This is an optimization exercise on Yosys and OpenROAD, whose aim is a short achievable clock period and few clock cycles, not a production implementation. Where RTL was checked, it was by simulation tests only, not by an equivalence proof against the original. Not every run is shown, and edits may drop behaviour that the tests do not exercise. The RTL of run 2 was laid out without a check of its function. Power and IR drop assume default switching activity.

==> run_1/layer_met1.png <==
Scale: 1 px per um.
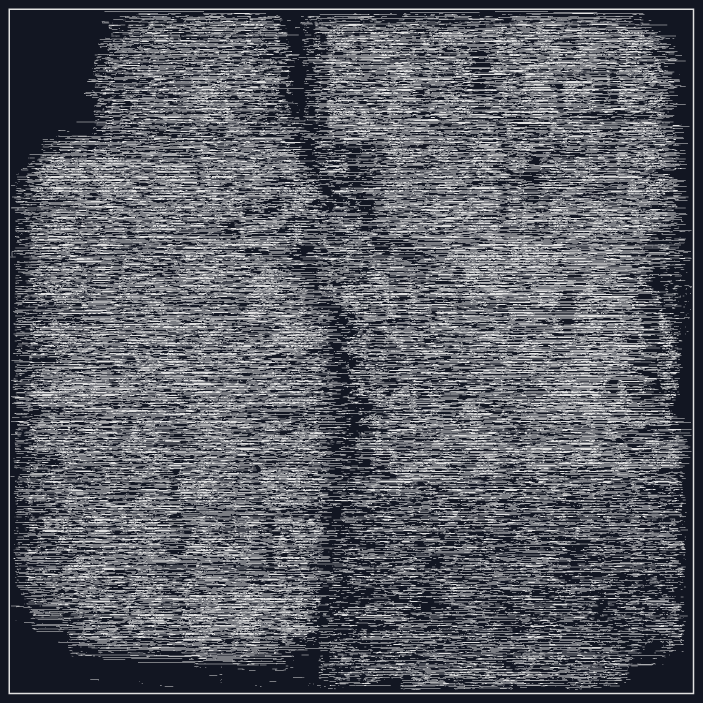
==> run_1/layer_met2.png <==
Scale: 1 px per um. Cells faint in the background.
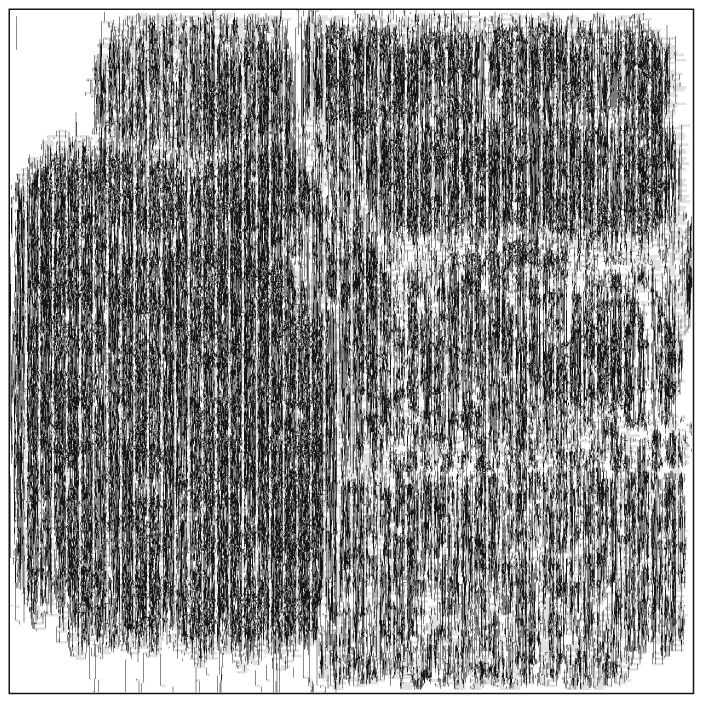
==> run_1/layer_met3.png <==
Scale: 1 px per um.
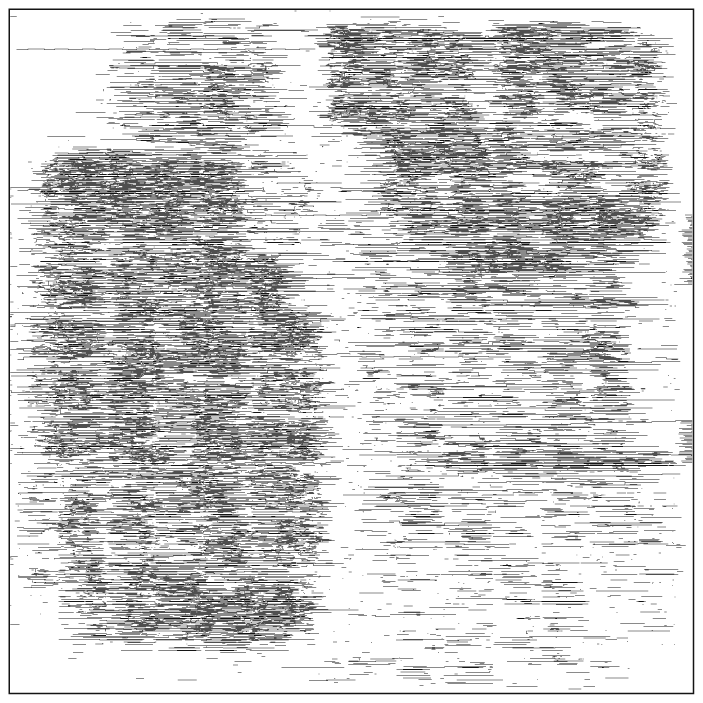
==> run_1/layer_met4.png <==
Scale: 1 px per um. Cells faint in the background.
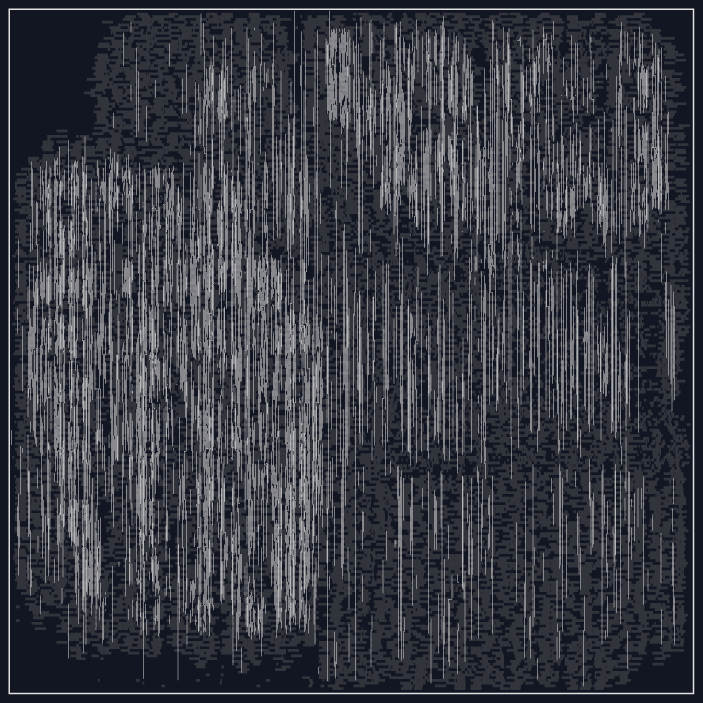
==> flow/design.v <==
`timescale 1ns/1ps
module riscv #(
  parameter RESET_PC     = 32'h0000_0000,
  parameter CPU_AWIDTH   = 6
) (
  input  clk,
  input  rst,
  input [31:0]  imem_addr1,
  input [31:0]  imem_din1,
  output [31:0] imem_dout1,
  input         imem_we1,
  input mmio_stall,
  output [31:0] mmio_addr,
  output [31:0] mmio_din,
  input  [31:0] mmio_dout,
  output        mmio_wen,
  output        mmio_ren
);
  integer i;
  reg  [63:0] fptr;         
  reg  [31:0] seq_pc;       
  reg         d_valid;
  reg  [31:0] d_inst;
  reg  [31:0] d_pc;
  reg         d_pred;
  reg  [5:0]  d_nidx;       
  reg         e_valid;
  reg         e_we;
  reg  [4:0]  e_rd;
  reg  [31:0] e_a, e_b, e_s;
  reg         e_bypa, e_bypb, e_byps;
  reg         e_sub;
  reg  [7:0]  e_sel;        
  reg         e_sra;
  reg         e_link;       
  reg  [31:0] e_lnk;        
  reg  [31:0] e_alt;        
  reg         e_br, e_jal, e_jalr, e_ld, e_st, e_pred;
  reg         e_eld;        
  reg  [31:0] e_eoh;        
  reg  [31:0] e_q;          
  reg  [2:0]  e_f3;
  reg  [5:0]  e_idx;        
  reg  [5:0]  e_tidx;       
  reg  [5:0]  e_sidx;       
  reg         m_we;
  reg  [4:0]  m_rd;
  reg  [31:0] m_res;
  reg  [31:0] m_aoh;        
  reg  [31:0] m_maddr;
  reg  [31:0] m_sdata;
  reg  [31:0] m_mdin;
  reg  [3:0]  m_dwe;
  reg         m_dld;
  reg         m_wen, m_ren;
  reg  [2:0]  m_f3;
  reg         w_we;
  reg  [4:0]  w_rd;
  reg  [31:0] w_res;
  reg         w_mld;
  reg  [2:0]  w_f3;
  reg  [1:0]  w_ab;
  reg  [31:0] imem [0:63];
  reg  [6:0]  ni   [0:63];   
  reg         u_we;           
  reg  [5:0]  u_idx;
  reg  [6:0]  u_ni;
  reg  [31:0] rf   [1:31];
  reg  [31:0] dmem [0:31];
  wire gstall = mmio_stall & (m_wen | m_ren);
  reg [31:0] imem_dout1_r;
  wire [5:0] ha = imem_addr1[5:0];
  always @(posedge clk) begin
    if (imem_we1) imem[ha] <= imem_din1;
    imem_dout1_r <= imem[ha];
  end
  assign imem_dout1 = imem_dout1_r;
  wire h_jal = imem_din1[6] & imem_din1[3];
  wire h_br  = imem_din1[6] & ~imem_din1[2];
  wire h_tk  = h_jal | (h_br & imem_din1[31]);
  wire [5:0] h_off = h_jal ? imem_din1[27:22] : {imem_din1[27:25], imem_din1[11:9]};
  wire [6:0] h_ni  = h_tk ? {1'b1, ha + h_off} : {1'b0, ha + 6'd1};
  reg [31:0] finst;
  reg [6:0]  fni;
  always @(*) begin
    finst = 32'd0;
    fni   = 7'd0;
    for (i = 0; i < 64; i = i + 1) begin
      finst = finst | ({32{fptr[i]}} & imem[i]);
      fni   = fni   | ({7{fptr[i]}} & ni[i]);
    end
  end
  function [63:0] onehot6(input [5:0] x);
    onehot6 = 64'd1 << x;
  endfunction
  wire [4:0] d_op  = d_inst[6:2];
  wire [2:0] d_f3  = d_inst[14:12];
  wire [4:0] d_rd  = d_inst[11:7];
  wire [4:0] d_rs1 = d_inst[19:15];
  wire [4:0] d_rs2 = d_inst[24:20];
  wire d_lui   = (d_op == 5'b01101);
  wire d_auipc = (d_op == 5'b00101);
  wire d_jal   = (d_op == 5'b11011);
  wire d_jalr  = (d_op == 5'b11001);
  wire d_br    = (d_op == 5'b11000);
  wire d_ld    = (d_op == 5'b00000);
  wire d_st    = (d_op == 5'b01000);
  wire d_opi   = (d_op == 5'b00100);
  wire d_opr   = (d_op == 5'b01100);
  wire d_use1 = d_jalr | d_br | d_ld | d_st | d_opi | d_opr;
  wire d_use2 = d_br | d_st | d_opr;
  wire d_wr   = (d_lui | d_auipc | d_jal | d_jalr | d_ld | d_opi | d_opr) & (d_rd != 5'd0);
  wire [31:0] imm_i = {{21{d_inst[31]}}, d_inst[30:20]};
  wire [31:0] imm_s = {{21{d_inst[31]}}, d_inst[30:25], d_inst[11:7]};
  wire [31:0] imm_b = {{20{d_inst[31]}}, d_inst[7], d_inst[30:25], d_inst[11:8], 1'b0};
  wire [31:0] imm_u = {d_inst[31:12], 12'b0};
  wire [31:0] imm_j = {{12{d_inst[31]}}, d_inst[19:12], d_inst[20], d_inst[30:21], 1'b0};
  wire [31:0] d_imm = d_st ? imm_s : (d_lui | d_auipc) ? imm_u : imm_i;
  wire [31:0] d_lnk  = d_pc + 32'd4;
  wire [31:0] d_tgt  = d_pc + (d_jal ? imm_j : imm_b);
  wire [31:0] d_jp   = {d_pc[31:8], d_nidx, 2'b00};
  wire [31:0] d_next = ~d_pred ? d_lnk : d_jalr ? d_jp : d_tgt;
  wire        d_eld  = d_ld & (d_rs1 == 5'd0);
  reg  [31:0] dm_word;
  always @(*) begin
    dm_word = 32'd0;
    for (i = 0; i < 32; i = i + 1)
      dm_word = dm_word | ({32{m_aoh[i]}} & dmem[i]);
  end
  reg  [31:0] m_ldv;
  always @(*) begin
    case (m_f3[1:0])
      2'b00: begin
        case (m_res[1:0])
          2'd0: m_ldv = {{24{~m_f3[2] & dm_word[7]}},  dm_word[7:0]};
          2'd1: m_ldv = {{24{~m_f3[2] & dm_word[15]}}, dm_word[15:8]};
          2'd2: m_ldv = {{24{~m_f3[2] & dm_word[23]}}, dm_word[23:16]};
          default: m_ldv = {{24{~m_f3[2] & dm_word[31]}}, dm_word[31:24]};
        endcase
      end
      2'b01: m_ldv = m_res[1] ? {{16{~m_f3[2] & dm_word[31]}}, dm_word[31:16]}
                              : {{16{~m_f3[2] & dm_word[15]}}, dm_word[15:0]};
      default: m_ldv = dm_word;
    endcase
  end
  wire [31:0] m_val = m_dld ? m_ldv : m_res;
  reg [31:0] w_mv;
  always @(*) begin
    case (w_f3[1:0])
      2'b00: begin
        case (w_ab)
          2'd0: w_mv = {{24{~w_f3[2] & mmio_dout[7]}},  mmio_dout[7:0]};
          2'd1: w_mv = {{24{~w_f3[2] & mmio_dout[15]}}, mmio_dout[15:8]};
          2'd2: w_mv = {{24{~w_f3[2] & mmio_dout[23]}}, mmio_dout[23:16]};
          default: w_mv = {{24{~w_f3[2] & mmio_dout[31]}}, mmio_dout[31:24]};
        endcase
      end
      2'b01: w_mv = w_ab[1] ? {{16{~w_f3[2] & mmio_dout[31]}}, mmio_dout[31:16]}
                            : {{16{~w_f3[2] & mmio_dout[15]}}, mmio_dout[15:0]};
      default: w_mv = mmio_dout;
    endcase
  end
  wire [31:0] w_data = w_mld ? w_mv : w_res;
  wire [31:0] rf1 = (d_rs1 == 5'd0) ? 32'd0 : rf[d_rs1];
  wire [31:0] rf2 = (d_rs2 == 5'd0) ? 32'd0 : rf[d_rs2];
  wire hitE1 = e_valid & e_we & (e_rd == d_rs1);
  wire hitE2 = e_valid & e_we & (e_rd == d_rs2);
  wire hitM1 = m_we & (m_rd == d_rs1);
  wire hitM2 = m_we & (m_rd == d_rs2);
  wire hitW1 = w_we & (w_rd == d_rs1);
  wire hitW2 = w_we & (w_rd == d_rs2);
  wire [31:0] v1 = hitM1 ? m_val : hitW1 ? w_data : rf1;
  wire [31:0] v2 = hitM2 ? m_val : hitW2 ? w_data : rf2;
  wire st1 = d_use1 & (hitE1 ? (e_ld & ~e_eld) : (hitM1 & m_ren));
  wire st2 = d_use2 & (hitE2 ? (e_ld & ~e_eld) : (hitM2 & m_ren));
  wire dstall = d_valid & (st1 | st2);
  wire [31:0] ea = e_bypa ? m_res : e_a;
  wire [31:0] eb = e_bypb ? m_res : e_b;
  wire [31:0] es = e_byps ? m_res : e_s;
  wire [31:0] ebx  = eb ^ {32{e_sub}};
  wire [32:0] esum = {1'b0, ea} + {1'b0, ebx} + {32'd0, e_sub};
  wire e_eq  = (ea == eb);
  wire e_ltu = ~esum[32];
  wire e_lt  = (ea[31] ^ eb[31]) ? ea[31] : esum[31];
  wire [31:0] e_sll = ea << eb[4:0];
  wire [31:0] e_srl = $signed({e_sra & ea[31], ea}) >>> eb[4:0];
  wire [31:0] e_alu = ({32{e_sel[0]}} & esum[31:0]) |
                      ({32{e_sel[1]}} & e_sll) |
                      ({32{e_sel[2]}} & {31'd0, e_lt}) |
                      ({32{e_sel[3]}} & {31'd0, e_ltu}) |
                      ({32{e_sel[4]}} & (ea ^ eb)) |
                      ({32{e_sel[5]}} & e_srl) |
                      ({32{e_sel[6]}} & (ea | eb)) |
                      ({32{e_sel[7]}} & (ea & eb));
  reg  [31:0] e_dw0;
  always @(*) begin
    e_dw0 = 32'd0;
    for (i = 0; i < 32; i = i + 1)
      e_dw0 = e_dw0 | ({32{e_eoh[i]}} & dmem[i]);
  end
  wire        e_shit = |(m_aoh & e_eoh);
  wire [31:0] e_dw = {(e_shit & m_dwe[3]) ? m_sdata[31:24] : e_dw0[31:24],
                      (e_shit & m_dwe[2]) ? m_sdata[23:16] : e_dw0[23:16],
                      (e_shit & m_dwe[1]) ? m_sdata[15:8]  : e_dw0[15:8],
                      (e_shit & m_dwe[0]) ? m_sdata[7:0]   : e_dw0[7:0]};
  reg  [31:0] e_ldv;
  always @(*) begin
    case (e_f3[1:0])
      2'b00: begin
        case (e_b[1:0])
          2'd0: e_ldv = {{24{~e_f3[2] & e_dw[7]}},  e_dw[7:0]};
          2'd1: e_ldv = {{24{~e_f3[2] & e_dw[15]}}, e_dw[15:8]};
          2'd2: e_ldv = {{24{~e_f3[2] & e_dw[23]}}, e_dw[23:16]};
          default: e_ldv = {{24{~e_f3[2] & e_dw[31]}}, e_dw[31:24]};
        endcase
      end
      2'b01: e_ldv = e_b[1] ? {{16{~e_f3[2] & e_dw[31]}}, e_dw[31:16]}
                            : {{16{~e_f3[2] & e_dw[15]}}, e_dw[15:0]};
      default: e_ldv = e_dw;
    endcase
  end
  wire [31:0] e_res = e_eld ? e_ldv : e_link ? e_lnk : e_alu;
  wire e_taken = e_f3[2] ? ((e_f3[1] ? e_ltu : e_lt) ^ e_f3[0]) : (e_eq ^ e_f3[0]);
  wire e_jok = e_pred & (ea == e_q);
  wire e_mis = e_valid & ((e_br & (e_taken ^ e_pred)) | (e_jal & ~e_pred) | (e_jalr & ~e_jok));
  wire [31:0] e_tgt = e_jalr ? {esum[31:1], 1'b0} : e_alt;
  wire [12:0] e_lo  = {1'b0, ea[11:0]} + {1'b0, eb[11:0]};
  wire e_c12  = e_lo[12];
  wire e_ineg = eb[31];
  wire e_h1   = &ea[27:12];
  wire e_h0   = ~(|ea[27:12]);
  wire e_h8   = (ea[31:28] == 4'h8);
  wire e_mmio = (e_c12 == e_ineg) ? e_h8 :
                e_c12 ? (((ea[31:28] == 4'h7) & e_h1) | (e_h8 & ~e_h1)) :
                        (((ea[31:28] == 4'h9) & e_h0) | (e_h8 & ~e_h0));
  wire [1:0] e_ab = esum[1:0];
  reg [31:0] e_sd;
  reg [3:0]  e_be;
  always @(*) begin
    case (e_f3[1:0])
      2'b00: begin
        e_sd = {24'd0, es[7:0]} << {e_ab, 3'b000};
        e_be = 4'b0001 << e_ab;
      end
      2'b01: begin
        e_sd = e_ab[1] ? {es[15:0], 16'd0} : {16'd0, es[15:0]};
        e_be = e_ab[1] ? 4'b1100 : 4'b0011;
      end
      default: begin
        e_sd = es;
        e_be = 4'b1111;
      end
    endcase
  end
  always @(posedge clk) begin
    if (rst) begin
      fptr    <= 64'd1;
      seq_pc  <= RESET_PC;
      d_valid <= 1'b0;
      e_valid <= 1'b0;
      m_we    <= 1'b0;
      m_dwe   <= 4'd0;
      m_dld   <= 1'b0;
      m_wen   <= 1'b0;
      m_ren   <= 1'b0;
      w_we    <= 1'b0;
      w_mld   <= 1'b0;
    end else begin
      if (!gstall) begin
        if (e_mis) fptr <= onehot6(e_tgt[7:2]);
        else if (!dstall) fptr <= onehot6(fni[5:0]);
        seq_pc <= e_tgt;
        if (e_mis) d_valid <= 1'b0;
        else if (!dstall) d_valid <= 1'b1;
        if (!dstall) begin
          d_inst  <= finst;
          d_pc    <= d_valid ? d_next : seq_pc;
          d_pred  <= fni[6];
          d_nidx  <= fni[5:0];
        end
        e_valid <= d_valid & ~dstall & ~e_mis;
        e_we    <= d_wr;
        e_rd    <= d_rd;
        e_a     <= d_lui ? 32'd0 : d_auipc ? d_pc : v1;
        e_b     <= (d_opr | d_br) ? v2 : d_imm;
        e_s     <= v2;
        e_bypa  <= hitE1 & d_use1;
        e_bypb  <= hitE2 & (d_opr | d_br);
        e_byps  <= hitE2 & d_st;
        e_sub   <= d_br | (d_opr & d_f3 == 3'b000 & d_inst[30]) |
                   ((d_opr | d_opi) & (d_f3 == 3'b010 | d_f3 == 3'b011));
        e_sel   <= (d_opr | d_opi) ? (8'd1 << d_f3) : 8'd1;
        e_sra   <= d_inst[30];
        e_link  <= d_jal | d_jalr;
        e_lnk   <= d_lnk;
        e_alt   <= d_pred ? d_lnk : d_tgt;
        e_br    <= d_br;
        e_jal   <= d_jal;
        e_jalr  <= d_jalr;
        e_ld    <= d_ld;
        e_eld   <= d_eld;
        e_eoh   <= 32'd1 << imm_i[6:2];
        e_st    <= d_st;
        e_pred  <= d_pred;
        e_q     <= d_jp - imm_i;
        e_f3    <= d_f3;
        e_idx   <= d_pc[7:2];
        e_tidx  <= d_tgt[7:2];
        e_sidx  <= d_lnk[7:2];
        m_we    <= e_valid & e_we;
        m_rd    <= e_rd;
        m_res   <= e_res;
        m_aoh   <= 32'd1 << esum[6:2];
        if (e_ld | e_st) m_maddr <= esum[31:0];
        if (e_st) m_sdata <= e_sd;
        if (e_valid & e_st) m_mdin <= e_sd;
        m_dwe   <= {4{e_valid & e_st & ~e_mmio}} & e_be;
        m_dld   <= e_valid & e_ld & ~e_eld & ~e_mmio;
        m_wen   <= e_valid & e_st & e_mmio;
        m_ren   <= e_valid & e_ld & e_mmio;
        m_f3    <= e_f3;
      end
      w_we  <= m_we & ~gstall;
      w_rd  <= m_rd;
      w_res <= m_val;
      w_mld <= m_ren;
      w_f3  <= m_f3;
      w_ab  <= m_res[1:0];
    end
  end
  always @(posedge clk) begin
    u_we  <= ~rst & e_valid & (e_br | e_jalr);
    u_idx <= e_idx;
    u_ni  <= e_jalr ? {1'b1, esum[7:2]} : e_taken ? {1'b1, e_tidx} : {1'b0, e_sidx};
    if (imem_we1)
      ni[ha] <= h_ni;
    else if (u_we)
      ni[u_idx] <= u_ni;
  end
  always @(posedge clk) begin
    if (w_we) rf[w_rd] <= w_data;
  end
  always @(posedge clk) begin
    for (i = 0; i < 32; i = i + 1) begin
      if (m_aoh[i] & m_dwe[0]) dmem[i][7:0]   <= m_sdata[7:0];
      if (m_aoh[i] & m_dwe[1]) dmem[i][15:8]  <= m_sdata[15:8];
      if (m_aoh[i] & m_dwe[2]) dmem[i][23:16] <= m_sdata[23:16];
      if (m_aoh[i] & m_dwe[3]) dmem[i][31:24] <= m_sdata[31:24];
    end
  end
  assign mmio_addr = m_maddr;
  assign mmio_din  = m_mdin;
  assign mmio_wen  = m_wen;
  assign mmio_ren  = m_ren;
endmodule
==> flow/run.sh <==
#!/bin/bash
# synth_recipe.tcl (not shown) runs the flow's synth.tcl, then flattens the netlist and writes it again
# the make line also repeats each setting of config.mk as NAME=value (left out here)
make -C /OpenROAD-flow-scripts/flow DESIGN_CONFIG=/design/flow/config.mk WORK_HOME=/design/flow/orfs CLKGATE_MAP_FILE= SYNTH_SCRIPT=/design/flow/synth_recipe.tcl finish
==> flow/config.mk <==
export PLATFORM = sky130hd
export DESIGN_NAME = riscv
export DESIGN_NICKNAME = riscv
export VERILOG_FILES = /design/flow/design.v
export SDC_FILE = /design/flow/constraint.sdc
export NUM_CORES = 4
export LEC_CHECK = 0
export ABC_CLOCK_PERIOD_IN_PS = 3000
export CAP_MARGIN = 20
export CORE_MARGIN = 2
export CORE_UTILIZATION = 50
export PLACE_DENSITY = 0.6
export SETUP_SLACK_MARGIN = 5
export SLEW_MARGIN = 20
==> flow/constraint.sdc <==
create_clock -name core_clock -period 9.0 [get_ports {clk}]
set_input_delay 1.8000 -clock core_clock [delete_from_list [all_inputs] [get_ports {clk}]]
set_output_delay 1.8000 -clock core_clock [all_outputs]
set_load 0.01 [all_outputs]
==> impl_metrics.ini, run 1 <==
[run_status]
status = complete, no violations

[floorplan]
initial_utilization_pct = 50.1
row_count = 249
fp.coreArea_um2 = 459000
ios = 198
dieWidth_um = 683
fp.dieH_um = 683
die-area_um2 = 466000

[route]
drc = 0
dr.pass1.iters = 16
ant_nets = 0
vias_per_cell = 8.21
wirelength_mm = 1140
wire_per_inst_um = 50.5
num_vias = 184983
drt_iter0_markers = 41066

[worst_setup_path]
crit_chain = buf_8 > buf_16 > mux2i_4 > xnor2_2 > ha_1 > buf_4 > o21a_1 > a2111oi_4 > nand2_1 > buf_6 > a31oi_4 > o311ai_2 > a211o_4 > a211o_4 > a31oi_4 > buf_6 > a211oi_4 > buf_6 > clkbuf_16 > a22o_1
crit_top_cell = buf_6
critPathKind = reg -> reg
path_delay_family = compound AO/OA/AOI/OAI gates
slowest_delay_ns = 0.45
critPathArrivalTime_ns = 6.15
worstSetupStartpointType = flop
crit_buf_inv = 7
slowest_stage = a211o_4
end_kind = flop
cp-startpoint = e_bypb$_DFFE_PP_
r2r-start = e_bypb$_DFFE_PP_
crit_required_ns = 10.05
r2r_slack_ns = 3.90
crit_fanout = 8

[clock_tree]
cts_root_buf = clkbuf_16
htree_num_levels = 6
clock-sinks = 5220
clkLatencyLatePin_ns = 1.20
hold_buffers = 0
cts.clk_slew.worst_paths_ns = 0.06
tritoncts = built
clockBufferDepth = 4
cts_made_buffers = 563

[power_and_ir_drop]
p_per_area_nw_per_um2 = 349
ir_drop_mv = 0.726
leakage_nw = 86.2
report.power.total_w = 0.0942

[placed_design]
place_area_um2 = 242000
gp_congestion = 1.04
io_buffers = 171
dp_hpwl_mm = 658

[sta]
slew_headroom_pct = 7.70
rsz0062_at_grt = true
finalHoldViolations = 0
max_slew.worst_pin.slew_ns = 1.38
skew_ns = 0.0974
min_period_ns = 5.10
setup_viol = 0
tns_ns = 0
fmax_ghz = 0.196
slew_viol_final = 0
post-route-period-util_pct = 56.6

[logic_synthesis]
ys.flop_type = edfxtp_1
synthesis.nets = 15496
yosys.area.top_type = edfxtp_1
synth.top_cell.area_share_pct = 65.9
synth_most_common_cell = edfxtp_1
synth_seq_cells = 5220
syn-instance-count = 15231
synth.avg_cell_area_um2 = 15.1
yosysWarnings = 2
synth.area.top_cells = edfxtp_1 (66%), a22oi_1 (5.4%), mux4_2 (5.3%)
synth_cell_types = 85
syn_area_um2 = 230000
synthArstFlopShare_pct = 0
synthTopCellsByCount = edfxtp_1 (5056), a22oi_1 (1652), clkbuf_1 (938), a22o_1 (887), a221oi_1 (847)
ys_seq_area_share_pct = 67.4

[global_route]
grt.overflow.total = 0
grt.total_usage_pct = 47.2
grt_max_degree = 138
first_global_vias = 169269
grt_pass1_wl_mm = 1490
antenna_found_initial = 116

[cells_and_area]
drive_gt1_share_pct = 20.3
final_cell_area_um2 = 269000
final_cell_mix = edfxtp_1 (5056), a22oi_1 (1648), a22o_1 (887), a221oi_1 (827), buf_4 (704)
nets = 16029
syn_to_final_growth_pct = 17.0
multi_input_area_um2 = 74800
fillCellCount = 35118
seq_area_um2 = 155000
mostFrequentLayoutCell = edfxtp_1

[min_path]
min_from = e_idx[1]$_DFFE_PP_
hold_path_class = reg -> reg

[flow_run]
cap_violations = 0
Testbench counts for the RTL of run 1, summed over its fixed seeds: cycles 32,511.
-- layer_met1.png (at the start) --
The layer carries 367 mm of wire. The layer holds 32% of the routed length. The wires run mostly horizontal.

-- layer_met2.png (at the start) --
The layer carries 454 mm of wire. 14315 nets have wire on it. The layer holds 40% of the routed length. The longest straight run is 162 um.

-- layer_met3.png (at the start) --
The longest straight run is 267 um. The layer holds 18% of the routed length. The wires run mostly horizontal. 3616 nets have wire on it. The layer carries 201 mm of wire.

-- layer_met4.png (at the start) --
The longest straight run is 473 um. The wires run mostly vertical.

## run 1: repair_timing
| item | in CTS | in global routing |
|---|---|---|
| setup buffers | 244 | 133 |
| resized for setup | 713 | 395 |
| pin swaps | 151 | 127 |
| cloned | 22 | 23 |
| hold endpoints to repair | 0 | 0 |
| setup endpoints to repair | 3201 | 950 |
## run 1: metrics by stage
stage	worst slack [ns]	hold slack (ns)	std cells	util, %
after CTS	4.07	0.349	22206	57.8
after floorplan	0.379	0.323	15231	-
after global placement	2.13	0.336	20915	52.6
after global routing	3.82	0.361	22392	58.6
final	3.90	0.352	22520	58.7
after detailed placement	2.08	0.331	20919	52.6
## run 1: worst paths after layout
kind,endpoint,depth (start not counted)
max,fptr[6]$_SDFFE_PP0P_,20
min,u_idx[1]$_DFF_P_,0
max reg2reg,fptr[6]$_SDFFE_PP0P_,20
min reg2reg,u_idx[1]$_DFF_P_,0
## run 1: cells by family after synthesis
family / count (synthesis) / share of synthesized area [%]
adder cells (fa/ha/maj): 165 / 0.906
buffers and inverters: 1426 / 2.34
multiplexers: 941 / 7.08
AO/OA/AOI/OAI: 4997 / 16.6
XOR/XNOR: 210 / 0.799
flip-flops: 5220 / 67.4
AND/OR/NAND/NOR: 2272 / 4.91
## run 1: where the power goes
part	switching, W	internal (W)
combinational	0.0256	0.0134
sequential	0.00247	0.0293
clock	0.0102	0.0132
total	0.0382	0.0559
## run 1: metal layers
metal / vias to the layer above / global-route usage (%) / wire [um]
met4: 73 / 35.9 / 115000
met1: 91227 / 58.2 / 367000
met5: - / 0.649 / 912
met3: 6362 / 22.2 / 201000
met2: 21889 / 63.9 / 454000
li1: 65432 / - / -
## run 1: registers in the layout (all words and copies together) (netlist names), 64 cells and up, named ones only
register  flops
dmem       1024
fptr         64
imem       2048
ni          448
rf          992
## run 1: area by class of cell
cell class,instances,share of cell area (%)
Antenna cell,151,0.140
Clock buffer,712,5.63
Clock inverter,309,1.11
Inverter,200,0.291
Multi-Input combinational cell,8592,27.8
Sequential cell,5220,57.7
Tap cell,6149,2.86
Timing Repair Buffer,1186,4.52
Timing Repair inverter,1,0.00186
--- run 2 (changed files replaced; the others as in run 1) ---
==> flow/design.v <==
`timescale 1ns/1ps
module riscv #(
  parameter RESET_PC     = 32'h0000_0000,
  parameter CPU_AWIDTH   = 6
) (
  input  clk,
  input  rst,
  input [31:0]  imem_addr1,
  input [31:0]  imem_din1,
  output [31:0] imem_dout1,
  input         imem_we1,
  input mmio_stall,
  output [31:0] mmio_addr,
  output [31:0] mmio_din,
  input  [31:0] mmio_dout,
  output        mmio_wen,
  output        mmio_ren
);
  reg [31:0] imem [0:63];
  reg [31:0] imem_dout1_r;
  always @(posedge clk) begin
    if (imem_we1) imem[imem_addr1[5:0]] <= imem_din1;
    imem_dout1_r <= imem[imem_addr1[5:0]];
  end
  assign imem_dout1 = imem_dout1_r;
  reg  [5:0]  fidx;         
  reg  [31:0] seq_pc;       
  reg         d_valid;
  reg  [31:0] d_inst;
  reg  [31:0] d_pc;
  reg         d_pred;
  reg         e_valid;
  reg         e_we;
  reg  [4:0]  e_rd;
  reg  [31:0] e_a, e_b, e_s;
  reg         e_bypa, e_bypb, e_byps;
  reg         e_sub;
  reg  [7:0]  e_sel;        
  reg         e_sra;
  reg         e_link;       
  reg  [31:0] e_lnk;        
  reg  [31:0] e_alt;        
  reg         e_br, e_jalr, e_ld, e_st, e_pred;
  reg  [2:0]  e_f3;
  reg  [5:0]  e_idx;
  reg         m_we;
  reg  [4:0]  m_rd;
  reg  [31:0] m_res;
  reg  [31:0] m_maddr;
  reg  [31:0] m_sdata;
  reg  [31:0] m_mdin;
  reg  [3:0]  m_dwe;
  reg         m_dld;
  reg         m_wen, m_ren;
  reg  [2:0]  m_f3;
  reg         w_we;
  reg  [4:0]  w_rd;
  reg  [31:0] w_res;
  reg         w_mld;
  reg  [2:0]  w_f3;
  reg  [1:0]  w_ab;
  reg  [31:0] rf   [1:31];
  reg  [31:0] dmem [0:31];
  reg  [1:0]  bht  [0:63];   
  wire gstall = mmio_stall & (m_wen | m_ren);
  wire [31:0] finst = imem[fidx];
  wire [1:0]  fbht  = bht[fidx];
  wire f_jal = finst[6] & finst[3];
  wire f_br  = finst[6] & ~finst[2];
  wire f_pred = f_jal | (f_br & (fbht[1] ? fbht[0] : finst[31]));
  wire [5:0] f_off  = f_jal ? finst[27:22] : {finst[27:25], finst[11:9]};
  wire [5:0] f_nidx = f_pred ? (fidx + f_off) : (fidx + 6'd1);
  wire [4:0] d_op  = d_inst[6:2];
  wire [2:0] d_f3  = d_inst[14:12];
  wire [4:0] d_rd  = d_inst[11:7];
  wire [4:0] d_rs1 = d_inst[19:15];
  wire [4:0] d_rs2 = d_inst[24:20];
  wire d_lui   = (d_op == 5'b01101);
  wire d_auipc = (d_op == 5'b00101);
  wire d_jal   = (d_op == 5'b11011);
  wire d_jalr  = (d_op == 5'b11001);
  wire d_br    = (d_op == 5'b11000);
  wire d_ld    = (d_op == 5'b00000);
  wire d_st    = (d_op == 5'b01000);
  wire d_opi   = (d_op == 5'b00100);
  wire d_opr   = (d_op == 5'b01100);
  wire d_use1 = d_jalr | d_br | d_ld | d_st | d_opi | d_opr;
  wire d_use2 = d_br | d_st | d_opr;
  wire d_wr   = (d_lui | d_auipc | d_jal | d_jalr | d_ld | d_opi | d_opr) & (d_rd != 5'd0);
  wire [31:0] imm_i = {{21{d_inst[31]}}, d_inst[30:20]};
  wire [31:0] imm_s = {{21{d_inst[31]}}, d_inst[30:25], d_inst[11:7]};
  wire [31:0] imm_b = {{20{d_inst[31]}}, d_inst[7], d_inst[30:25], d_inst[11:8], 1'b0};
  wire [31:0] imm_u = {d_inst[31:12], 12'b0};
  wire [31:0] imm_j = {{12{d_inst[31]}}, d_inst[19:12], d_inst[20], d_inst[30:21], 1'b0};
  wire [31:0] d_imm = d_st ? imm_s : (d_lui | d_auipc) ? imm_u : imm_i;
  wire [31:0] d_lnk  = d_pc + 32'd4;
  wire [31:0] d_tgt  = d_pc + (d_jal ? imm_j : imm_b);
  wire [31:0] d_next = d_pred ? d_tgt : d_lnk;
  wire [31:0] dm_word = dmem[m_res[6:2]];
  reg  [31:0] m_ldv;
  always @(*) begin
    case (m_f3[1:0])
      2'b00: begin
        case (m_res[1:0])
          2'd0: m_ldv = {{24{~m_f3[2] & dm_word[7]}},  dm_word[7:0]};
          2'd1: m_ldv = {{24{~m_f3[2] & dm_word[15]}}, dm_word[15:8]};
          2'd2: m_ldv = {{24{~m_f3[2] & dm_word[23]}}, dm_word[23:16]};
          default: m_ldv = {{24{~m_f3[2] & dm_word[31]}}, dm_word[31:24]};
        endcase
      end
      2'b01: m_ldv = m_res[1] ? {{16{~m_f3[2] & dm_word[31]}}, dm_word[31:16]}
                              : {{16{~m_f3[2] & dm_word[15]}}, dm_word[15:0]};
      default: m_ldv = dm_word;
    endcase
  end
  wire [31:0] m_val = m_dld ? m_ldv : m_res;
  reg [31:0] w_mv;
  always @(*) begin
    case (w_f3[1:0])
      2'b00: begin
        case (w_ab)
          2'd0: w_mv = {{24{~w_f3[2] & mmio_dout[7]}},  mmio_dout[7:0]};
          2'd1: w_mv = {{24{~w_f3[2] & mmio_dout[15]}}, mmio_dout[15:8]};
          2'd2: w_mv = {{24{~w_f3[2] & mmio_dout[23]}}, mmio_dout[23:16]};
          default: w_mv = {{24{~w_f3[2] & mmio_dout[31]}}, mmio_dout[31:24]};
        endcase
      end
      2'b01: w_mv = w_ab[1] ? {{16{~w_f3[2] & mmio_dout[31]}}, mmio_dout[31:16]}
                            : {{16{~w_f3[2] & mmio_dout[15]}}, mmio_dout[15:0]};
      default: w_mv = mmio_dout;
    endcase
  end
  wire [31:0] w_data = w_mld ? w_mv : w_res;
  wire [31:0] rf1 = (d_rs1 == 5'd0) ? 32'd0 : rf[d_rs1];
  wire [31:0] rf2 = (d_rs2 == 5'd0) ? 32'd0 : rf[d_rs2];
  wire hitE1 = e_valid & e_we & (e_rd == d_rs1);
  wire hitE2 = e_valid & e_we & (e_rd == d_rs2);
  wire hitM1 = m_we & (m_rd == d_rs1);
  wire hitM2 = m_we & (m_rd == d_rs2);
  wire hitW1 = w_we & (w_rd == d_rs1);
  wire hitW2 = w_we & (w_rd == d_rs2);
  wire [31:0] v1 = hitM1 ? m_val : hitW1 ? w_data : rf1;
  wire [31:0] v2 = hitM2 ? m_val : hitW2 ? w_data : rf2;
  wire st1 = d_use1 & (hitE1 ? e_ld : (hitM1 & m_ren));
  wire st2 = d_use2 & (hitE2 ? e_ld : (hitM2 & m_ren));
  wire dstall = d_valid & (st1 | st2);
  wire [31:0] ea = e_bypa ? m_res : e_a;
  wire [31:0] eb = e_bypb ? m_res : e_b;
  wire [31:0] es = e_byps ? m_res : e_s;
  wire [31:0] ebx  = eb ^ {32{e_sub}};
  wire [32:0] esum = {1'b0, ea} + {1'b0, ebx} + {32'd0, e_sub};
  wire e_eq  = (ea == eb);
  wire e_ltu = ~esum[32];
  wire e_lt  = (ea[31] ^ eb[31]) ? ea[31] : esum[31];
  wire [31:0] e_sll = ea << eb[4:0];
  wire [31:0] e_srl = $signed({e_sra & ea[31], ea}) >>> eb[4:0];
  wire [31:0] e_alu = ({32{e_sel[0]}} & esum[31:0]) |
                      ({32{e_sel[1]}} & e_sll) |
                      ({32{e_sel[2]}} & {31'd0, e_lt}) |
                      ({32{e_sel[3]}} & {31'd0, e_ltu}) |
                      ({32{e_sel[4]}} & (ea ^ eb)) |
                      ({32{e_sel[5]}} & e_srl) |
                      ({32{e_sel[6]}} & (ea | eb)) |
                      ({32{e_sel[7]}} & (ea & eb));
  wire [31:0] e_res = e_link ? e_lnk : e_alu;
  wire e_taken = e_f3[2] ? ((e_f3[1] ? e_ltu : e_lt) ^ e_f3[0]) : (e_eq ^ e_f3[0]);
  wire e_mis = e_valid & ((e_br & (e_taken ^ e_pred)) | e_jalr);
  wire [31:0] e_tgt = e_jalr ? {esum[31:1], 1'b0} : e_alt;
  wire e_mmio = (esum[31:28] == 4'h8);
  wire [1:0] e_ab = esum[1:0];
  reg [31:0] e_sd;
  reg [3:0]  e_be;
  always @(*) begin
    case (e_f3[1:0])
      2'b00: begin
        e_sd = {24'd0, es[7:0]} << {e_ab, 3'b000};
        e_be = 4'b0001 << e_ab;
      end
      2'b01: begin
        e_sd = e_ab[1] ? {es[15:0], 16'd0} : {16'd0, es[15:0]};
        e_be = e_ab[1] ? 4'b1100 : 4'b0011;
      end
      default: begin
        e_sd = es;
        e_be = 4'b1111;
      end
    endcase
  end
  always @(posedge clk) begin
    if (rst) begin
      fidx    <= 6'd0;
      seq_pc  <= RESET_PC;
      d_valid <= 1'b0;
      e_valid <= 1'b0;
      m_we    <= 1'b0;
      m_dwe   <= 4'd0;
      m_dld   <= 1'b0;
      m_wen   <= 1'b0;
      m_ren   <= 1'b0;
      w_we    <= 1'b0;
      w_mld   <= 1'b0;
    end else begin
      if (!gstall) begin
        fidx <= e_mis ? e_tgt[7:2] : dstall ? fidx : f_nidx;
        if (e_mis) seq_pc <= e_tgt;
        if (e_mis) d_valid <= 1'b0;
        else if (!dstall) begin
          d_valid <= 1'b1;
          d_inst  <= finst;
          d_pc    <= d_valid ? d_next : seq_pc;
          d_pred  <= f_pred;
        end
        e_valid <= d_valid & ~dstall & ~e_mis;
        e_we    <= d_wr;
        e_rd    <= d_rd;
        e_a     <= d_lui ? 32'd0 : d_auipc ? d_pc : v1;
        e_b     <= (d_opr | d_br) ? v2 : d_imm;
        e_s     <= v2;
        e_bypa  <= hitE1 & d_use1;
        e_bypb  <= hitE2 & (d_opr | d_br);
        e_byps  <= hitE2 & d_st;
        e_sub   <= d_br | (d_opr & d_f3 == 3'b000 & d_inst[30]) |
                   ((d_opr | d_opi) & (d_f3 == 3'b010 | d_f3 == 3'b011));
        e_sel   <= (d_opr | d_opi) ? (8'd1 << d_f3) : 8'd1;
        e_sra   <= d_inst[30];
        e_link  <= d_jal | d_jalr;
        e_lnk   <= d_lnk;
        e_alt   <= d_pred ? d_lnk : d_tgt;
        e_br    <= d_br;
        e_jalr  <= d_jalr;
        e_ld    <= d_ld;
        e_st    <= d_st;
        e_pred  <= d_pred;
        e_f3    <= d_f3;
        e_idx   <= d_pc[7:2];
        m_we    <= e_valid & e_we;
        m_rd    <= e_rd;
        m_res   <= e_res;
        if (e_ld | e_st) m_maddr <= esum[31:0];
        if (e_st) m_sdata <= e_sd;
        if (e_st & e_mmio) m_mdin <= e_sd;
        m_dwe   <= {4{e_valid & e_st & ~e_mmio}} & e_be;
        m_dld   <= e_valid & e_ld & ~e_mmio;
        m_wen   <= e_valid & e_st & e_mmio;
        m_ren   <= e_valid & e_ld & e_mmio;
        m_f3    <= e_f3;
      end
      w_we  <= m_we & ~gstall;
      w_rd  <= m_rd;
      w_res <= m_val;
      w_mld <= m_ren;
      w_f3  <= m_f3;
      w_ab  <= m_res[1:0];
    end
  end
  integer i;
  always @(posedge clk) begin
    if (rst) begin
      for (i = 0; i < 64; i = i + 1) bht[i] <= 2'b00;
    end else if (e_valid & e_br) begin
      bht[e_idx] <= {1'b1, e_taken};
    end
  end
  always @(posedge clk) begin
    if (w_we) rf[w_rd] <= w_data;
  end
  always @(posedge clk) begin
    if (m_dwe[0]) dmem[m_res[6:2]][7:0]   <= m_sdata[7:0];
    if (m_dwe[1]) dmem[m_res[6:2]][15:8]  <= m_sdata[15:8];
    if (m_dwe[2]) dmem[m_res[6:2]][23:16] <= m_sdata[23:16];
    if (m_dwe[3]) dmem[m_res[6:2]][31:24] <= m_sdata[31:24];
  end
  assign mmio_addr = m_maddr;
  assign mmio_din  = m_mdin;
  assign mmio_wen  = m_wen;
  assign mmio_ren  = m_ren;
endmodule
==> flow/config.mk <==
export PLATFORM = sky130hd
export DESIGN_NAME = riscv
export DESIGN_NICKNAME = riscv
export VERILOG_FILES = /design/flow/design.v
export SDC_FILE = /design/flow/constraint.sdc
export NUM_CORES = 4
export LEC_CHECK = 0
export ABC_CLOCK_PERIOD_IN_PS = 3000
export CAP_MARGIN = 20
export CORE_MARGIN = 2
export CORE_UTILIZATION = 35
export PLACE_DENSITY = 0.42
export SETUP_SLACK_MARGIN = 5
export SLEW_MARGIN = 20
==> impl_metrics.ini, run 2 <==
[run_status]
status = complete, no violations

[global_route]
grt.overflow.total = 0
grt.total_usage_pct = 27.3
first_global_vias = 134667
antenna_found_initial = 57
grt_pass1_wl_mm = 1160
grt_max_degree = 134

[logic_synthesis]
synth.top_cell.area_share_pct = 64.3
yosys.area.top_type = edfxtp_1
synthesis.nets = 12560
syn-instance-count = 12325
synth_edf_count = 4562
synth.avg_cell_area_um2 = 17.3
synthTopCellsByCount = edfxtp_1 (4562), mux4_2 (1533), clkbuf_1 (696), a22oi_1 (659), nor2_1 (491)
ys_seq_area_share_pct = 65.9
synth_seq_cells = 4729
synthArstFlopShare_pct = 0
synth.area.top_cells = edfxtp_1 (64%), mux4_2 (16%), a22oi_1 (2.3%)
ys.flop_type = edfxtp_1
yosysWarnings = 1
synth_cell_types = 99
synth_most_common_cell = edfxtp_1
syn_area_um2 = 213000

[sta]
setup_viol = 0
post-route-period-util_pct = 55.3
min_period_ns = 4.98
hold_slack_ns = 0.457
slew_viol_final = 0
max_slew.worst_pin.slew_ns = 1.29
fmax_ghz = 0.201
finalHoldViolations = 0
rsz0062_at_grt = true
slew_headroom_pct = 14.0
tns_ns = 0

[cells_and_area]
nets = 13370
syn_to_final_growth_pct = 20.7
final_cell_mix = edfxtp_1 (4562), mux4_2 (1533), buf_4 (664), a22oi_1 (650), clkbuf_16 (584)
largest_reg_flops = 2048
fin_util_pct = 42.4
fillCellCount = 53497
drive_gt1_share_pct = 31.8
mostFrequentLayoutCell = edfxtp_1
final_cell_area_um2 = 257000

[clock_tree]
cts.clk_slew.worst_paths_ns = 0.06
cts_made_buffers = 559
cts_root_buf = clkbuf_16
hold_buffers = 0
cts_setup_buffers = 361
clockBufferDepth = 4
post_cts_resized = 998
clock-sinks = 4729
tritoncts = built
htree_num_levels = 6

[floorplan]
fp.coreArea_um2 = 606000
ios = 198
dieWidth_um = 784
row_count = 286
die-area_um2 = 615000
initial_utilization_pct = 35.1
fp.dieH_um = 784

[worst_setup_path]
end_kind = flop
crit_required_ns = 9.78
critPathKind = reg -> reg
worstSetupStartpointType = flop
r2r_slack_ns = 4.02
critPathArrivalTime_ns = 5.76
ff2ff_path_depth = 19
crit_fanout = 6

[route]
ant_nets = 0
drt_iter0_markers = 16492
dr.pass1.iters = 6
wire_per_inst_um = 39.9
num_vias = 134644
wirelength_mm = 866
drc = 0
vias_per_cell = 6.21

[flow_run]
cap_violations = 0

[placed_design]
gp_congestion = 0.925
place_area_um2 = 226000
dp_hpwl_mm = 508
io_buffers = 171

[power_and_ir_drop]
leakage_nw = 81.7
report.power.total_w = 0.0898
ir_drop_mv = 0.334
p_per_area_nw_per_um2 = 349

[min_path]
hold_path_class = reg -> reg
holdPathStages = 1
## run 2: cell families after synthesis
logic type,count (synthesis),share of synthesized area [%]
AO/OA/AOI/OAI,2643,8.82
AND/OR/NAND/NOR,1604,3.62
multiplexers,1919,18.1
adder cells (fa/ha/maj),135,0.804
flip-flops,4729,65.9
XOR/XNOR,148,0.609
buffers and inverters,1147,2.15
## run 2: per-stage QoR
step | std cells | worst slack [ns]
3_3_place_gp | 20005 | 1.71
3_5_place_dp | 20018 | 1.61
4_1_cts | 21431 | 4.16
2_1_floorplan | 12325 | 2.02
6_report | 21690 | 4.02
5_1_grt | 21674 | 4.02
## run 2: area by class of cell
cell class                 instances  area (um^2)  area share (%)
clock buffer                     711        15000            5.82
sequential                      4729       140000            54.6
inverter                         160          632           0.246
tap                             8064        10100            3.93
timing repair buffer            1227        13800            5.37
clock inverter                   283         2670            1.04
timing repair inverter             3         17.5         0.00681
multi-input combinational       6455        74300            28.9
antenna                           58          145          0.0565
## run 2: path summary, 6_finish.rpt
kind | from | endpoint
max | e_bypa$_DFFE_PP_ | d_pc[31]$_DFFE_PP_
min | bht[18][1]$_SDFFE_PP1P_ | bht[18][1]$_SDFFE_PP1P_
min reg2reg | bht[18][1]$_SDFFE_PP1P_ | bht[18][1]$_SDFFE_PP1P_
max reg2reg | e_bypa$_DFFE_PP_ | d_pc[31]$_DFFE_PP_
## run 2: critical path, cell delays in order (launching register included)
cell and delay [ns]:
edfxtp_1 0.38, buf_6 0.15, buf_8 0.16, buf_12 0.16, mux2i_4 0.19, buf_4 0.19
ha_1 0.34, nor4_1 0.62, nand2_1 0.21, nor4_1 0.34, nand2_2 0.23, o211a_1 0.22
a2111oi_4 0.34, buf_6 0.20, a21o_4 0.15, nand4b_4 0.18, clkinvlp_4 0.18, buf_12 0.16
buf_6 0.11, buf_12 0.11
## run 2: metal layers
metal / routed length (um) / GRT usage [%] / vias up
met5: 79 / 0 / -
met4: 40000 / 10.8 / 14
met3: 71000 / 5.22 / 1460
met2: 409000 / 44.1 / 7260
met1: 347000 / 36.6 / 72320
li1: - / - / 53590
## run 2: where the power goes
part           total, W  internal, W  switching, W
Clock            0.0223       0.0129       0.00936
Sequential       0.0281       0.0263       0.00178
Combinational    0.0394       0.0168        0.0226
==> run_2/layer_met4.png <==
Scale: 1 px per um. Cells faint in the background.
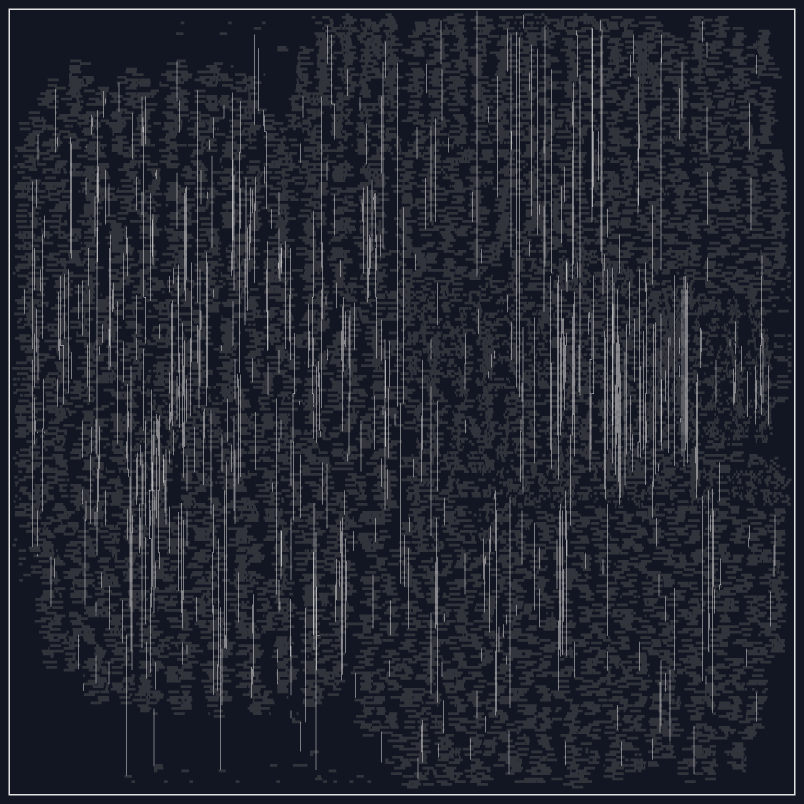
The layer carries 40.0 mm of wire. 373 nets have wire on it. The longest straight run is 360 um.

==> run_2/clocks.png <==
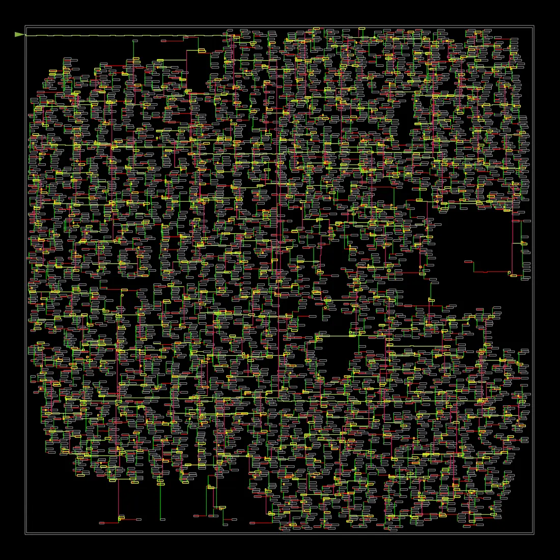
clk_skew: 0.0531 ns
worst-skew pair later-pin latency: 1.10 ns

--- run 3 (changed files replaced; the others as in run 2) ---
==> flow/design.v <==
module ks_add32 (
  input  [31:0] a,
  input  [31:0] b,
  input         ci,
  output [31:0] s,
  output        co
);
  wire [31:0] p0 = a ^ b;
  wire [31:0] g0 = a & b;
  wire [31:0] g1, p1, g2, p2, g3, p3, g4, p4, g5, p5;
  wire        gi0 = g0[0] | (p0[0] & ci);
  genvar i;
  generate
    for (i = 0; i < 32; i = i + 1) begin : l1
      if (i == 0) begin
        assign g1[i] = gi0;          assign p1[i] = 1'b0;
      end else if (i == 1) begin
        assign g1[i] = g0[i] | (p0[i] & gi0); assign p1[i] = 1'b0;
      end else begin
        assign g1[i] = g0[i] | (p0[i] & g0[i-1]); assign p1[i] = p0[i] & p0[i-1];
      end
    end
    for (i = 0; i < 32; i = i + 1) begin : l2
      if (i < 2) begin
        assign g2[i] = g1[i]; assign p2[i] = p1[i];
      end else begin
        assign g2[i] = g1[i] | (p1[i] & g1[i-2]); assign p2[i] = p1[i] & p1[i-2];
      end
    end
    for (i = 0; i < 32; i = i + 1) begin : l3
      if (i < 4) begin
        assign g3[i] = g2[i]; assign p3[i] = p2[i];
      end else begin
        assign g3[i] = g2[i] | (p2[i] & g2[i-4]); assign p3[i] = p2[i] & p2[i-4];
      end
    end
    for (i = 0; i < 32; i = i + 1) begin : l4
      if (i < 8) begin
        assign g4[i] = g3[i]; assign p4[i] = p3[i];
      end else begin
        assign g4[i] = g3[i] | (p3[i] & g3[i-8]); assign p4[i] = p3[i] & p3[i-8];
      end
    end
    for (i = 0; i < 32; i = i + 1) begin : l5
      if (i < 16) begin
        assign g5[i] = g4[i]; assign p5[i] = p4[i];
      end else begin
        assign g5[i] = g4[i] | (p4[i] & g4[i-16]); assign p5[i] = p4[i] & p4[i-16];
      end
    end
  endgenerate
  assign s  = p0 ^ {g5[30:0], ci};
  assign co = g5[31];
endmodule
`timescale 1ns/1ps
module riscv #(
  parameter RESET_PC     = 32'h0000_0000,
  parameter CPU_AWIDTH   = 6
) (
  input  clk,
  input  rst,
  input [31:0]  imem_addr1,
  input [31:0]  imem_din1,
  output [31:0] imem_dout1,
  input         imem_we1,
  input mmio_stall,
  output [31:0] mmio_addr,
  output [31:0] mmio_din,
  input  [31:0] mmio_dout,
  output        mmio_wen,
  output        mmio_ren
);
  integer i;
  reg  [63:0] fp_s, fp_r;
  reg         fsel;
  wire [63:0] fptr = fsel ? fp_r : fp_s;
  reg  [31:0] seq_pc;       
  reg         d_valid;
  reg  [31:0] d_inst;
  reg  [31:0] d_pc;
  reg         d_pred;
  reg  [5:0]  d_nidx;       
  reg  [31:0] d_ibj;        
  reg         e_valid;
  reg         e_we;
  reg  [4:0]  e_rd;
  reg  [31:0] e_a, e_b, e_s;
  reg         e_sub;
  reg  [7:0]  e_sel;        
  reg         e_sra;
  reg  [31:0] e_jimm;       
  reg         e_eld;        
  reg  [31:0] e_eoh;        
  reg  [31:0] e_lnk;        
  reg  [31:0] e_alt;        
  reg         e_br, e_jal, e_jalr, e_ld, e_st, e_pred;
  reg  [31:0] e_q;          
  reg  [2:0]  e_f3;
  reg         e_ceq, e_clt, e_cltu;   
  reg         e_inv;        
  reg         e_jmis;       
  reg  [5:0]  e_idx;        
  reg  [5:0]  e_tidx;       
  reg  [5:0]  e_sidx;       
  reg         m_we;
  reg  [4:0]  m_rd;
  reg  [31:0] m_res;
  reg  [31:0] m_maddr;
  reg  [31:0] m_lnk;        
  reg  [31:0] m_mdin;
  reg         m_wen, m_ren;
  reg  [2:0]  m_f3;
  reg  [31:0] m_aoh;        
  reg         m_dld;        
  reg         w_we;
  reg  [4:0]  w_rd;
  reg  [31:0] w_res;
  reg         w_mld;
  reg  [2:0]  w_f3;
  reg  [1:0]  w_ab;
  reg  [31:0] imem [0:63];
  reg  [6:0]  ni   [0:63];   
  reg         u_we;           
  reg  [5:0]  u_idx;
  reg  [6:0]  u_ni;
  reg  [31:0] rf   [1:31];
  reg  [31:0] dmem [0:31];
  wire gstall = mmio_stall & (m_wen | m_ren);
  reg [31:0] imem_dout1_r;
  wire [5:0] ha = imem_addr1[5:0];
  always @(posedge clk) begin
    if (imem_we1) imem[ha] <= imem_din1;
    imem_dout1_r <= imem[ha];
  end
  assign imem_dout1 = imem_dout1_r;
  wire h_jal = imem_din1[6] & imem_din1[3];
  wire h_br  = imem_din1[6] & ~imem_din1[2];
  wire h_tk  = h_jal | (h_br & imem_din1[31]);
  wire [5:0] h_off = h_jal ? imem_din1[27:22] : {imem_din1[27:25], imem_din1[11:9]};
  wire [6:0] h_ni  = h_tk ? {1'b1, ha + h_off} : {1'b0, ha + 6'd1};
  reg [31:0] finst;
  reg [6:0]  fni;
  always @(*) begin
    finst = 32'd0;
    fni   = 7'd0;
    for (i = 0; i < 64; i = i + 1) begin
      finst = finst | ({32{fptr[i]}} & imem[i]);
      fni   = fni   | ({7{fptr[i]}} & ni[i]);
    end
  end
  wire f_jal = finst[3];
  wire [31:0] f_ibj = f_jal ? {{12{finst[31]}}, finst[19:12], finst[20], finst[30:21], 1'b0}
                            : {{20{finst[31]}}, finst[7], finst[30:25], finst[11:8], 1'b0};
  function [63:0] onehot6(input [5:0] x);
    onehot6 = 64'd1 << x;
  endfunction
  wire [4:0] d_op  = d_inst[6:2];
  wire [2:0] d_f3  = d_inst[14:12];
  wire [4:0] d_rd  = d_inst[11:7];
  wire [4:0] d_rs1 = d_inst[19:15];
  wire [4:0] d_rs2 = d_inst[24:20];
  wire d_lui   = (d_op == 5'b01101);
  wire d_auipc = (d_op == 5'b00101);
  wire d_jal   = (d_op == 5'b11011);
  wire d_jalr  = (d_op == 5'b11001);
  wire d_br    = (d_op == 5'b11000);
  wire d_ld    = (d_op == 5'b00000);
  wire d_st    = (d_op == 5'b01000);
  wire d_opi   = (d_op == 5'b00100);
  wire d_opr   = (d_op == 5'b01100);
  wire d_use1 = d_jalr | d_br | d_ld | d_st | d_opi | d_opr;
  wire d_use2 = d_br | d_st | d_opr;
  wire d_wr   = (d_lui | d_auipc | d_jal | d_jalr | d_ld | d_opi | d_opr) & (d_rd != 5'd0);
  wire [31:0] imm_i = {{21{d_inst[31]}}, d_inst[30:20]};
  wire [31:0] imm_s = {{21{d_inst[31]}}, d_inst[30:25], d_inst[11:7]};
  wire [31:0] imm_b = {{20{d_inst[31]}}, d_inst[7], d_inst[30:25], d_inst[11:8], 1'b0};
  wire [31:0] imm_u = {d_inst[31:12], 12'b0};
  wire [31:0] imm_j = {{12{d_inst[31]}}, d_inst[19:12], d_inst[20], d_inst[30:21], 1'b0};
  wire [31:0] d_imm = d_st ? imm_s : (d_lui | d_auipc) ? imm_u : imm_i;
  wire [31:0] d_lnk;
  wire [31:0] d_tgt;
  wire        d_co0, d_co1;
  ks_add32 d_add0 (.a(d_pc), .b(32'd4), .ci(1'b0), .s(d_lnk), .co(d_co0));
  ks_add32 d_add1 (.a(d_pc), .b(d_ibj), .ci(1'b0), .s(d_tgt), .co(d_co1));
  wire [31:0] d_jp   = {d_pc[31:8], d_nidx, 2'b00};
  wire [31:0] d_next = ~d_pred ? d_lnk : d_jalr ? d_jp : d_tgt;
  reg  [31:0] m_dw;
  always @(*) begin
    m_dw = 32'd0;
    for (i = 0; i < 32; i = i + 1)
      m_dw = m_dw | ({32{m_aoh[i]}} & dmem[i]);
  end
  reg  [31:0] m_ldv;
  always @(*) begin
    case (m_f3[1:0])
      2'b00: begin
        case (m_maddr[1:0])
          2'd0: m_ldv = {{24{~m_f3[2] & m_dw[7]}},  m_dw[7:0]};
          2'd1: m_ldv = {{24{~m_f3[2] & m_dw[15]}}, m_dw[15:8]};
          2'd2: m_ldv = {{24{~m_f3[2] & m_dw[23]}}, m_dw[23:16]};
          default: m_ldv = {{24{~m_f3[2] & m_dw[31]}}, m_dw[31:24]};
        endcase
      end
      2'b01: m_ldv = m_maddr[1] ? {{16{~m_f3[2] & m_dw[31]}}, m_dw[31:16]}
                          : {{16{~m_f3[2] & m_dw[15]}}, m_dw[15:0]};
      default: m_ldv = m_dw;
    endcase
  end
  wire [31:0] m_val = m_dld ? m_ldv : m_res;
  reg [31:0] w_mv;
  always @(*) begin
    case (w_f3[1:0])
      2'b00: begin
        case (w_ab)
          2'd0: w_mv = {{24{~w_f3[2] & mmio_dout[7]}},  mmio_dout[7:0]};
          2'd1: w_mv = {{24{~w_f3[2] & mmio_dout[15]}}, mmio_dout[15:8]};
          2'd2: w_mv = {{24{~w_f3[2] & mmio_dout[23]}}, mmio_dout[23:16]};
          default: w_mv = {{24{~w_f3[2] & mmio_dout[31]}}, mmio_dout[31:24]};
        endcase
      end
      2'b01: w_mv = w_ab[1] ? {{16{~w_f3[2] & mmio_dout[31]}}, mmio_dout[31:16]}
                            : {{16{~w_f3[2] & mmio_dout[15]}}, mmio_dout[15:0]};
      default: w_mv = mmio_dout;
    endcase
  end
  wire [31:0] w_data = w_mld ? w_mv : w_res;
  wire [31:0] rf1 = (d_rs1 == 5'd0) ? 32'd0 : rf[d_rs1];
  wire [31:0] rf2 = (d_rs2 == 5'd0) ? 32'd0 : rf[d_rs2];
  wire hitE1 = e_valid & e_we & (e_rd == d_rs1);
  wire hitE2 = e_valid & e_we & (e_rd == d_rs2);
  wire hitM1 = m_we & (m_rd == d_rs1);
  wire hitM2 = m_we & (m_rd == d_rs2);
  wire hitW1 = w_we & (w_rd == d_rs1);
  wire hitW2 = w_we & (w_rd == d_rs2);
  wire [31:0] v1 = hitM1 ? m_val : hitW1 ? w_res : rf1;
  wire [31:0] v2 = hitM2 ? m_val : hitW2 ? w_res : rf2;
  wire wm1 = ~hitM1 & hitW1 & w_mld;
  wire wm2 = ~hitM2 & hitW2 & w_mld;
  wire st1 = d_use1 & (hitE1 ? (e_ld & ~e_eld) : (hitM1 & m_ren));
  wire st2 = d_use2 & (hitE2 ? (e_ld & ~e_eld) : (hitM2 & m_ren));
  wire dstall = d_valid & (st1 | st2);
  wire [31:0] ea = e_a;
  wire [31:0] eb = e_b;
  wire [31:0] es = e_s;
  wire [31:0] ebx  = eb ^ {32{e_sub}};
  wire [32:0] esum;
  ks_add32 e_add (.a(ea), .b(ebx), .ci(e_sub), .s(esum[31:0]), .co(esum[32]));
  wire e_eq  = ~|(ea ^ eb);
  wire e_ltu = ~esum[32];
  wire e_lt  = (ea[31] ^ eb[31]) ? ea[31] : esum[31];
  wire [31:0] e_sll = ea << eb[4:0];
  wire [31:0] e_srl = $signed({e_sra & ea[31], ea}) >>> eb[4:0];
  wire [31:0] e_alu = ({32{e_sel[0]}} & esum[31:0]) |
                      ({32{e_sel[1]}} & e_sll) |
                      ({32{e_sel[2]}} & {31'd0, e_lt}) |
                      ({32{e_sel[3]}} & {31'd0, e_ltu}) |
                      ({32{e_sel[4]}} & (ea ^ eb)) |
                      ({32{e_sel[5]}} & e_srl) |
                      ({32{e_sel[6]}} & (ea | eb)) |
                      ({32{e_sel[7]}} & (ea & eb));
  wire [6:0]  e_lo7 = ea[6:0] + eb[6:0];
  wire [4:0]  e_ai  = e_lo7[6:2];
  wire [1:0]  e_ab  = e_lo7[1:0];
  reg  [31:0] e_dw;
  always @(*) begin
    e_dw = 32'd0;
    for (i = 0; i < 32; i = i + 1)
      e_dw = e_dw | ({32{e_eoh[i]}} & dmem[i]);
  end
  reg  [31:0] e_ldv;
  always @(*) begin
    case (e_f3[1:0])
      2'b00: begin
        case (e_b[1:0])
          2'd0: e_ldv = {{24{~e_f3[2] & e_dw[7]}},  e_dw[7:0]};
          2'd1: e_ldv = {{24{~e_f3[2] & e_dw[15]}}, e_dw[15:8]};
          2'd2: e_ldv = {{24{~e_f3[2] & e_dw[23]}}, e_dw[23:16]};
          default: e_ldv = {{24{~e_f3[2] & e_dw[31]}}, e_dw[31:24]};
        endcase
      end
      2'b01: e_ldv = e_b[1] ? {{16{~e_f3[2] & e_dw[31]}}, e_dw[31:16]}
                          : {{16{~e_f3[2] & e_dw[15]}}, e_dw[15:0]};
      default: e_ldv = e_dw;
    endcase
  end
  wire [31:0] e_res = e_eld ? e_ldv : e_alu;
  wire e_cond  = (e_ceq & e_eq) | (e_clt & e_lt) | (e_cltu & e_ltu);
  wire e_taken = e_cond ^ e_f3[0];
  wire [31:0] e_jt;
  wire        e_jco;
  ks_add32 e_jadd (.a(es), .b(e_jimm), .ci(1'b0), .s(e_jt), .co(e_jco));
  wire e_jok = e_pred & (es == e_q);
  wire e_mis = e_valid & ((e_br & (e_cond ^ e_inv)) | e_jmis | (e_jalr & ~e_jok));
  wire [31:0] e_tgt = e_jalr ? {e_jt[31:1], 1'b0} : e_alt;
  wire [12:0] e_lo  = {1'b0, ea[11:0]} + {1'b0, eb[11:0]};
  wire e_c12  = e_lo[12];
  wire e_ineg = eb[31];
  wire e_h1   = &ea[27:12];
  wire e_h0   = ~(|ea[27:12]);
  wire e_h8   = (ea[31:28] == 4'h8);
  wire e_mmio = (e_c12 == e_ineg) ? e_h8 :
                e_c12 ? (((ea[31:28] == 4'h7) & e_h1) | (e_h8 & ~e_h1)) :
                        (((ea[31:28] == 4'h9) & e_h0) | (e_h8 & ~e_h0));
  reg [31:0] e_sd;
  reg [3:0]  e_be;
  always @(*) begin
    case (e_f3[1:0])
      2'b00: begin
        e_sd = {24'd0, es[7:0]} << {e_ab, 3'b000};
        e_be = 4'b0001 << e_ab;
      end
      2'b01: begin
        e_sd = e_ab[1] ? {es[15:0], 16'd0} : {16'd0, es[15:0]};
        e_be = e_ab[1] ? 4'b1100 : 4'b0011;
      end
      default: begin
        e_sd = es;
        e_be = 4'b1111;
      end
    endcase
  end
  always @(posedge clk) begin
    e_we    <= d_wr;
    e_rd    <= d_rd;
    e_a     <= (hitE1 & d_use1 & ~d_jalr) ? e_res :
               (~hitE1 & wm1 & d_use1 & ~d_jalr) ? w_mv :
               (d_lui ? 32'd0 : d_auipc ? d_pc : (d_jal | d_jalr) ? d_lnk : v1);
    e_b     <= (hitE2 & (d_opr | d_br)) ? e_res :
               (~hitE2 & wm2 & (d_opr | d_br)) ? w_mv :
               ((d_opr | d_br) ? v2 : (d_jal | d_jalr) ? 32'd0 : d_imm);
    e_s     <= (d_jalr ? hitE1 : hitE2) ? e_res :
               (d_jalr ? (~hitE1 & wm1) : (~hitE2 & wm2)) ? w_mv :
               (d_jalr ? v1 : v2);
    e_sub   <= d_br | (d_opr & d_f3 == 3'b000 & d_inst[30]) |
               ((d_opr | d_opi) & (d_f3 == 3'b010 | d_f3 == 3'b011));
    e_sel   <= (d_opr | d_opi) ? (8'd1 << d_f3) : 8'd1;
    e_sra   <= d_inst[30];
    e_jimm  <= imm_i;
    e_eld   <= d_ld & (d_rs1 == 5'd0);
    e_eoh   <= 32'd1 << imm_i[6:2];
    e_lnk   <= d_lnk;
    e_alt   <= d_pred ? d_lnk : d_tgt;
    e_br    <= d_br;
    e_jal   <= d_jal;
    e_jalr  <= d_jalr;
    e_ld    <= d_ld;
    e_st    <= d_st;
    e_pred  <= d_pred;
    e_q     <= d_jp - imm_i;
    e_f3    <= d_f3;
    e_ceq   <= ~d_f3[2];
    e_clt   <= d_f3[2] & ~d_f3[1];
    e_cltu  <= d_f3[2] & d_f3[1];
    e_inv   <= d_f3[0] ^ d_pred;
    e_jmis  <= d_jal & ~d_pred;
    e_idx   <= d_pc[7:2];
    e_tidx  <= d_tgt[7:2];
    e_sidx  <= d_lnk[7:2];
    m_res   <= e_res;
  end
  always @(posedge clk) begin
    if (rst) begin
      fp_s    <= 64'd1;
      fsel    <= 1'b0;
      seq_pc  <= RESET_PC;
      d_valid <= 1'b0;
      e_valid <= 1'b0;
      m_we    <= 1'b0;
      m_wen   <= 1'b0;
      m_ren   <= 1'b0;
      m_dld   <= 1'b0;
      w_we    <= 1'b0;
      w_mld   <= 1'b0;
    end else begin
      fsel   <= gstall | e_mis;
      fp_r   <= onehot6(gstall ? m_lnk[7:2] : e_tgt[7:2]);
      fp_s   <= dstall ? fptr : onehot6(fni[5:0]);
      seq_pc <= gstall ? m_lnk : e_tgt;
      if (gstall | e_mis) d_valid <= 1'b0;
      else if (!dstall) d_valid <= 1'b1;
      if (!dstall) begin
        d_inst  <= finst;
        d_pc    <= d_valid ? d_next : seq_pc;
        d_pred  <= fni[6];
        d_nidx  <= fni[5:0];
        d_ibj   <= f_ibj;
      end
      e_valid <= d_valid & ~dstall & ~e_mis & ~gstall;
      if (!gstall) begin
        m_we    <= e_valid & e_we;
        m_rd    <= e_rd;
        m_lnk   <= e_lnk;
        if (e_ld | e_st) m_maddr <= esum[31:0];
        if (e_valid & e_st) m_mdin <= e_sd;
        m_wen   <= e_valid & e_st & e_mmio;
        m_ren   <= e_valid & e_ld & e_mmio;
        m_f3    <= e_f3;
        m_aoh   <= 32'd1 << e_ai;
        m_dld   <= e_valid & e_ld & ~e_eld & ~e_mmio;
      end
      w_we  <= m_we & ~gstall;
      w_rd  <= m_rd;
      w_res <= m_val;
      w_mld <= m_ren;
      w_f3  <= m_f3;
      w_ab  <= m_maddr[1:0];
    end
  end
  always @(posedge clk) begin
    u_we  <= ~rst & e_valid & (e_br | e_jalr);
    u_idx <= e_idx;
    u_ni  <= e_jalr ? {1'b1, e_jt[7:2]} : e_taken ? {1'b1, e_tidx} : {1'b0, e_sidx};
    if (imem_we1)
      ni[ha] <= h_ni;
    else if (u_we)
      ni[u_idx] <= u_ni;
  end
  always @(posedge clk) begin
    if (w_we) rf[w_rd] <= w_data;
  end
  always @(posedge clk) begin
    if (e_valid & e_st & ~e_mmio) begin
      if (e_be[0]) dmem[e_ai][7:0]   <= e_sd[7:0];
      if (e_be[1]) dmem[e_ai][15:8]  <= e_sd[15:8];
      if (e_be[2]) dmem[e_ai][23:16] <= e_sd[23:16];
      if (e_be[3]) dmem[e_ai][31:24] <= e_sd[31:24];
    end
  end
  assign mmio_addr = m_maddr;
  assign mmio_din  = m_mdin;
  assign mmio_wen  = m_wen;
  assign mmio_ren  = m_ren;
endmodule
==> flow/config.mk <==
export PLATFORM = sky130hd
export DESIGN_NAME = riscv
export DESIGN_NICKNAME = riscv
export VERILOG_FILES = /design/flow/design.v
export SDC_FILE = /design/flow/constraint.sdc
export NUM_CORES = 4
export LEC_CHECK = 0
export CAP_MARGIN = 20
export CORE_MARGIN = 2
export CORE_UTILIZATION = 35
export PLACE_DENSITY = 0.42
export SETUP_SLACK_MARGIN = 5
export SLEW_MARGIN = 20
==> impl_metrics.ini, run 3 <==
[clock_tree]
clockBufferDepth = 4
tritoncts = built

[global_route]
grt.busiest_layer = met2
grt_util_met2_pct = 53.6
grt_max_degree = 109
grt.total_usage_pct = 36.9
first_global_vias = 169945
grt_pass1_wl_mm = 1660
grt.overflow.total = 0

[cells_and_area]
multi_input_area_um2 = 78000
nets = 17005
fin_util_pct = 42.4
syn_to_final_growth_pct = 20.6
final_cell_mix = edfxtp_1 (4836), a22oi_1 (1590), a22o_1 (898), a221oi_1 (861), buf_4 (812)
drive_gt1_share_pct = 21.8
fillCellCount = 59972
final_cell_area_um2 = 281000
largest_reg_flops = 2048

[route]
wirelength_mm = 1300
wl_met1_mm = 492
num_vias = 182966
ant_nets = 0
wire_per_inst_um = 49.5
wl_met2_mm = 543
drc = 0
drt_iter0_markers = 34653
dr.pass1.iters = 9

[placed_design]
dp_hpwl_mm = 773
io_buffers = 171
gp_congestion = 0.956

[worst_setup_path]
r2r-start = m_aoh[11]$_SDFFCE_PN0P_
ff2ff_path_depth = 15
crit_fanout = 21
crit_required_ns = 9.98
end_kind = flop
reg2reg_to = e_s[10]$_DFF_P_
r2r_slack_ns = 4.77
critPathKind = in -> reg
critPathArrivalTime_ns = 5.20

[logic_synthesis]
synth_cell_types = 97
ys.flop_type = edfxtp_1
synth_top_family_by_area = compound AO/OA/AOI/OAI gates
synthXorXnorAreaFrac_pct = 0.930
synth.avg_cell_area_um2 = 14.7
yosys.area.top_type = edfxtp_1
ys_seq_area_share_pct = 66.4
syn-instance-count = 15826
syn_area_um2 = 233000
synth.top_cell.area_share_pct = 62.4
synth.area.top_cells = edfxtp_1 (62%), mux4_2 (5.7%), a22oi_1 (5.1%)
yosys.area_share.simple_pct = 5.26
synth_edf_count = 4836
synthesis.nets = 16124

[power_and_ir_drop]
ir_drop_mv = 0.359
seqPwrFrac_pct = 31.0
p_per_area_nw_per_um2 = 374
report.power.total_w = 0.105
leakage_nw = 90.8
swShare_pct = 43.0
p_int_w = 0.0599
combPwrFrac_pct = 45.4
pwr-share-clk_pct = 23.7
power_switching_w = 0.0452

[floorplan]
initial_utilization_pct = 35.1
dieWidth_um = 819
die-area_um2 = 671000
row_count = 299
fp.dieH_um = 819
fp.coreArea_um2 = 663000

[sta]
post-route-period-util_pct = 47.0
hold_slack_ns = 0.325
skew_ns = 0.0994
finalHoldViolations = 0
fmax_ghz = 0.236
tns_ns = 0

[flow_run]
cap_violations = 0

[run_status]
status = complete, no violations

[min_path]
hold_path_class = reg -> reg
Testbench counts for the RTL of run 3, summed over its fixed seeds: cycles 32,511.
[run 3: layout make-up]
| type | count | area share [%] |
|---|---|---|
| timing repair inverter | 3 | 0.00535 |
| antenna | 103 | 0.0918 |
| sequential | 5304 | 55.1 |
| multi-input combinational | 9051 | 27.8 |
| inverter | 265 | 0.365 |
| timing repair buffer | 1464 | 5.75 |
| clock inverter | 292 | 0.870 |
| clock buffer | 825 | 6.03 |
| tap | 8879 | 3.96 |
[run 3: power by group through the flow]
stage               Sequential (W)  Combinational (W)  Clock, W
global route                0.0326             0.0484    0.0259
CTS                         0.0325             0.0446    0.0250
detailed placement          0.0333             0.0409         0
floorplan                   0.0318             0.0215         0
finish                      0.0325             0.0477    0.0249
global placement            0.0333             0.0411         0
[run 3: metrics by stage]
step | instances | setup slack [ns]
final | 26186 | 4.77
after global routing | 26114 | 4.74
after CTS | 25954 | 4.84
after detailed placement | 24390 | 2.64
after global placement | 24374 | 2.66
after floorplan | 15826 | 3.84
[run 3: timing repair]
item                       4_1_cts  5_1_grt
setup endpoints to repair     3588     1885
pin swaps                      240      115
hold buffers                     0        0
setup buffers                  420      111
gates resized for setup        680      294
cloned                          27       14
[run 3: cells by family after synthesis]
kind of cell / Yosys count
simple gates: 2536
buf+inv: 1481
compound gates: 5150
mux: 910
flops: 5304
xor+xnor: 247
fa+ha+maj: 198
[run 3: worst min path at each step]
stage | startpoint | to | slack, ns | cells past startpoint
final | e_idx[3]$_DFF_P_ | u_idx[3]$_DFF_P_ | 0.32 | 0
after global routing | e_idx[4]$_DFF_P_ | u_idx[4]$_DFF_P_ | 0.33 | 0
after CTS | e_idx[5]$_DFF_P_ | u_idx[5]$_DFF_P_ | 0.33 | 0
after detailed placement | e_idx[5]$_DFF_P_ | u_idx[5]$_DFF_P_ | 0.31 | 0
after global placement | e_idx[5]$_DFF_P_ | u_idx[5]$_DFF_P_ | 0.31 | 0
after floorplan | e_idx[0]$_DFF_P_ | u_idx[0]$_DFF_P_ | 0.31 | 0
[run 3: worst max-delay path, stage by stage]
cell and delay (ns):
clkdlybuf4s50_1 0.99, or3_4 0.84, buf_4 0.61, a31oi_1 0.10
nor4_1 0.47, nand3_2 0.29
==> run_3/clock_tree.png <==
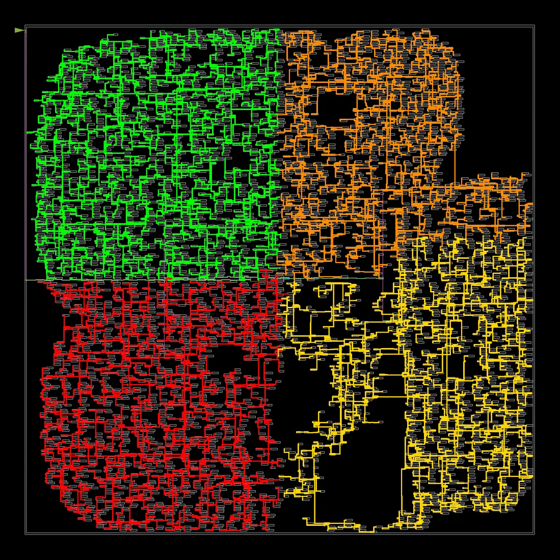
clock sink count: 5304
seq_cells: 5304
TritonCTS Buffers: 618
H-Tree Depth: 6
root buf cell: clkbuf_16

==> run_3/layer_met1.png <==
Scale: 1 px per um.
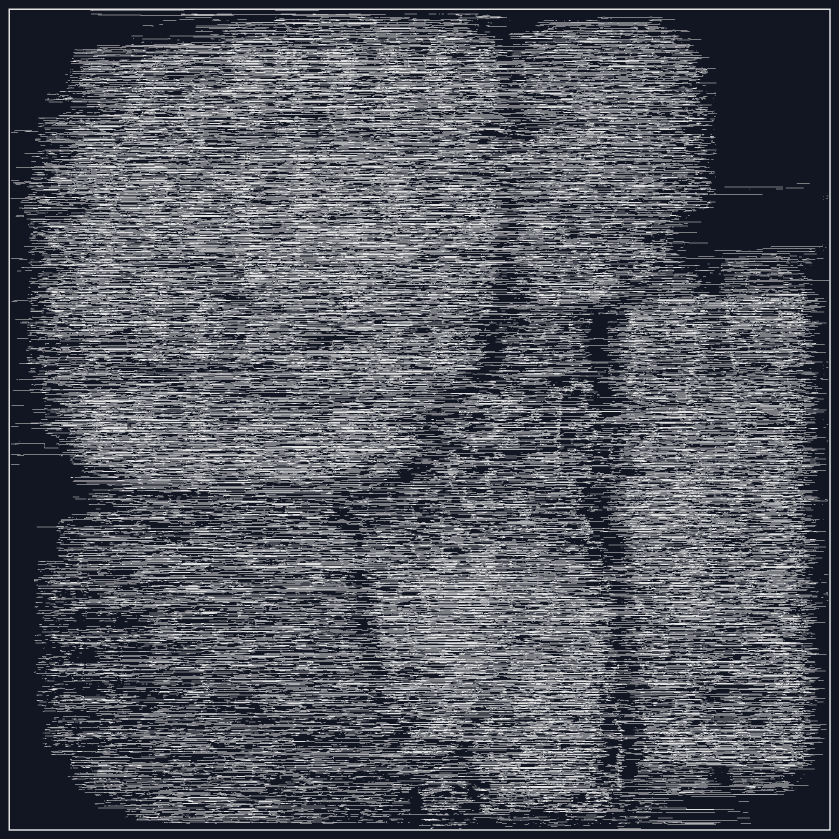
16274 nets have wire on it. The layer carries 492 mm of wire. The wires run mostly horizontal. The longest straight run is 214 um.

--- run 4 (diff from run 3) ---
--- a/flow/design.v
+++ b/flow/design.v
@@ -89,8 +89,6 @@
   reg  [7:0]  e_sel;        
   reg         e_sra;
   reg  [31:0] e_jimm;       
-  reg         e_eld;        
-  reg  [31:0] e_eoh;        
   reg  [31:0] e_lnk;        
   reg  [31:0] e_alt;        
   reg         e_br, e_jal, e_jalr, e_ld, e_st, e_pred;
@@ -110,8 +108,6 @@
   reg  [31:0] m_mdin;
   reg         m_wen, m_ren;
   reg  [2:0]  m_f3;
-  reg  [31:0] m_aoh;        
-  reg         m_dld;        
   reg         w_we;
   reg  [4:0]  w_rd;
   reg  [31:0] w_res;
@@ -184,29 +180,7 @@
   ks_add32 d_add1 (.a(d_pc), .b(d_ibj), .ci(1'b0), .s(d_tgt), .co(d_co1));
   wire [31:0] d_jp   = {d_pc[31:8], d_nidx, 2'b00};
   wire [31:0] d_next = ~d_pred ? d_lnk : d_jalr ? d_jp : d_tgt;
-  reg  [31:0] m_dw;
-  always @(*) begin
-    m_dw = 32'd0;
-    for (i = 0; i < 32; i = i + 1)
-      m_dw = m_dw | ({32{m_aoh[i]}} & dmem[i]);
-  end
-  reg  [31:0] m_ldv;
-  always @(*) begin
-    case (m_f3[1:0])
-      2'b00: begin
-        case (m_maddr[1:0])
-          2'd0: m_ldv = {{24{~m_f3[2] & m_dw[7]}},  m_dw[7:0]};
-          2'd1: m_ldv = {{24{~m_f3[2] & m_dw[15]}}, m_dw[15:8]};
-          2'd2: m_ldv = {{24{~m_f3[2] & m_dw[23]}}, m_dw[23:16]};
-          default: m_ldv = {{24{~m_f3[2] & m_dw[31]}}, m_dw[31:24]};
-        endcase
-      end
-      2'b01: m_ldv = m_maddr[1] ? {{16{~m_f3[2] & m_dw[31]}}, m_dw[31:16]}
-                          : {{16{~m_f3[2] & m_dw[15]}}, m_dw[15:0]};
-      default: m_ldv = m_dw;
-    endcase
-  end
-  wire [31:0] m_val = m_dld ? m_ldv : m_res;
+  wire [31:0] m_val = m_res;
   reg [31:0] w_mv;
   always @(*) begin
     case (w_f3[1:0])
@@ -236,8 +210,8 @@
   wire [31:0] v2 = hitM2 ? m_val : hitW2 ? w_res : rf2;
   wire wm1 = ~hitM1 & hitW1 & w_mld;
   wire wm2 = ~hitM2 & hitW2 & w_mld;
-  wire st1 = d_use1 & (hitE1 ? (e_ld & ~e_eld) : (hitM1 & m_ren));
-  wire st2 = d_use2 & (hitE2 ? (e_ld & ~e_eld) : (hitM2 & m_ren));
+  wire st1 = d_use1 & (hitE1 ? (e_ld & e_mmio) : (hitM1 & m_ren));
+  wire st2 = d_use2 & (hitE2 ? (e_ld & e_mmio) : (hitM2 & m_ren));
   wire dstall = d_valid & (st1 | st2);
   wire [31:0] ea = e_a;
   wire [31:0] eb = e_b;
@@ -261,29 +235,24 @@
   wire [6:0]  e_lo7 = ea[6:0] + eb[6:0];
   wire [4:0]  e_ai  = e_lo7[6:2];
   wire [1:0]  e_ab  = e_lo7[1:0];
-  reg  [31:0] e_dw;
-  always @(*) begin
-    e_dw = 32'd0;
-    for (i = 0; i < 32; i = i + 1)
-      e_dw = e_dw | ({32{e_eoh[i]}} & dmem[i]);
-  end
+  wire [31:0] e_dw  = dmem[e_ai];
   reg  [31:0] e_ldv;
   always @(*) begin
     case (e_f3[1:0])
       2'b00: begin
-        case (e_b[1:0])
+        case (e_ab)
           2'd0: e_ldv = {{24{~e_f3[2] & e_dw[7]}},  e_dw[7:0]};
           2'd1: e_ldv = {{24{~e_f3[2] & e_dw[15]}}, e_dw[15:8]};
           2'd2: e_ldv = {{24{~e_f3[2] & e_dw[23]}}, e_dw[23:16]};
           default: e_ldv = {{24{~e_f3[2] & e_dw[31]}}, e_dw[31:24]};
         endcase
       end
-      2'b01: e_ldv = e_b[1] ? {{16{~e_f3[2] & e_dw[31]}}, e_dw[31:16]}
-                          : {{16{~e_f3[2] & e_dw[15]}}, e_dw[15:0]};
+      2'b01: e_ldv = e_ab[1] ? {{16{~e_f3[2] & e_dw[31]}}, e_dw[31:16]}
+                             : {{16{~e_f3[2] & e_dw[15]}}, e_dw[15:0]};
       default: e_ldv = e_dw;
     endcase
   end
-  wire [31:0] e_res = e_eld ? e_ldv : e_alu;
+  wire [31:0] e_res = e_ld ? e_ldv : e_alu;
   wire e_cond  = (e_ceq & e_eq) | (e_clt & e_lt) | (e_cltu & e_ltu);
   wire e_taken = e_cond ^ e_f3[0];
   wire [31:0] e_jt;
@@ -336,8 +305,6 @@
     e_sel   <= (d_opr | d_opi) ? (8'd1 << d_f3) : 8'd1;
     e_sra   <= d_inst[30];
     e_jimm  <= imm_i;
-    e_eld   <= d_ld & (d_rs1 == 5'd0);
-    e_eoh   <= 32'd1 << imm_i[6:2];
     e_lnk   <= d_lnk;
     e_alt   <= d_pred ? d_lnk : d_tgt;
     e_br    <= d_br;
@@ -368,7 +335,6 @@
       m_we    <= 1'b0;
       m_wen   <= 1'b0;
       m_ren   <= 1'b0;
-      m_dld   <= 1'b0;
       w_we    <= 1'b0;
       w_mld   <= 1'b0;
     end else begin
@@ -395,8 +361,6 @@
         m_wen   <= e_valid & e_st & e_mmio;
         m_ren   <= e_valid & e_ld & e_mmio;
         m_f3    <= e_f3;
-        m_aoh   <= 32'd1 << e_ai;
-        m_dld   <= e_valid & e_ld & ~e_eld & ~e_mmio;
       end
       w_we  <= m_we & ~gstall;
       w_rd  <= m_rd;
==> impl_metrics.ini, run 4 <==
[logic_synthesis]
synthesis.nets = 15423
ys.flop_type = edfxtp_1
synth_cell_types = 121
synth.top_cell.area_share_pct = 62.9
syn_area_um2 = 229000
syn-instance-count = 15125
synth.avg_cell_area_um2 = 15.2
synth_edf_count = 4804
ys_seq_area_share_pct = 66.7
synthTopCellsByCount = edfxtp_1 (4804), nor2_1 (904), a221oi_1 (848), a22o_1 (809), mux4_2 (780)
synthXorXnorAreaFrac_pct = 0.926
yosys.area.top_type = edfxtp_1
yosys.area_share.simple_pct = 5.31
synth_top_family_by_area = compound AO/OA/AOI/OAI gates
synth.area.top_cells = edfxtp_1 (63%), mux4_2 (7.7%), dfxtp_1 (3.8%)
synth_seq_cells = 5238

[worst_setup_path]
crit_buf_inv = 10
crit_chain = buf_6 > clkinvlp_4 > ha_4 > a211oi_4 > buf_6 > buf_6 > nor2_4 > nor2_4 > buf_12 > buf_12 > buf_12 > buf_6 > mux4_2 > a22o_4 > o41ai_4 > o221ai_4 > buf_6 > a211o_4 > buf_6 > a21oi_4 > o22ai_2
path_delay_family = compound AO/OA/AOI/OAI gates
crit_fanout = 6
crit_top_cell = buf_6
crit_required_ns = 9.95
end_kind = flop
critPathArrivalTime_ns = 5.41
slowest_delay_ns = 0.45
slowest_stage = o41ai_4
critPathKind = reg -> reg

[power_and_ir_drop]
power_leader = combinational cells
pg_comb_w = 0.0768
report.power.total_w = 0.134
combPwrFrac_pct = 57.4
p_int_w = 0.0717
p_seq_w = 0.0325
ir_drop_mv = 0.563
leakage_nw = 89.3
pwr-share-clk_pct = 18.3
swShare_pct = 46.4
p_clk_w = 0.0245
power_switching_w = 0.0621
p_per_area_nw_per_um2 = 485

[cells_and_area]
finalNonFillerCells = 25134
final_cell_area_um2 = 276000
fin_util_pct = 42.2
nets = 16144
syn_to_final_growth_pct = 20.1
drive_gt1_share_pct = 23.5
final_cell_mix = edfxtp_1 (4804), a221oi_1 (815), a22o_1 (803), mux4_2 (781), nand2_1 (721)
largest_reg_flops = 2048
fillCellCount = 58336

[sta]
setup_viol = 0
finalHoldViolations = 0
fmax_ghz = 0.224
tns_ns = 0
hold_slack_ns = 0.324
post-route-period-util_pct = 49.6
skew_ns = 0.0904
setup_slack_ns = 4.54

[placed_design]
dpl.cell_count = 23383
io_buffers = 171
dp_hpwl_mm = 674
place_ws_ns = 2.37
gp_congestion = 0.941

[route]
ant_nets = 0
num_vias = 169904
wirelength_mm = 1160
drc = 0
drt_iter0_markers = 30231
wire_per_inst_um = 46.3
dr.pass1.iters = 9

[clock_tree]
tritoncts = built
hold_buffers = 0
cts_root_buf = clkbuf_16
cts_made_buffers = 595
cts.clk_slew.worst_paths_ns = 0.06
clockBufferDepth = 4
cts_setup_buffers = 335
htree_num_levels = 6
post_cts_resized = 1089
clock-sinks = 5238

[global_route]
first_global_vias = 160553
grt.overflow.total = 0
grt_pass1_wl_mm = 1510
grt.total_usage_pct = 33.8
grt_max_degree = 113

[min_path]
hold_path_class = reg -> reg

[floorplan]
fp.coreArea_um2 = 654000
row_count = 297
fp.dieH_um = 814
die-area_um2 = 662000
initial_utilization_pct = 35.1
dieWidth_um = 814

[flow_run]
cap_violations = 0

[run_status]
status = complete, no violations
Testbench counts for the RTL of run 4, summed over its fixed seeds: cycles 32,416.
[run 4: changes by cell type after synthesis, sizes merged, moves of 42 or more]
| cell | delta |
|---|---|
| a221oi | -67 |
| a22o | -86 |
| a22oi | -877 |
| clkbuf | -83 |
| mux2i | +47 |
| mux4 | +195 |
| nand2 | +250 |
| nand4 | -151 |
| o211ai | +43 |
| o21ai | +42 |
| o22ai | +47 |
[run 4: worst register-to-register path, stage by stage, from the launching register on]
cell	delay, ns
dfxtp_4	0.40
buf_6	0.12
clkinvlp_4	0.09
ha_4	0.24
a211oi_4	0.26
buf_6	0.15
buf_6	0.09
nor2_4	0.04
nor2_4	0.13
buf_12	0.14
buf_12	0.12
buf_12	0.12
buf_6	0.10
mux4_2	0.33
a22o_4	0.29
o41ai_4	0.45
o221ai_4	0.20
buf_6	0.17
a211o_4	0.41
buf_6	0.15
a21oi_4	0.19
o22ai_2	0.10
[run 4: logic make-up after synthesis]
| family | count (synthesis) |
|---|---|
| flops | 5238 |
| compound gates | 4263 |
| simple gates | 2612 |
| buf+inv | 1406 |
| mux | 1167 |
| xor+xnor | 241 |
| fa+ha+maj | 198 |
[run 4: layer usage]
| layer | wire, um | global-route usage [%] | part of all wire [%] |
|---|---|---|---|
| met1 | 444000 | 44.3 | 38 |
| met2 | 496000 | 49.4 | 43 |
| met3 | 145000 | 11.2 | 12 |
| met4 | 76800 | 18.3 | 6.6 |
| met5 | 683 | 0.159 | 0.059 |
[run 4: path summary, 6_finish.rpt]
path	cells past startpoint	from	to	slack (ns)
worst max-delay path	21	e_b[1]$_DFF_P_	e_s[19]$_DFF_P_	4.54
worst min-delay path	0	e_idx[5]$_DFF_P_	u_idx[5]$_DFF_P_	0.32
worst max register to register	21	e_b[1]$_DFF_P_	e_s[19]$_DFF_P_	4.54
worst min register to register	0	e_idx[5]$_DFF_P_	u_idx[5]$_DFF_P_	0.32
[run 4: layout make-up]
class	count	area [um^2]	area share [%]
Sequential cell	5238	153000	55.5
Multi-Input combinational cell	8492	76800	27.9
Clock buffer	767	16300	5.91
Timing Repair Buffer	1268	14300	5.19
Tap cell	8671	10800	3.94
Clock inverter	323	3000	1.09
Inverter	248	997	0.362
Antenna cell	124	310	0.113
Timing Repair inverter	3	18.8	0.00681
==> run_4/layer_met2.png <==
Scale: 1 px per um. Cells faint in the background.
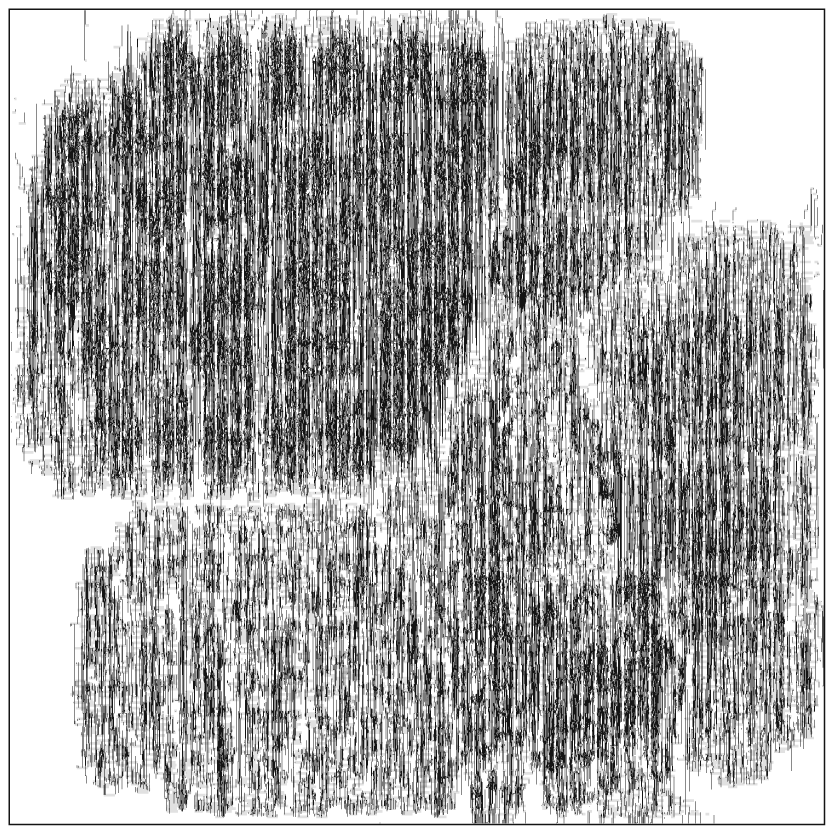
The layer holds 43% of the routed length. The longest straight run is 338 um. 14071 nets have wire on it.

==> run_4/layer_met4.png <==
Scale: 1 px per um. Cells faint in the background.
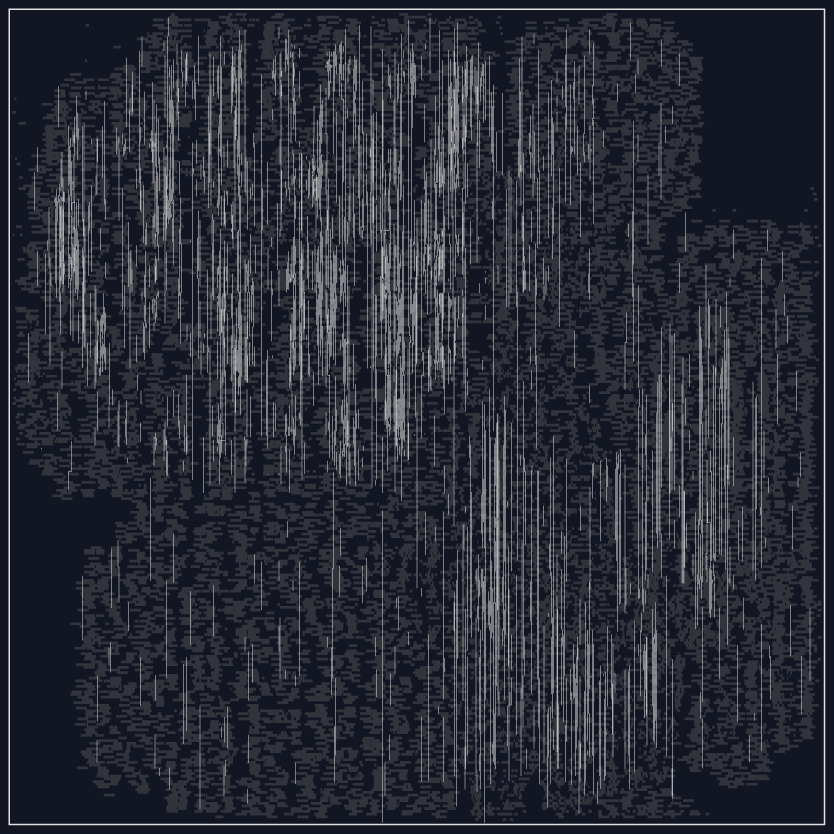
The layer holds 6.6% of the routed length. 798 nets have wire on it. The longest straight run is 372 um. The wires run mostly vertical.


==> screenshots <==
CTS result over the die.
picture 1
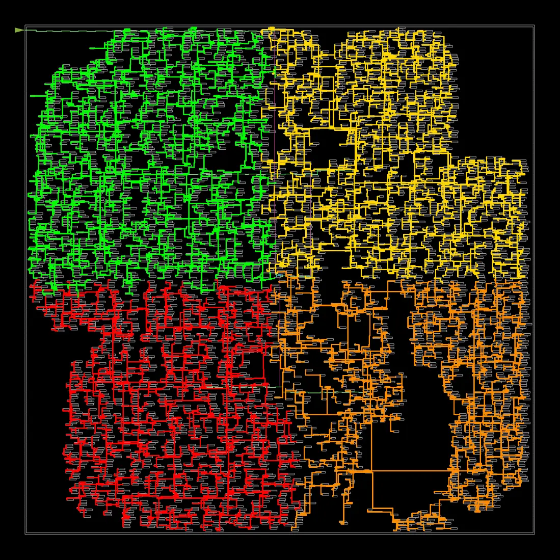
picture 2
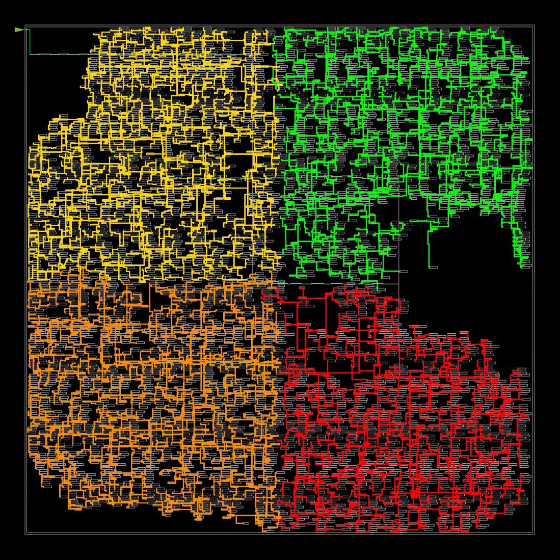
picture 3
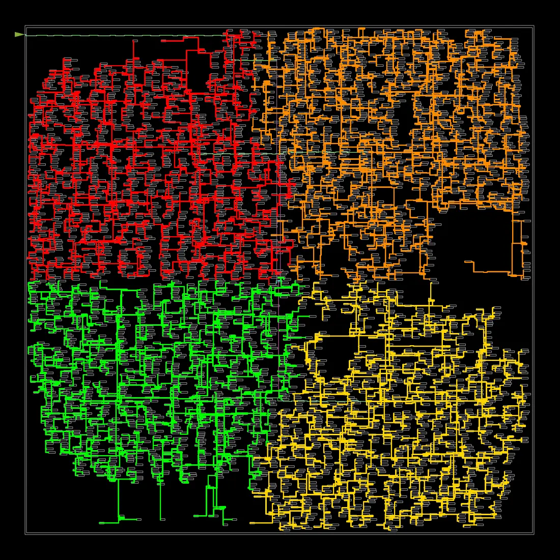
- run 2 = picture 3
- run 4 = picture 1
- run 1 = picture 2


==> layout pictures side by side <==
The metal 3 layer.
Scale: 1 px per um.
panel A
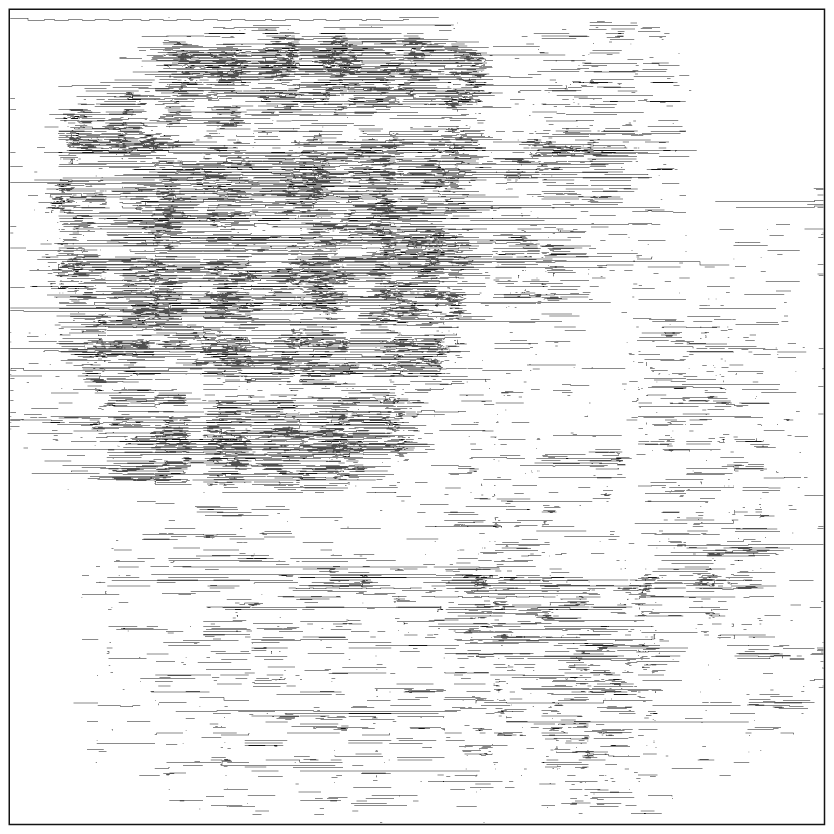
panel B
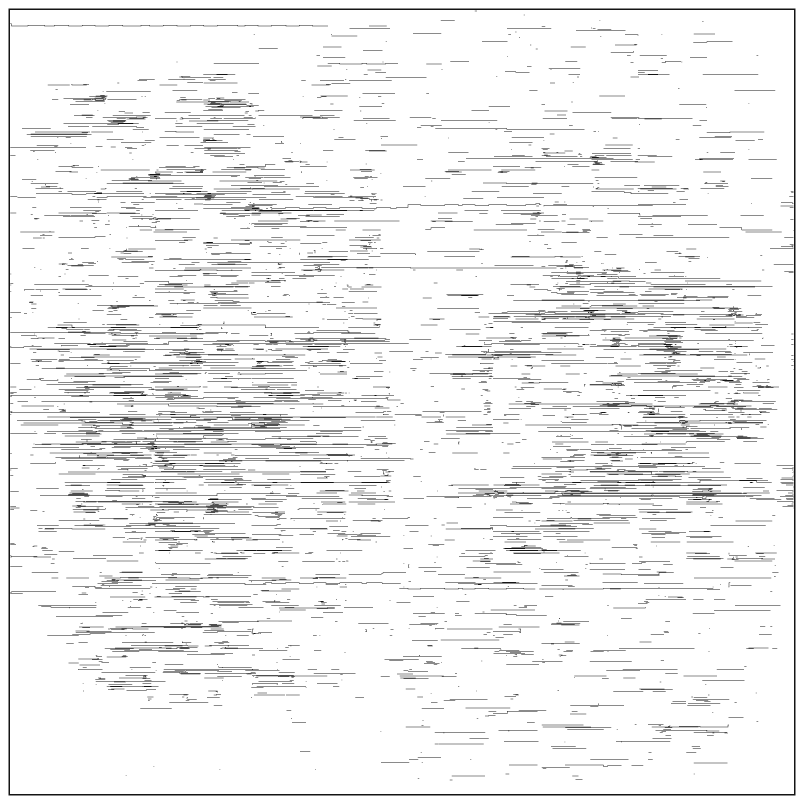
For run 4, see panel A.
For run 2, see panel B.

Key to panel A:
2671 nets have wire on it. The longest straight run is 439 um. The layer holds 12% of the routed length. The layer carries 145 mm of wire. The wires run mostly horizontal.

afterwards: timing with drivers on the ports:
The results above use ideal ports. As a check the final layouts listed here were re-extracted and re-timed, cells and wires unchanged. Step 1, drivers: a clkbuf_16 drives clk and a buf_2 each remaining input, both assumed. Step 2, shift: input delay + t, output delay - t, t = (earliest + latest rising clock arrival at the registers) / 2. This alone moves slack from input paths to output paths. Slacks: ideal ports / drivers / drivers and shift; pairs: ideal ports / drivers.
run	t, ns	setup WS [ns]	worst setup path at the end	clock arrival spread, ns	worst slew at a driven data input, ns
run 1	1.284	3.903 / 3.903 / 3.493	input to register	0.108 / 0.108	0.31
run 2	1.211	4.024 / 4.024 / 3.708	input to register	0.065 / 0.065	0.24
run 3	1.270	4.771 / 4.772 / 3.611	input to register	0.126 / 0.125	0.37
run 4	1.298	4.540 / 4.540 / 3.606	input to register	0.105 / 0.106	0.43
After both steps setup and hold are still met in every run listed. For run 3, which loses most, drivers alone change the setup slack by +0.001 ns; drivers and shift together by -1.160 ns.
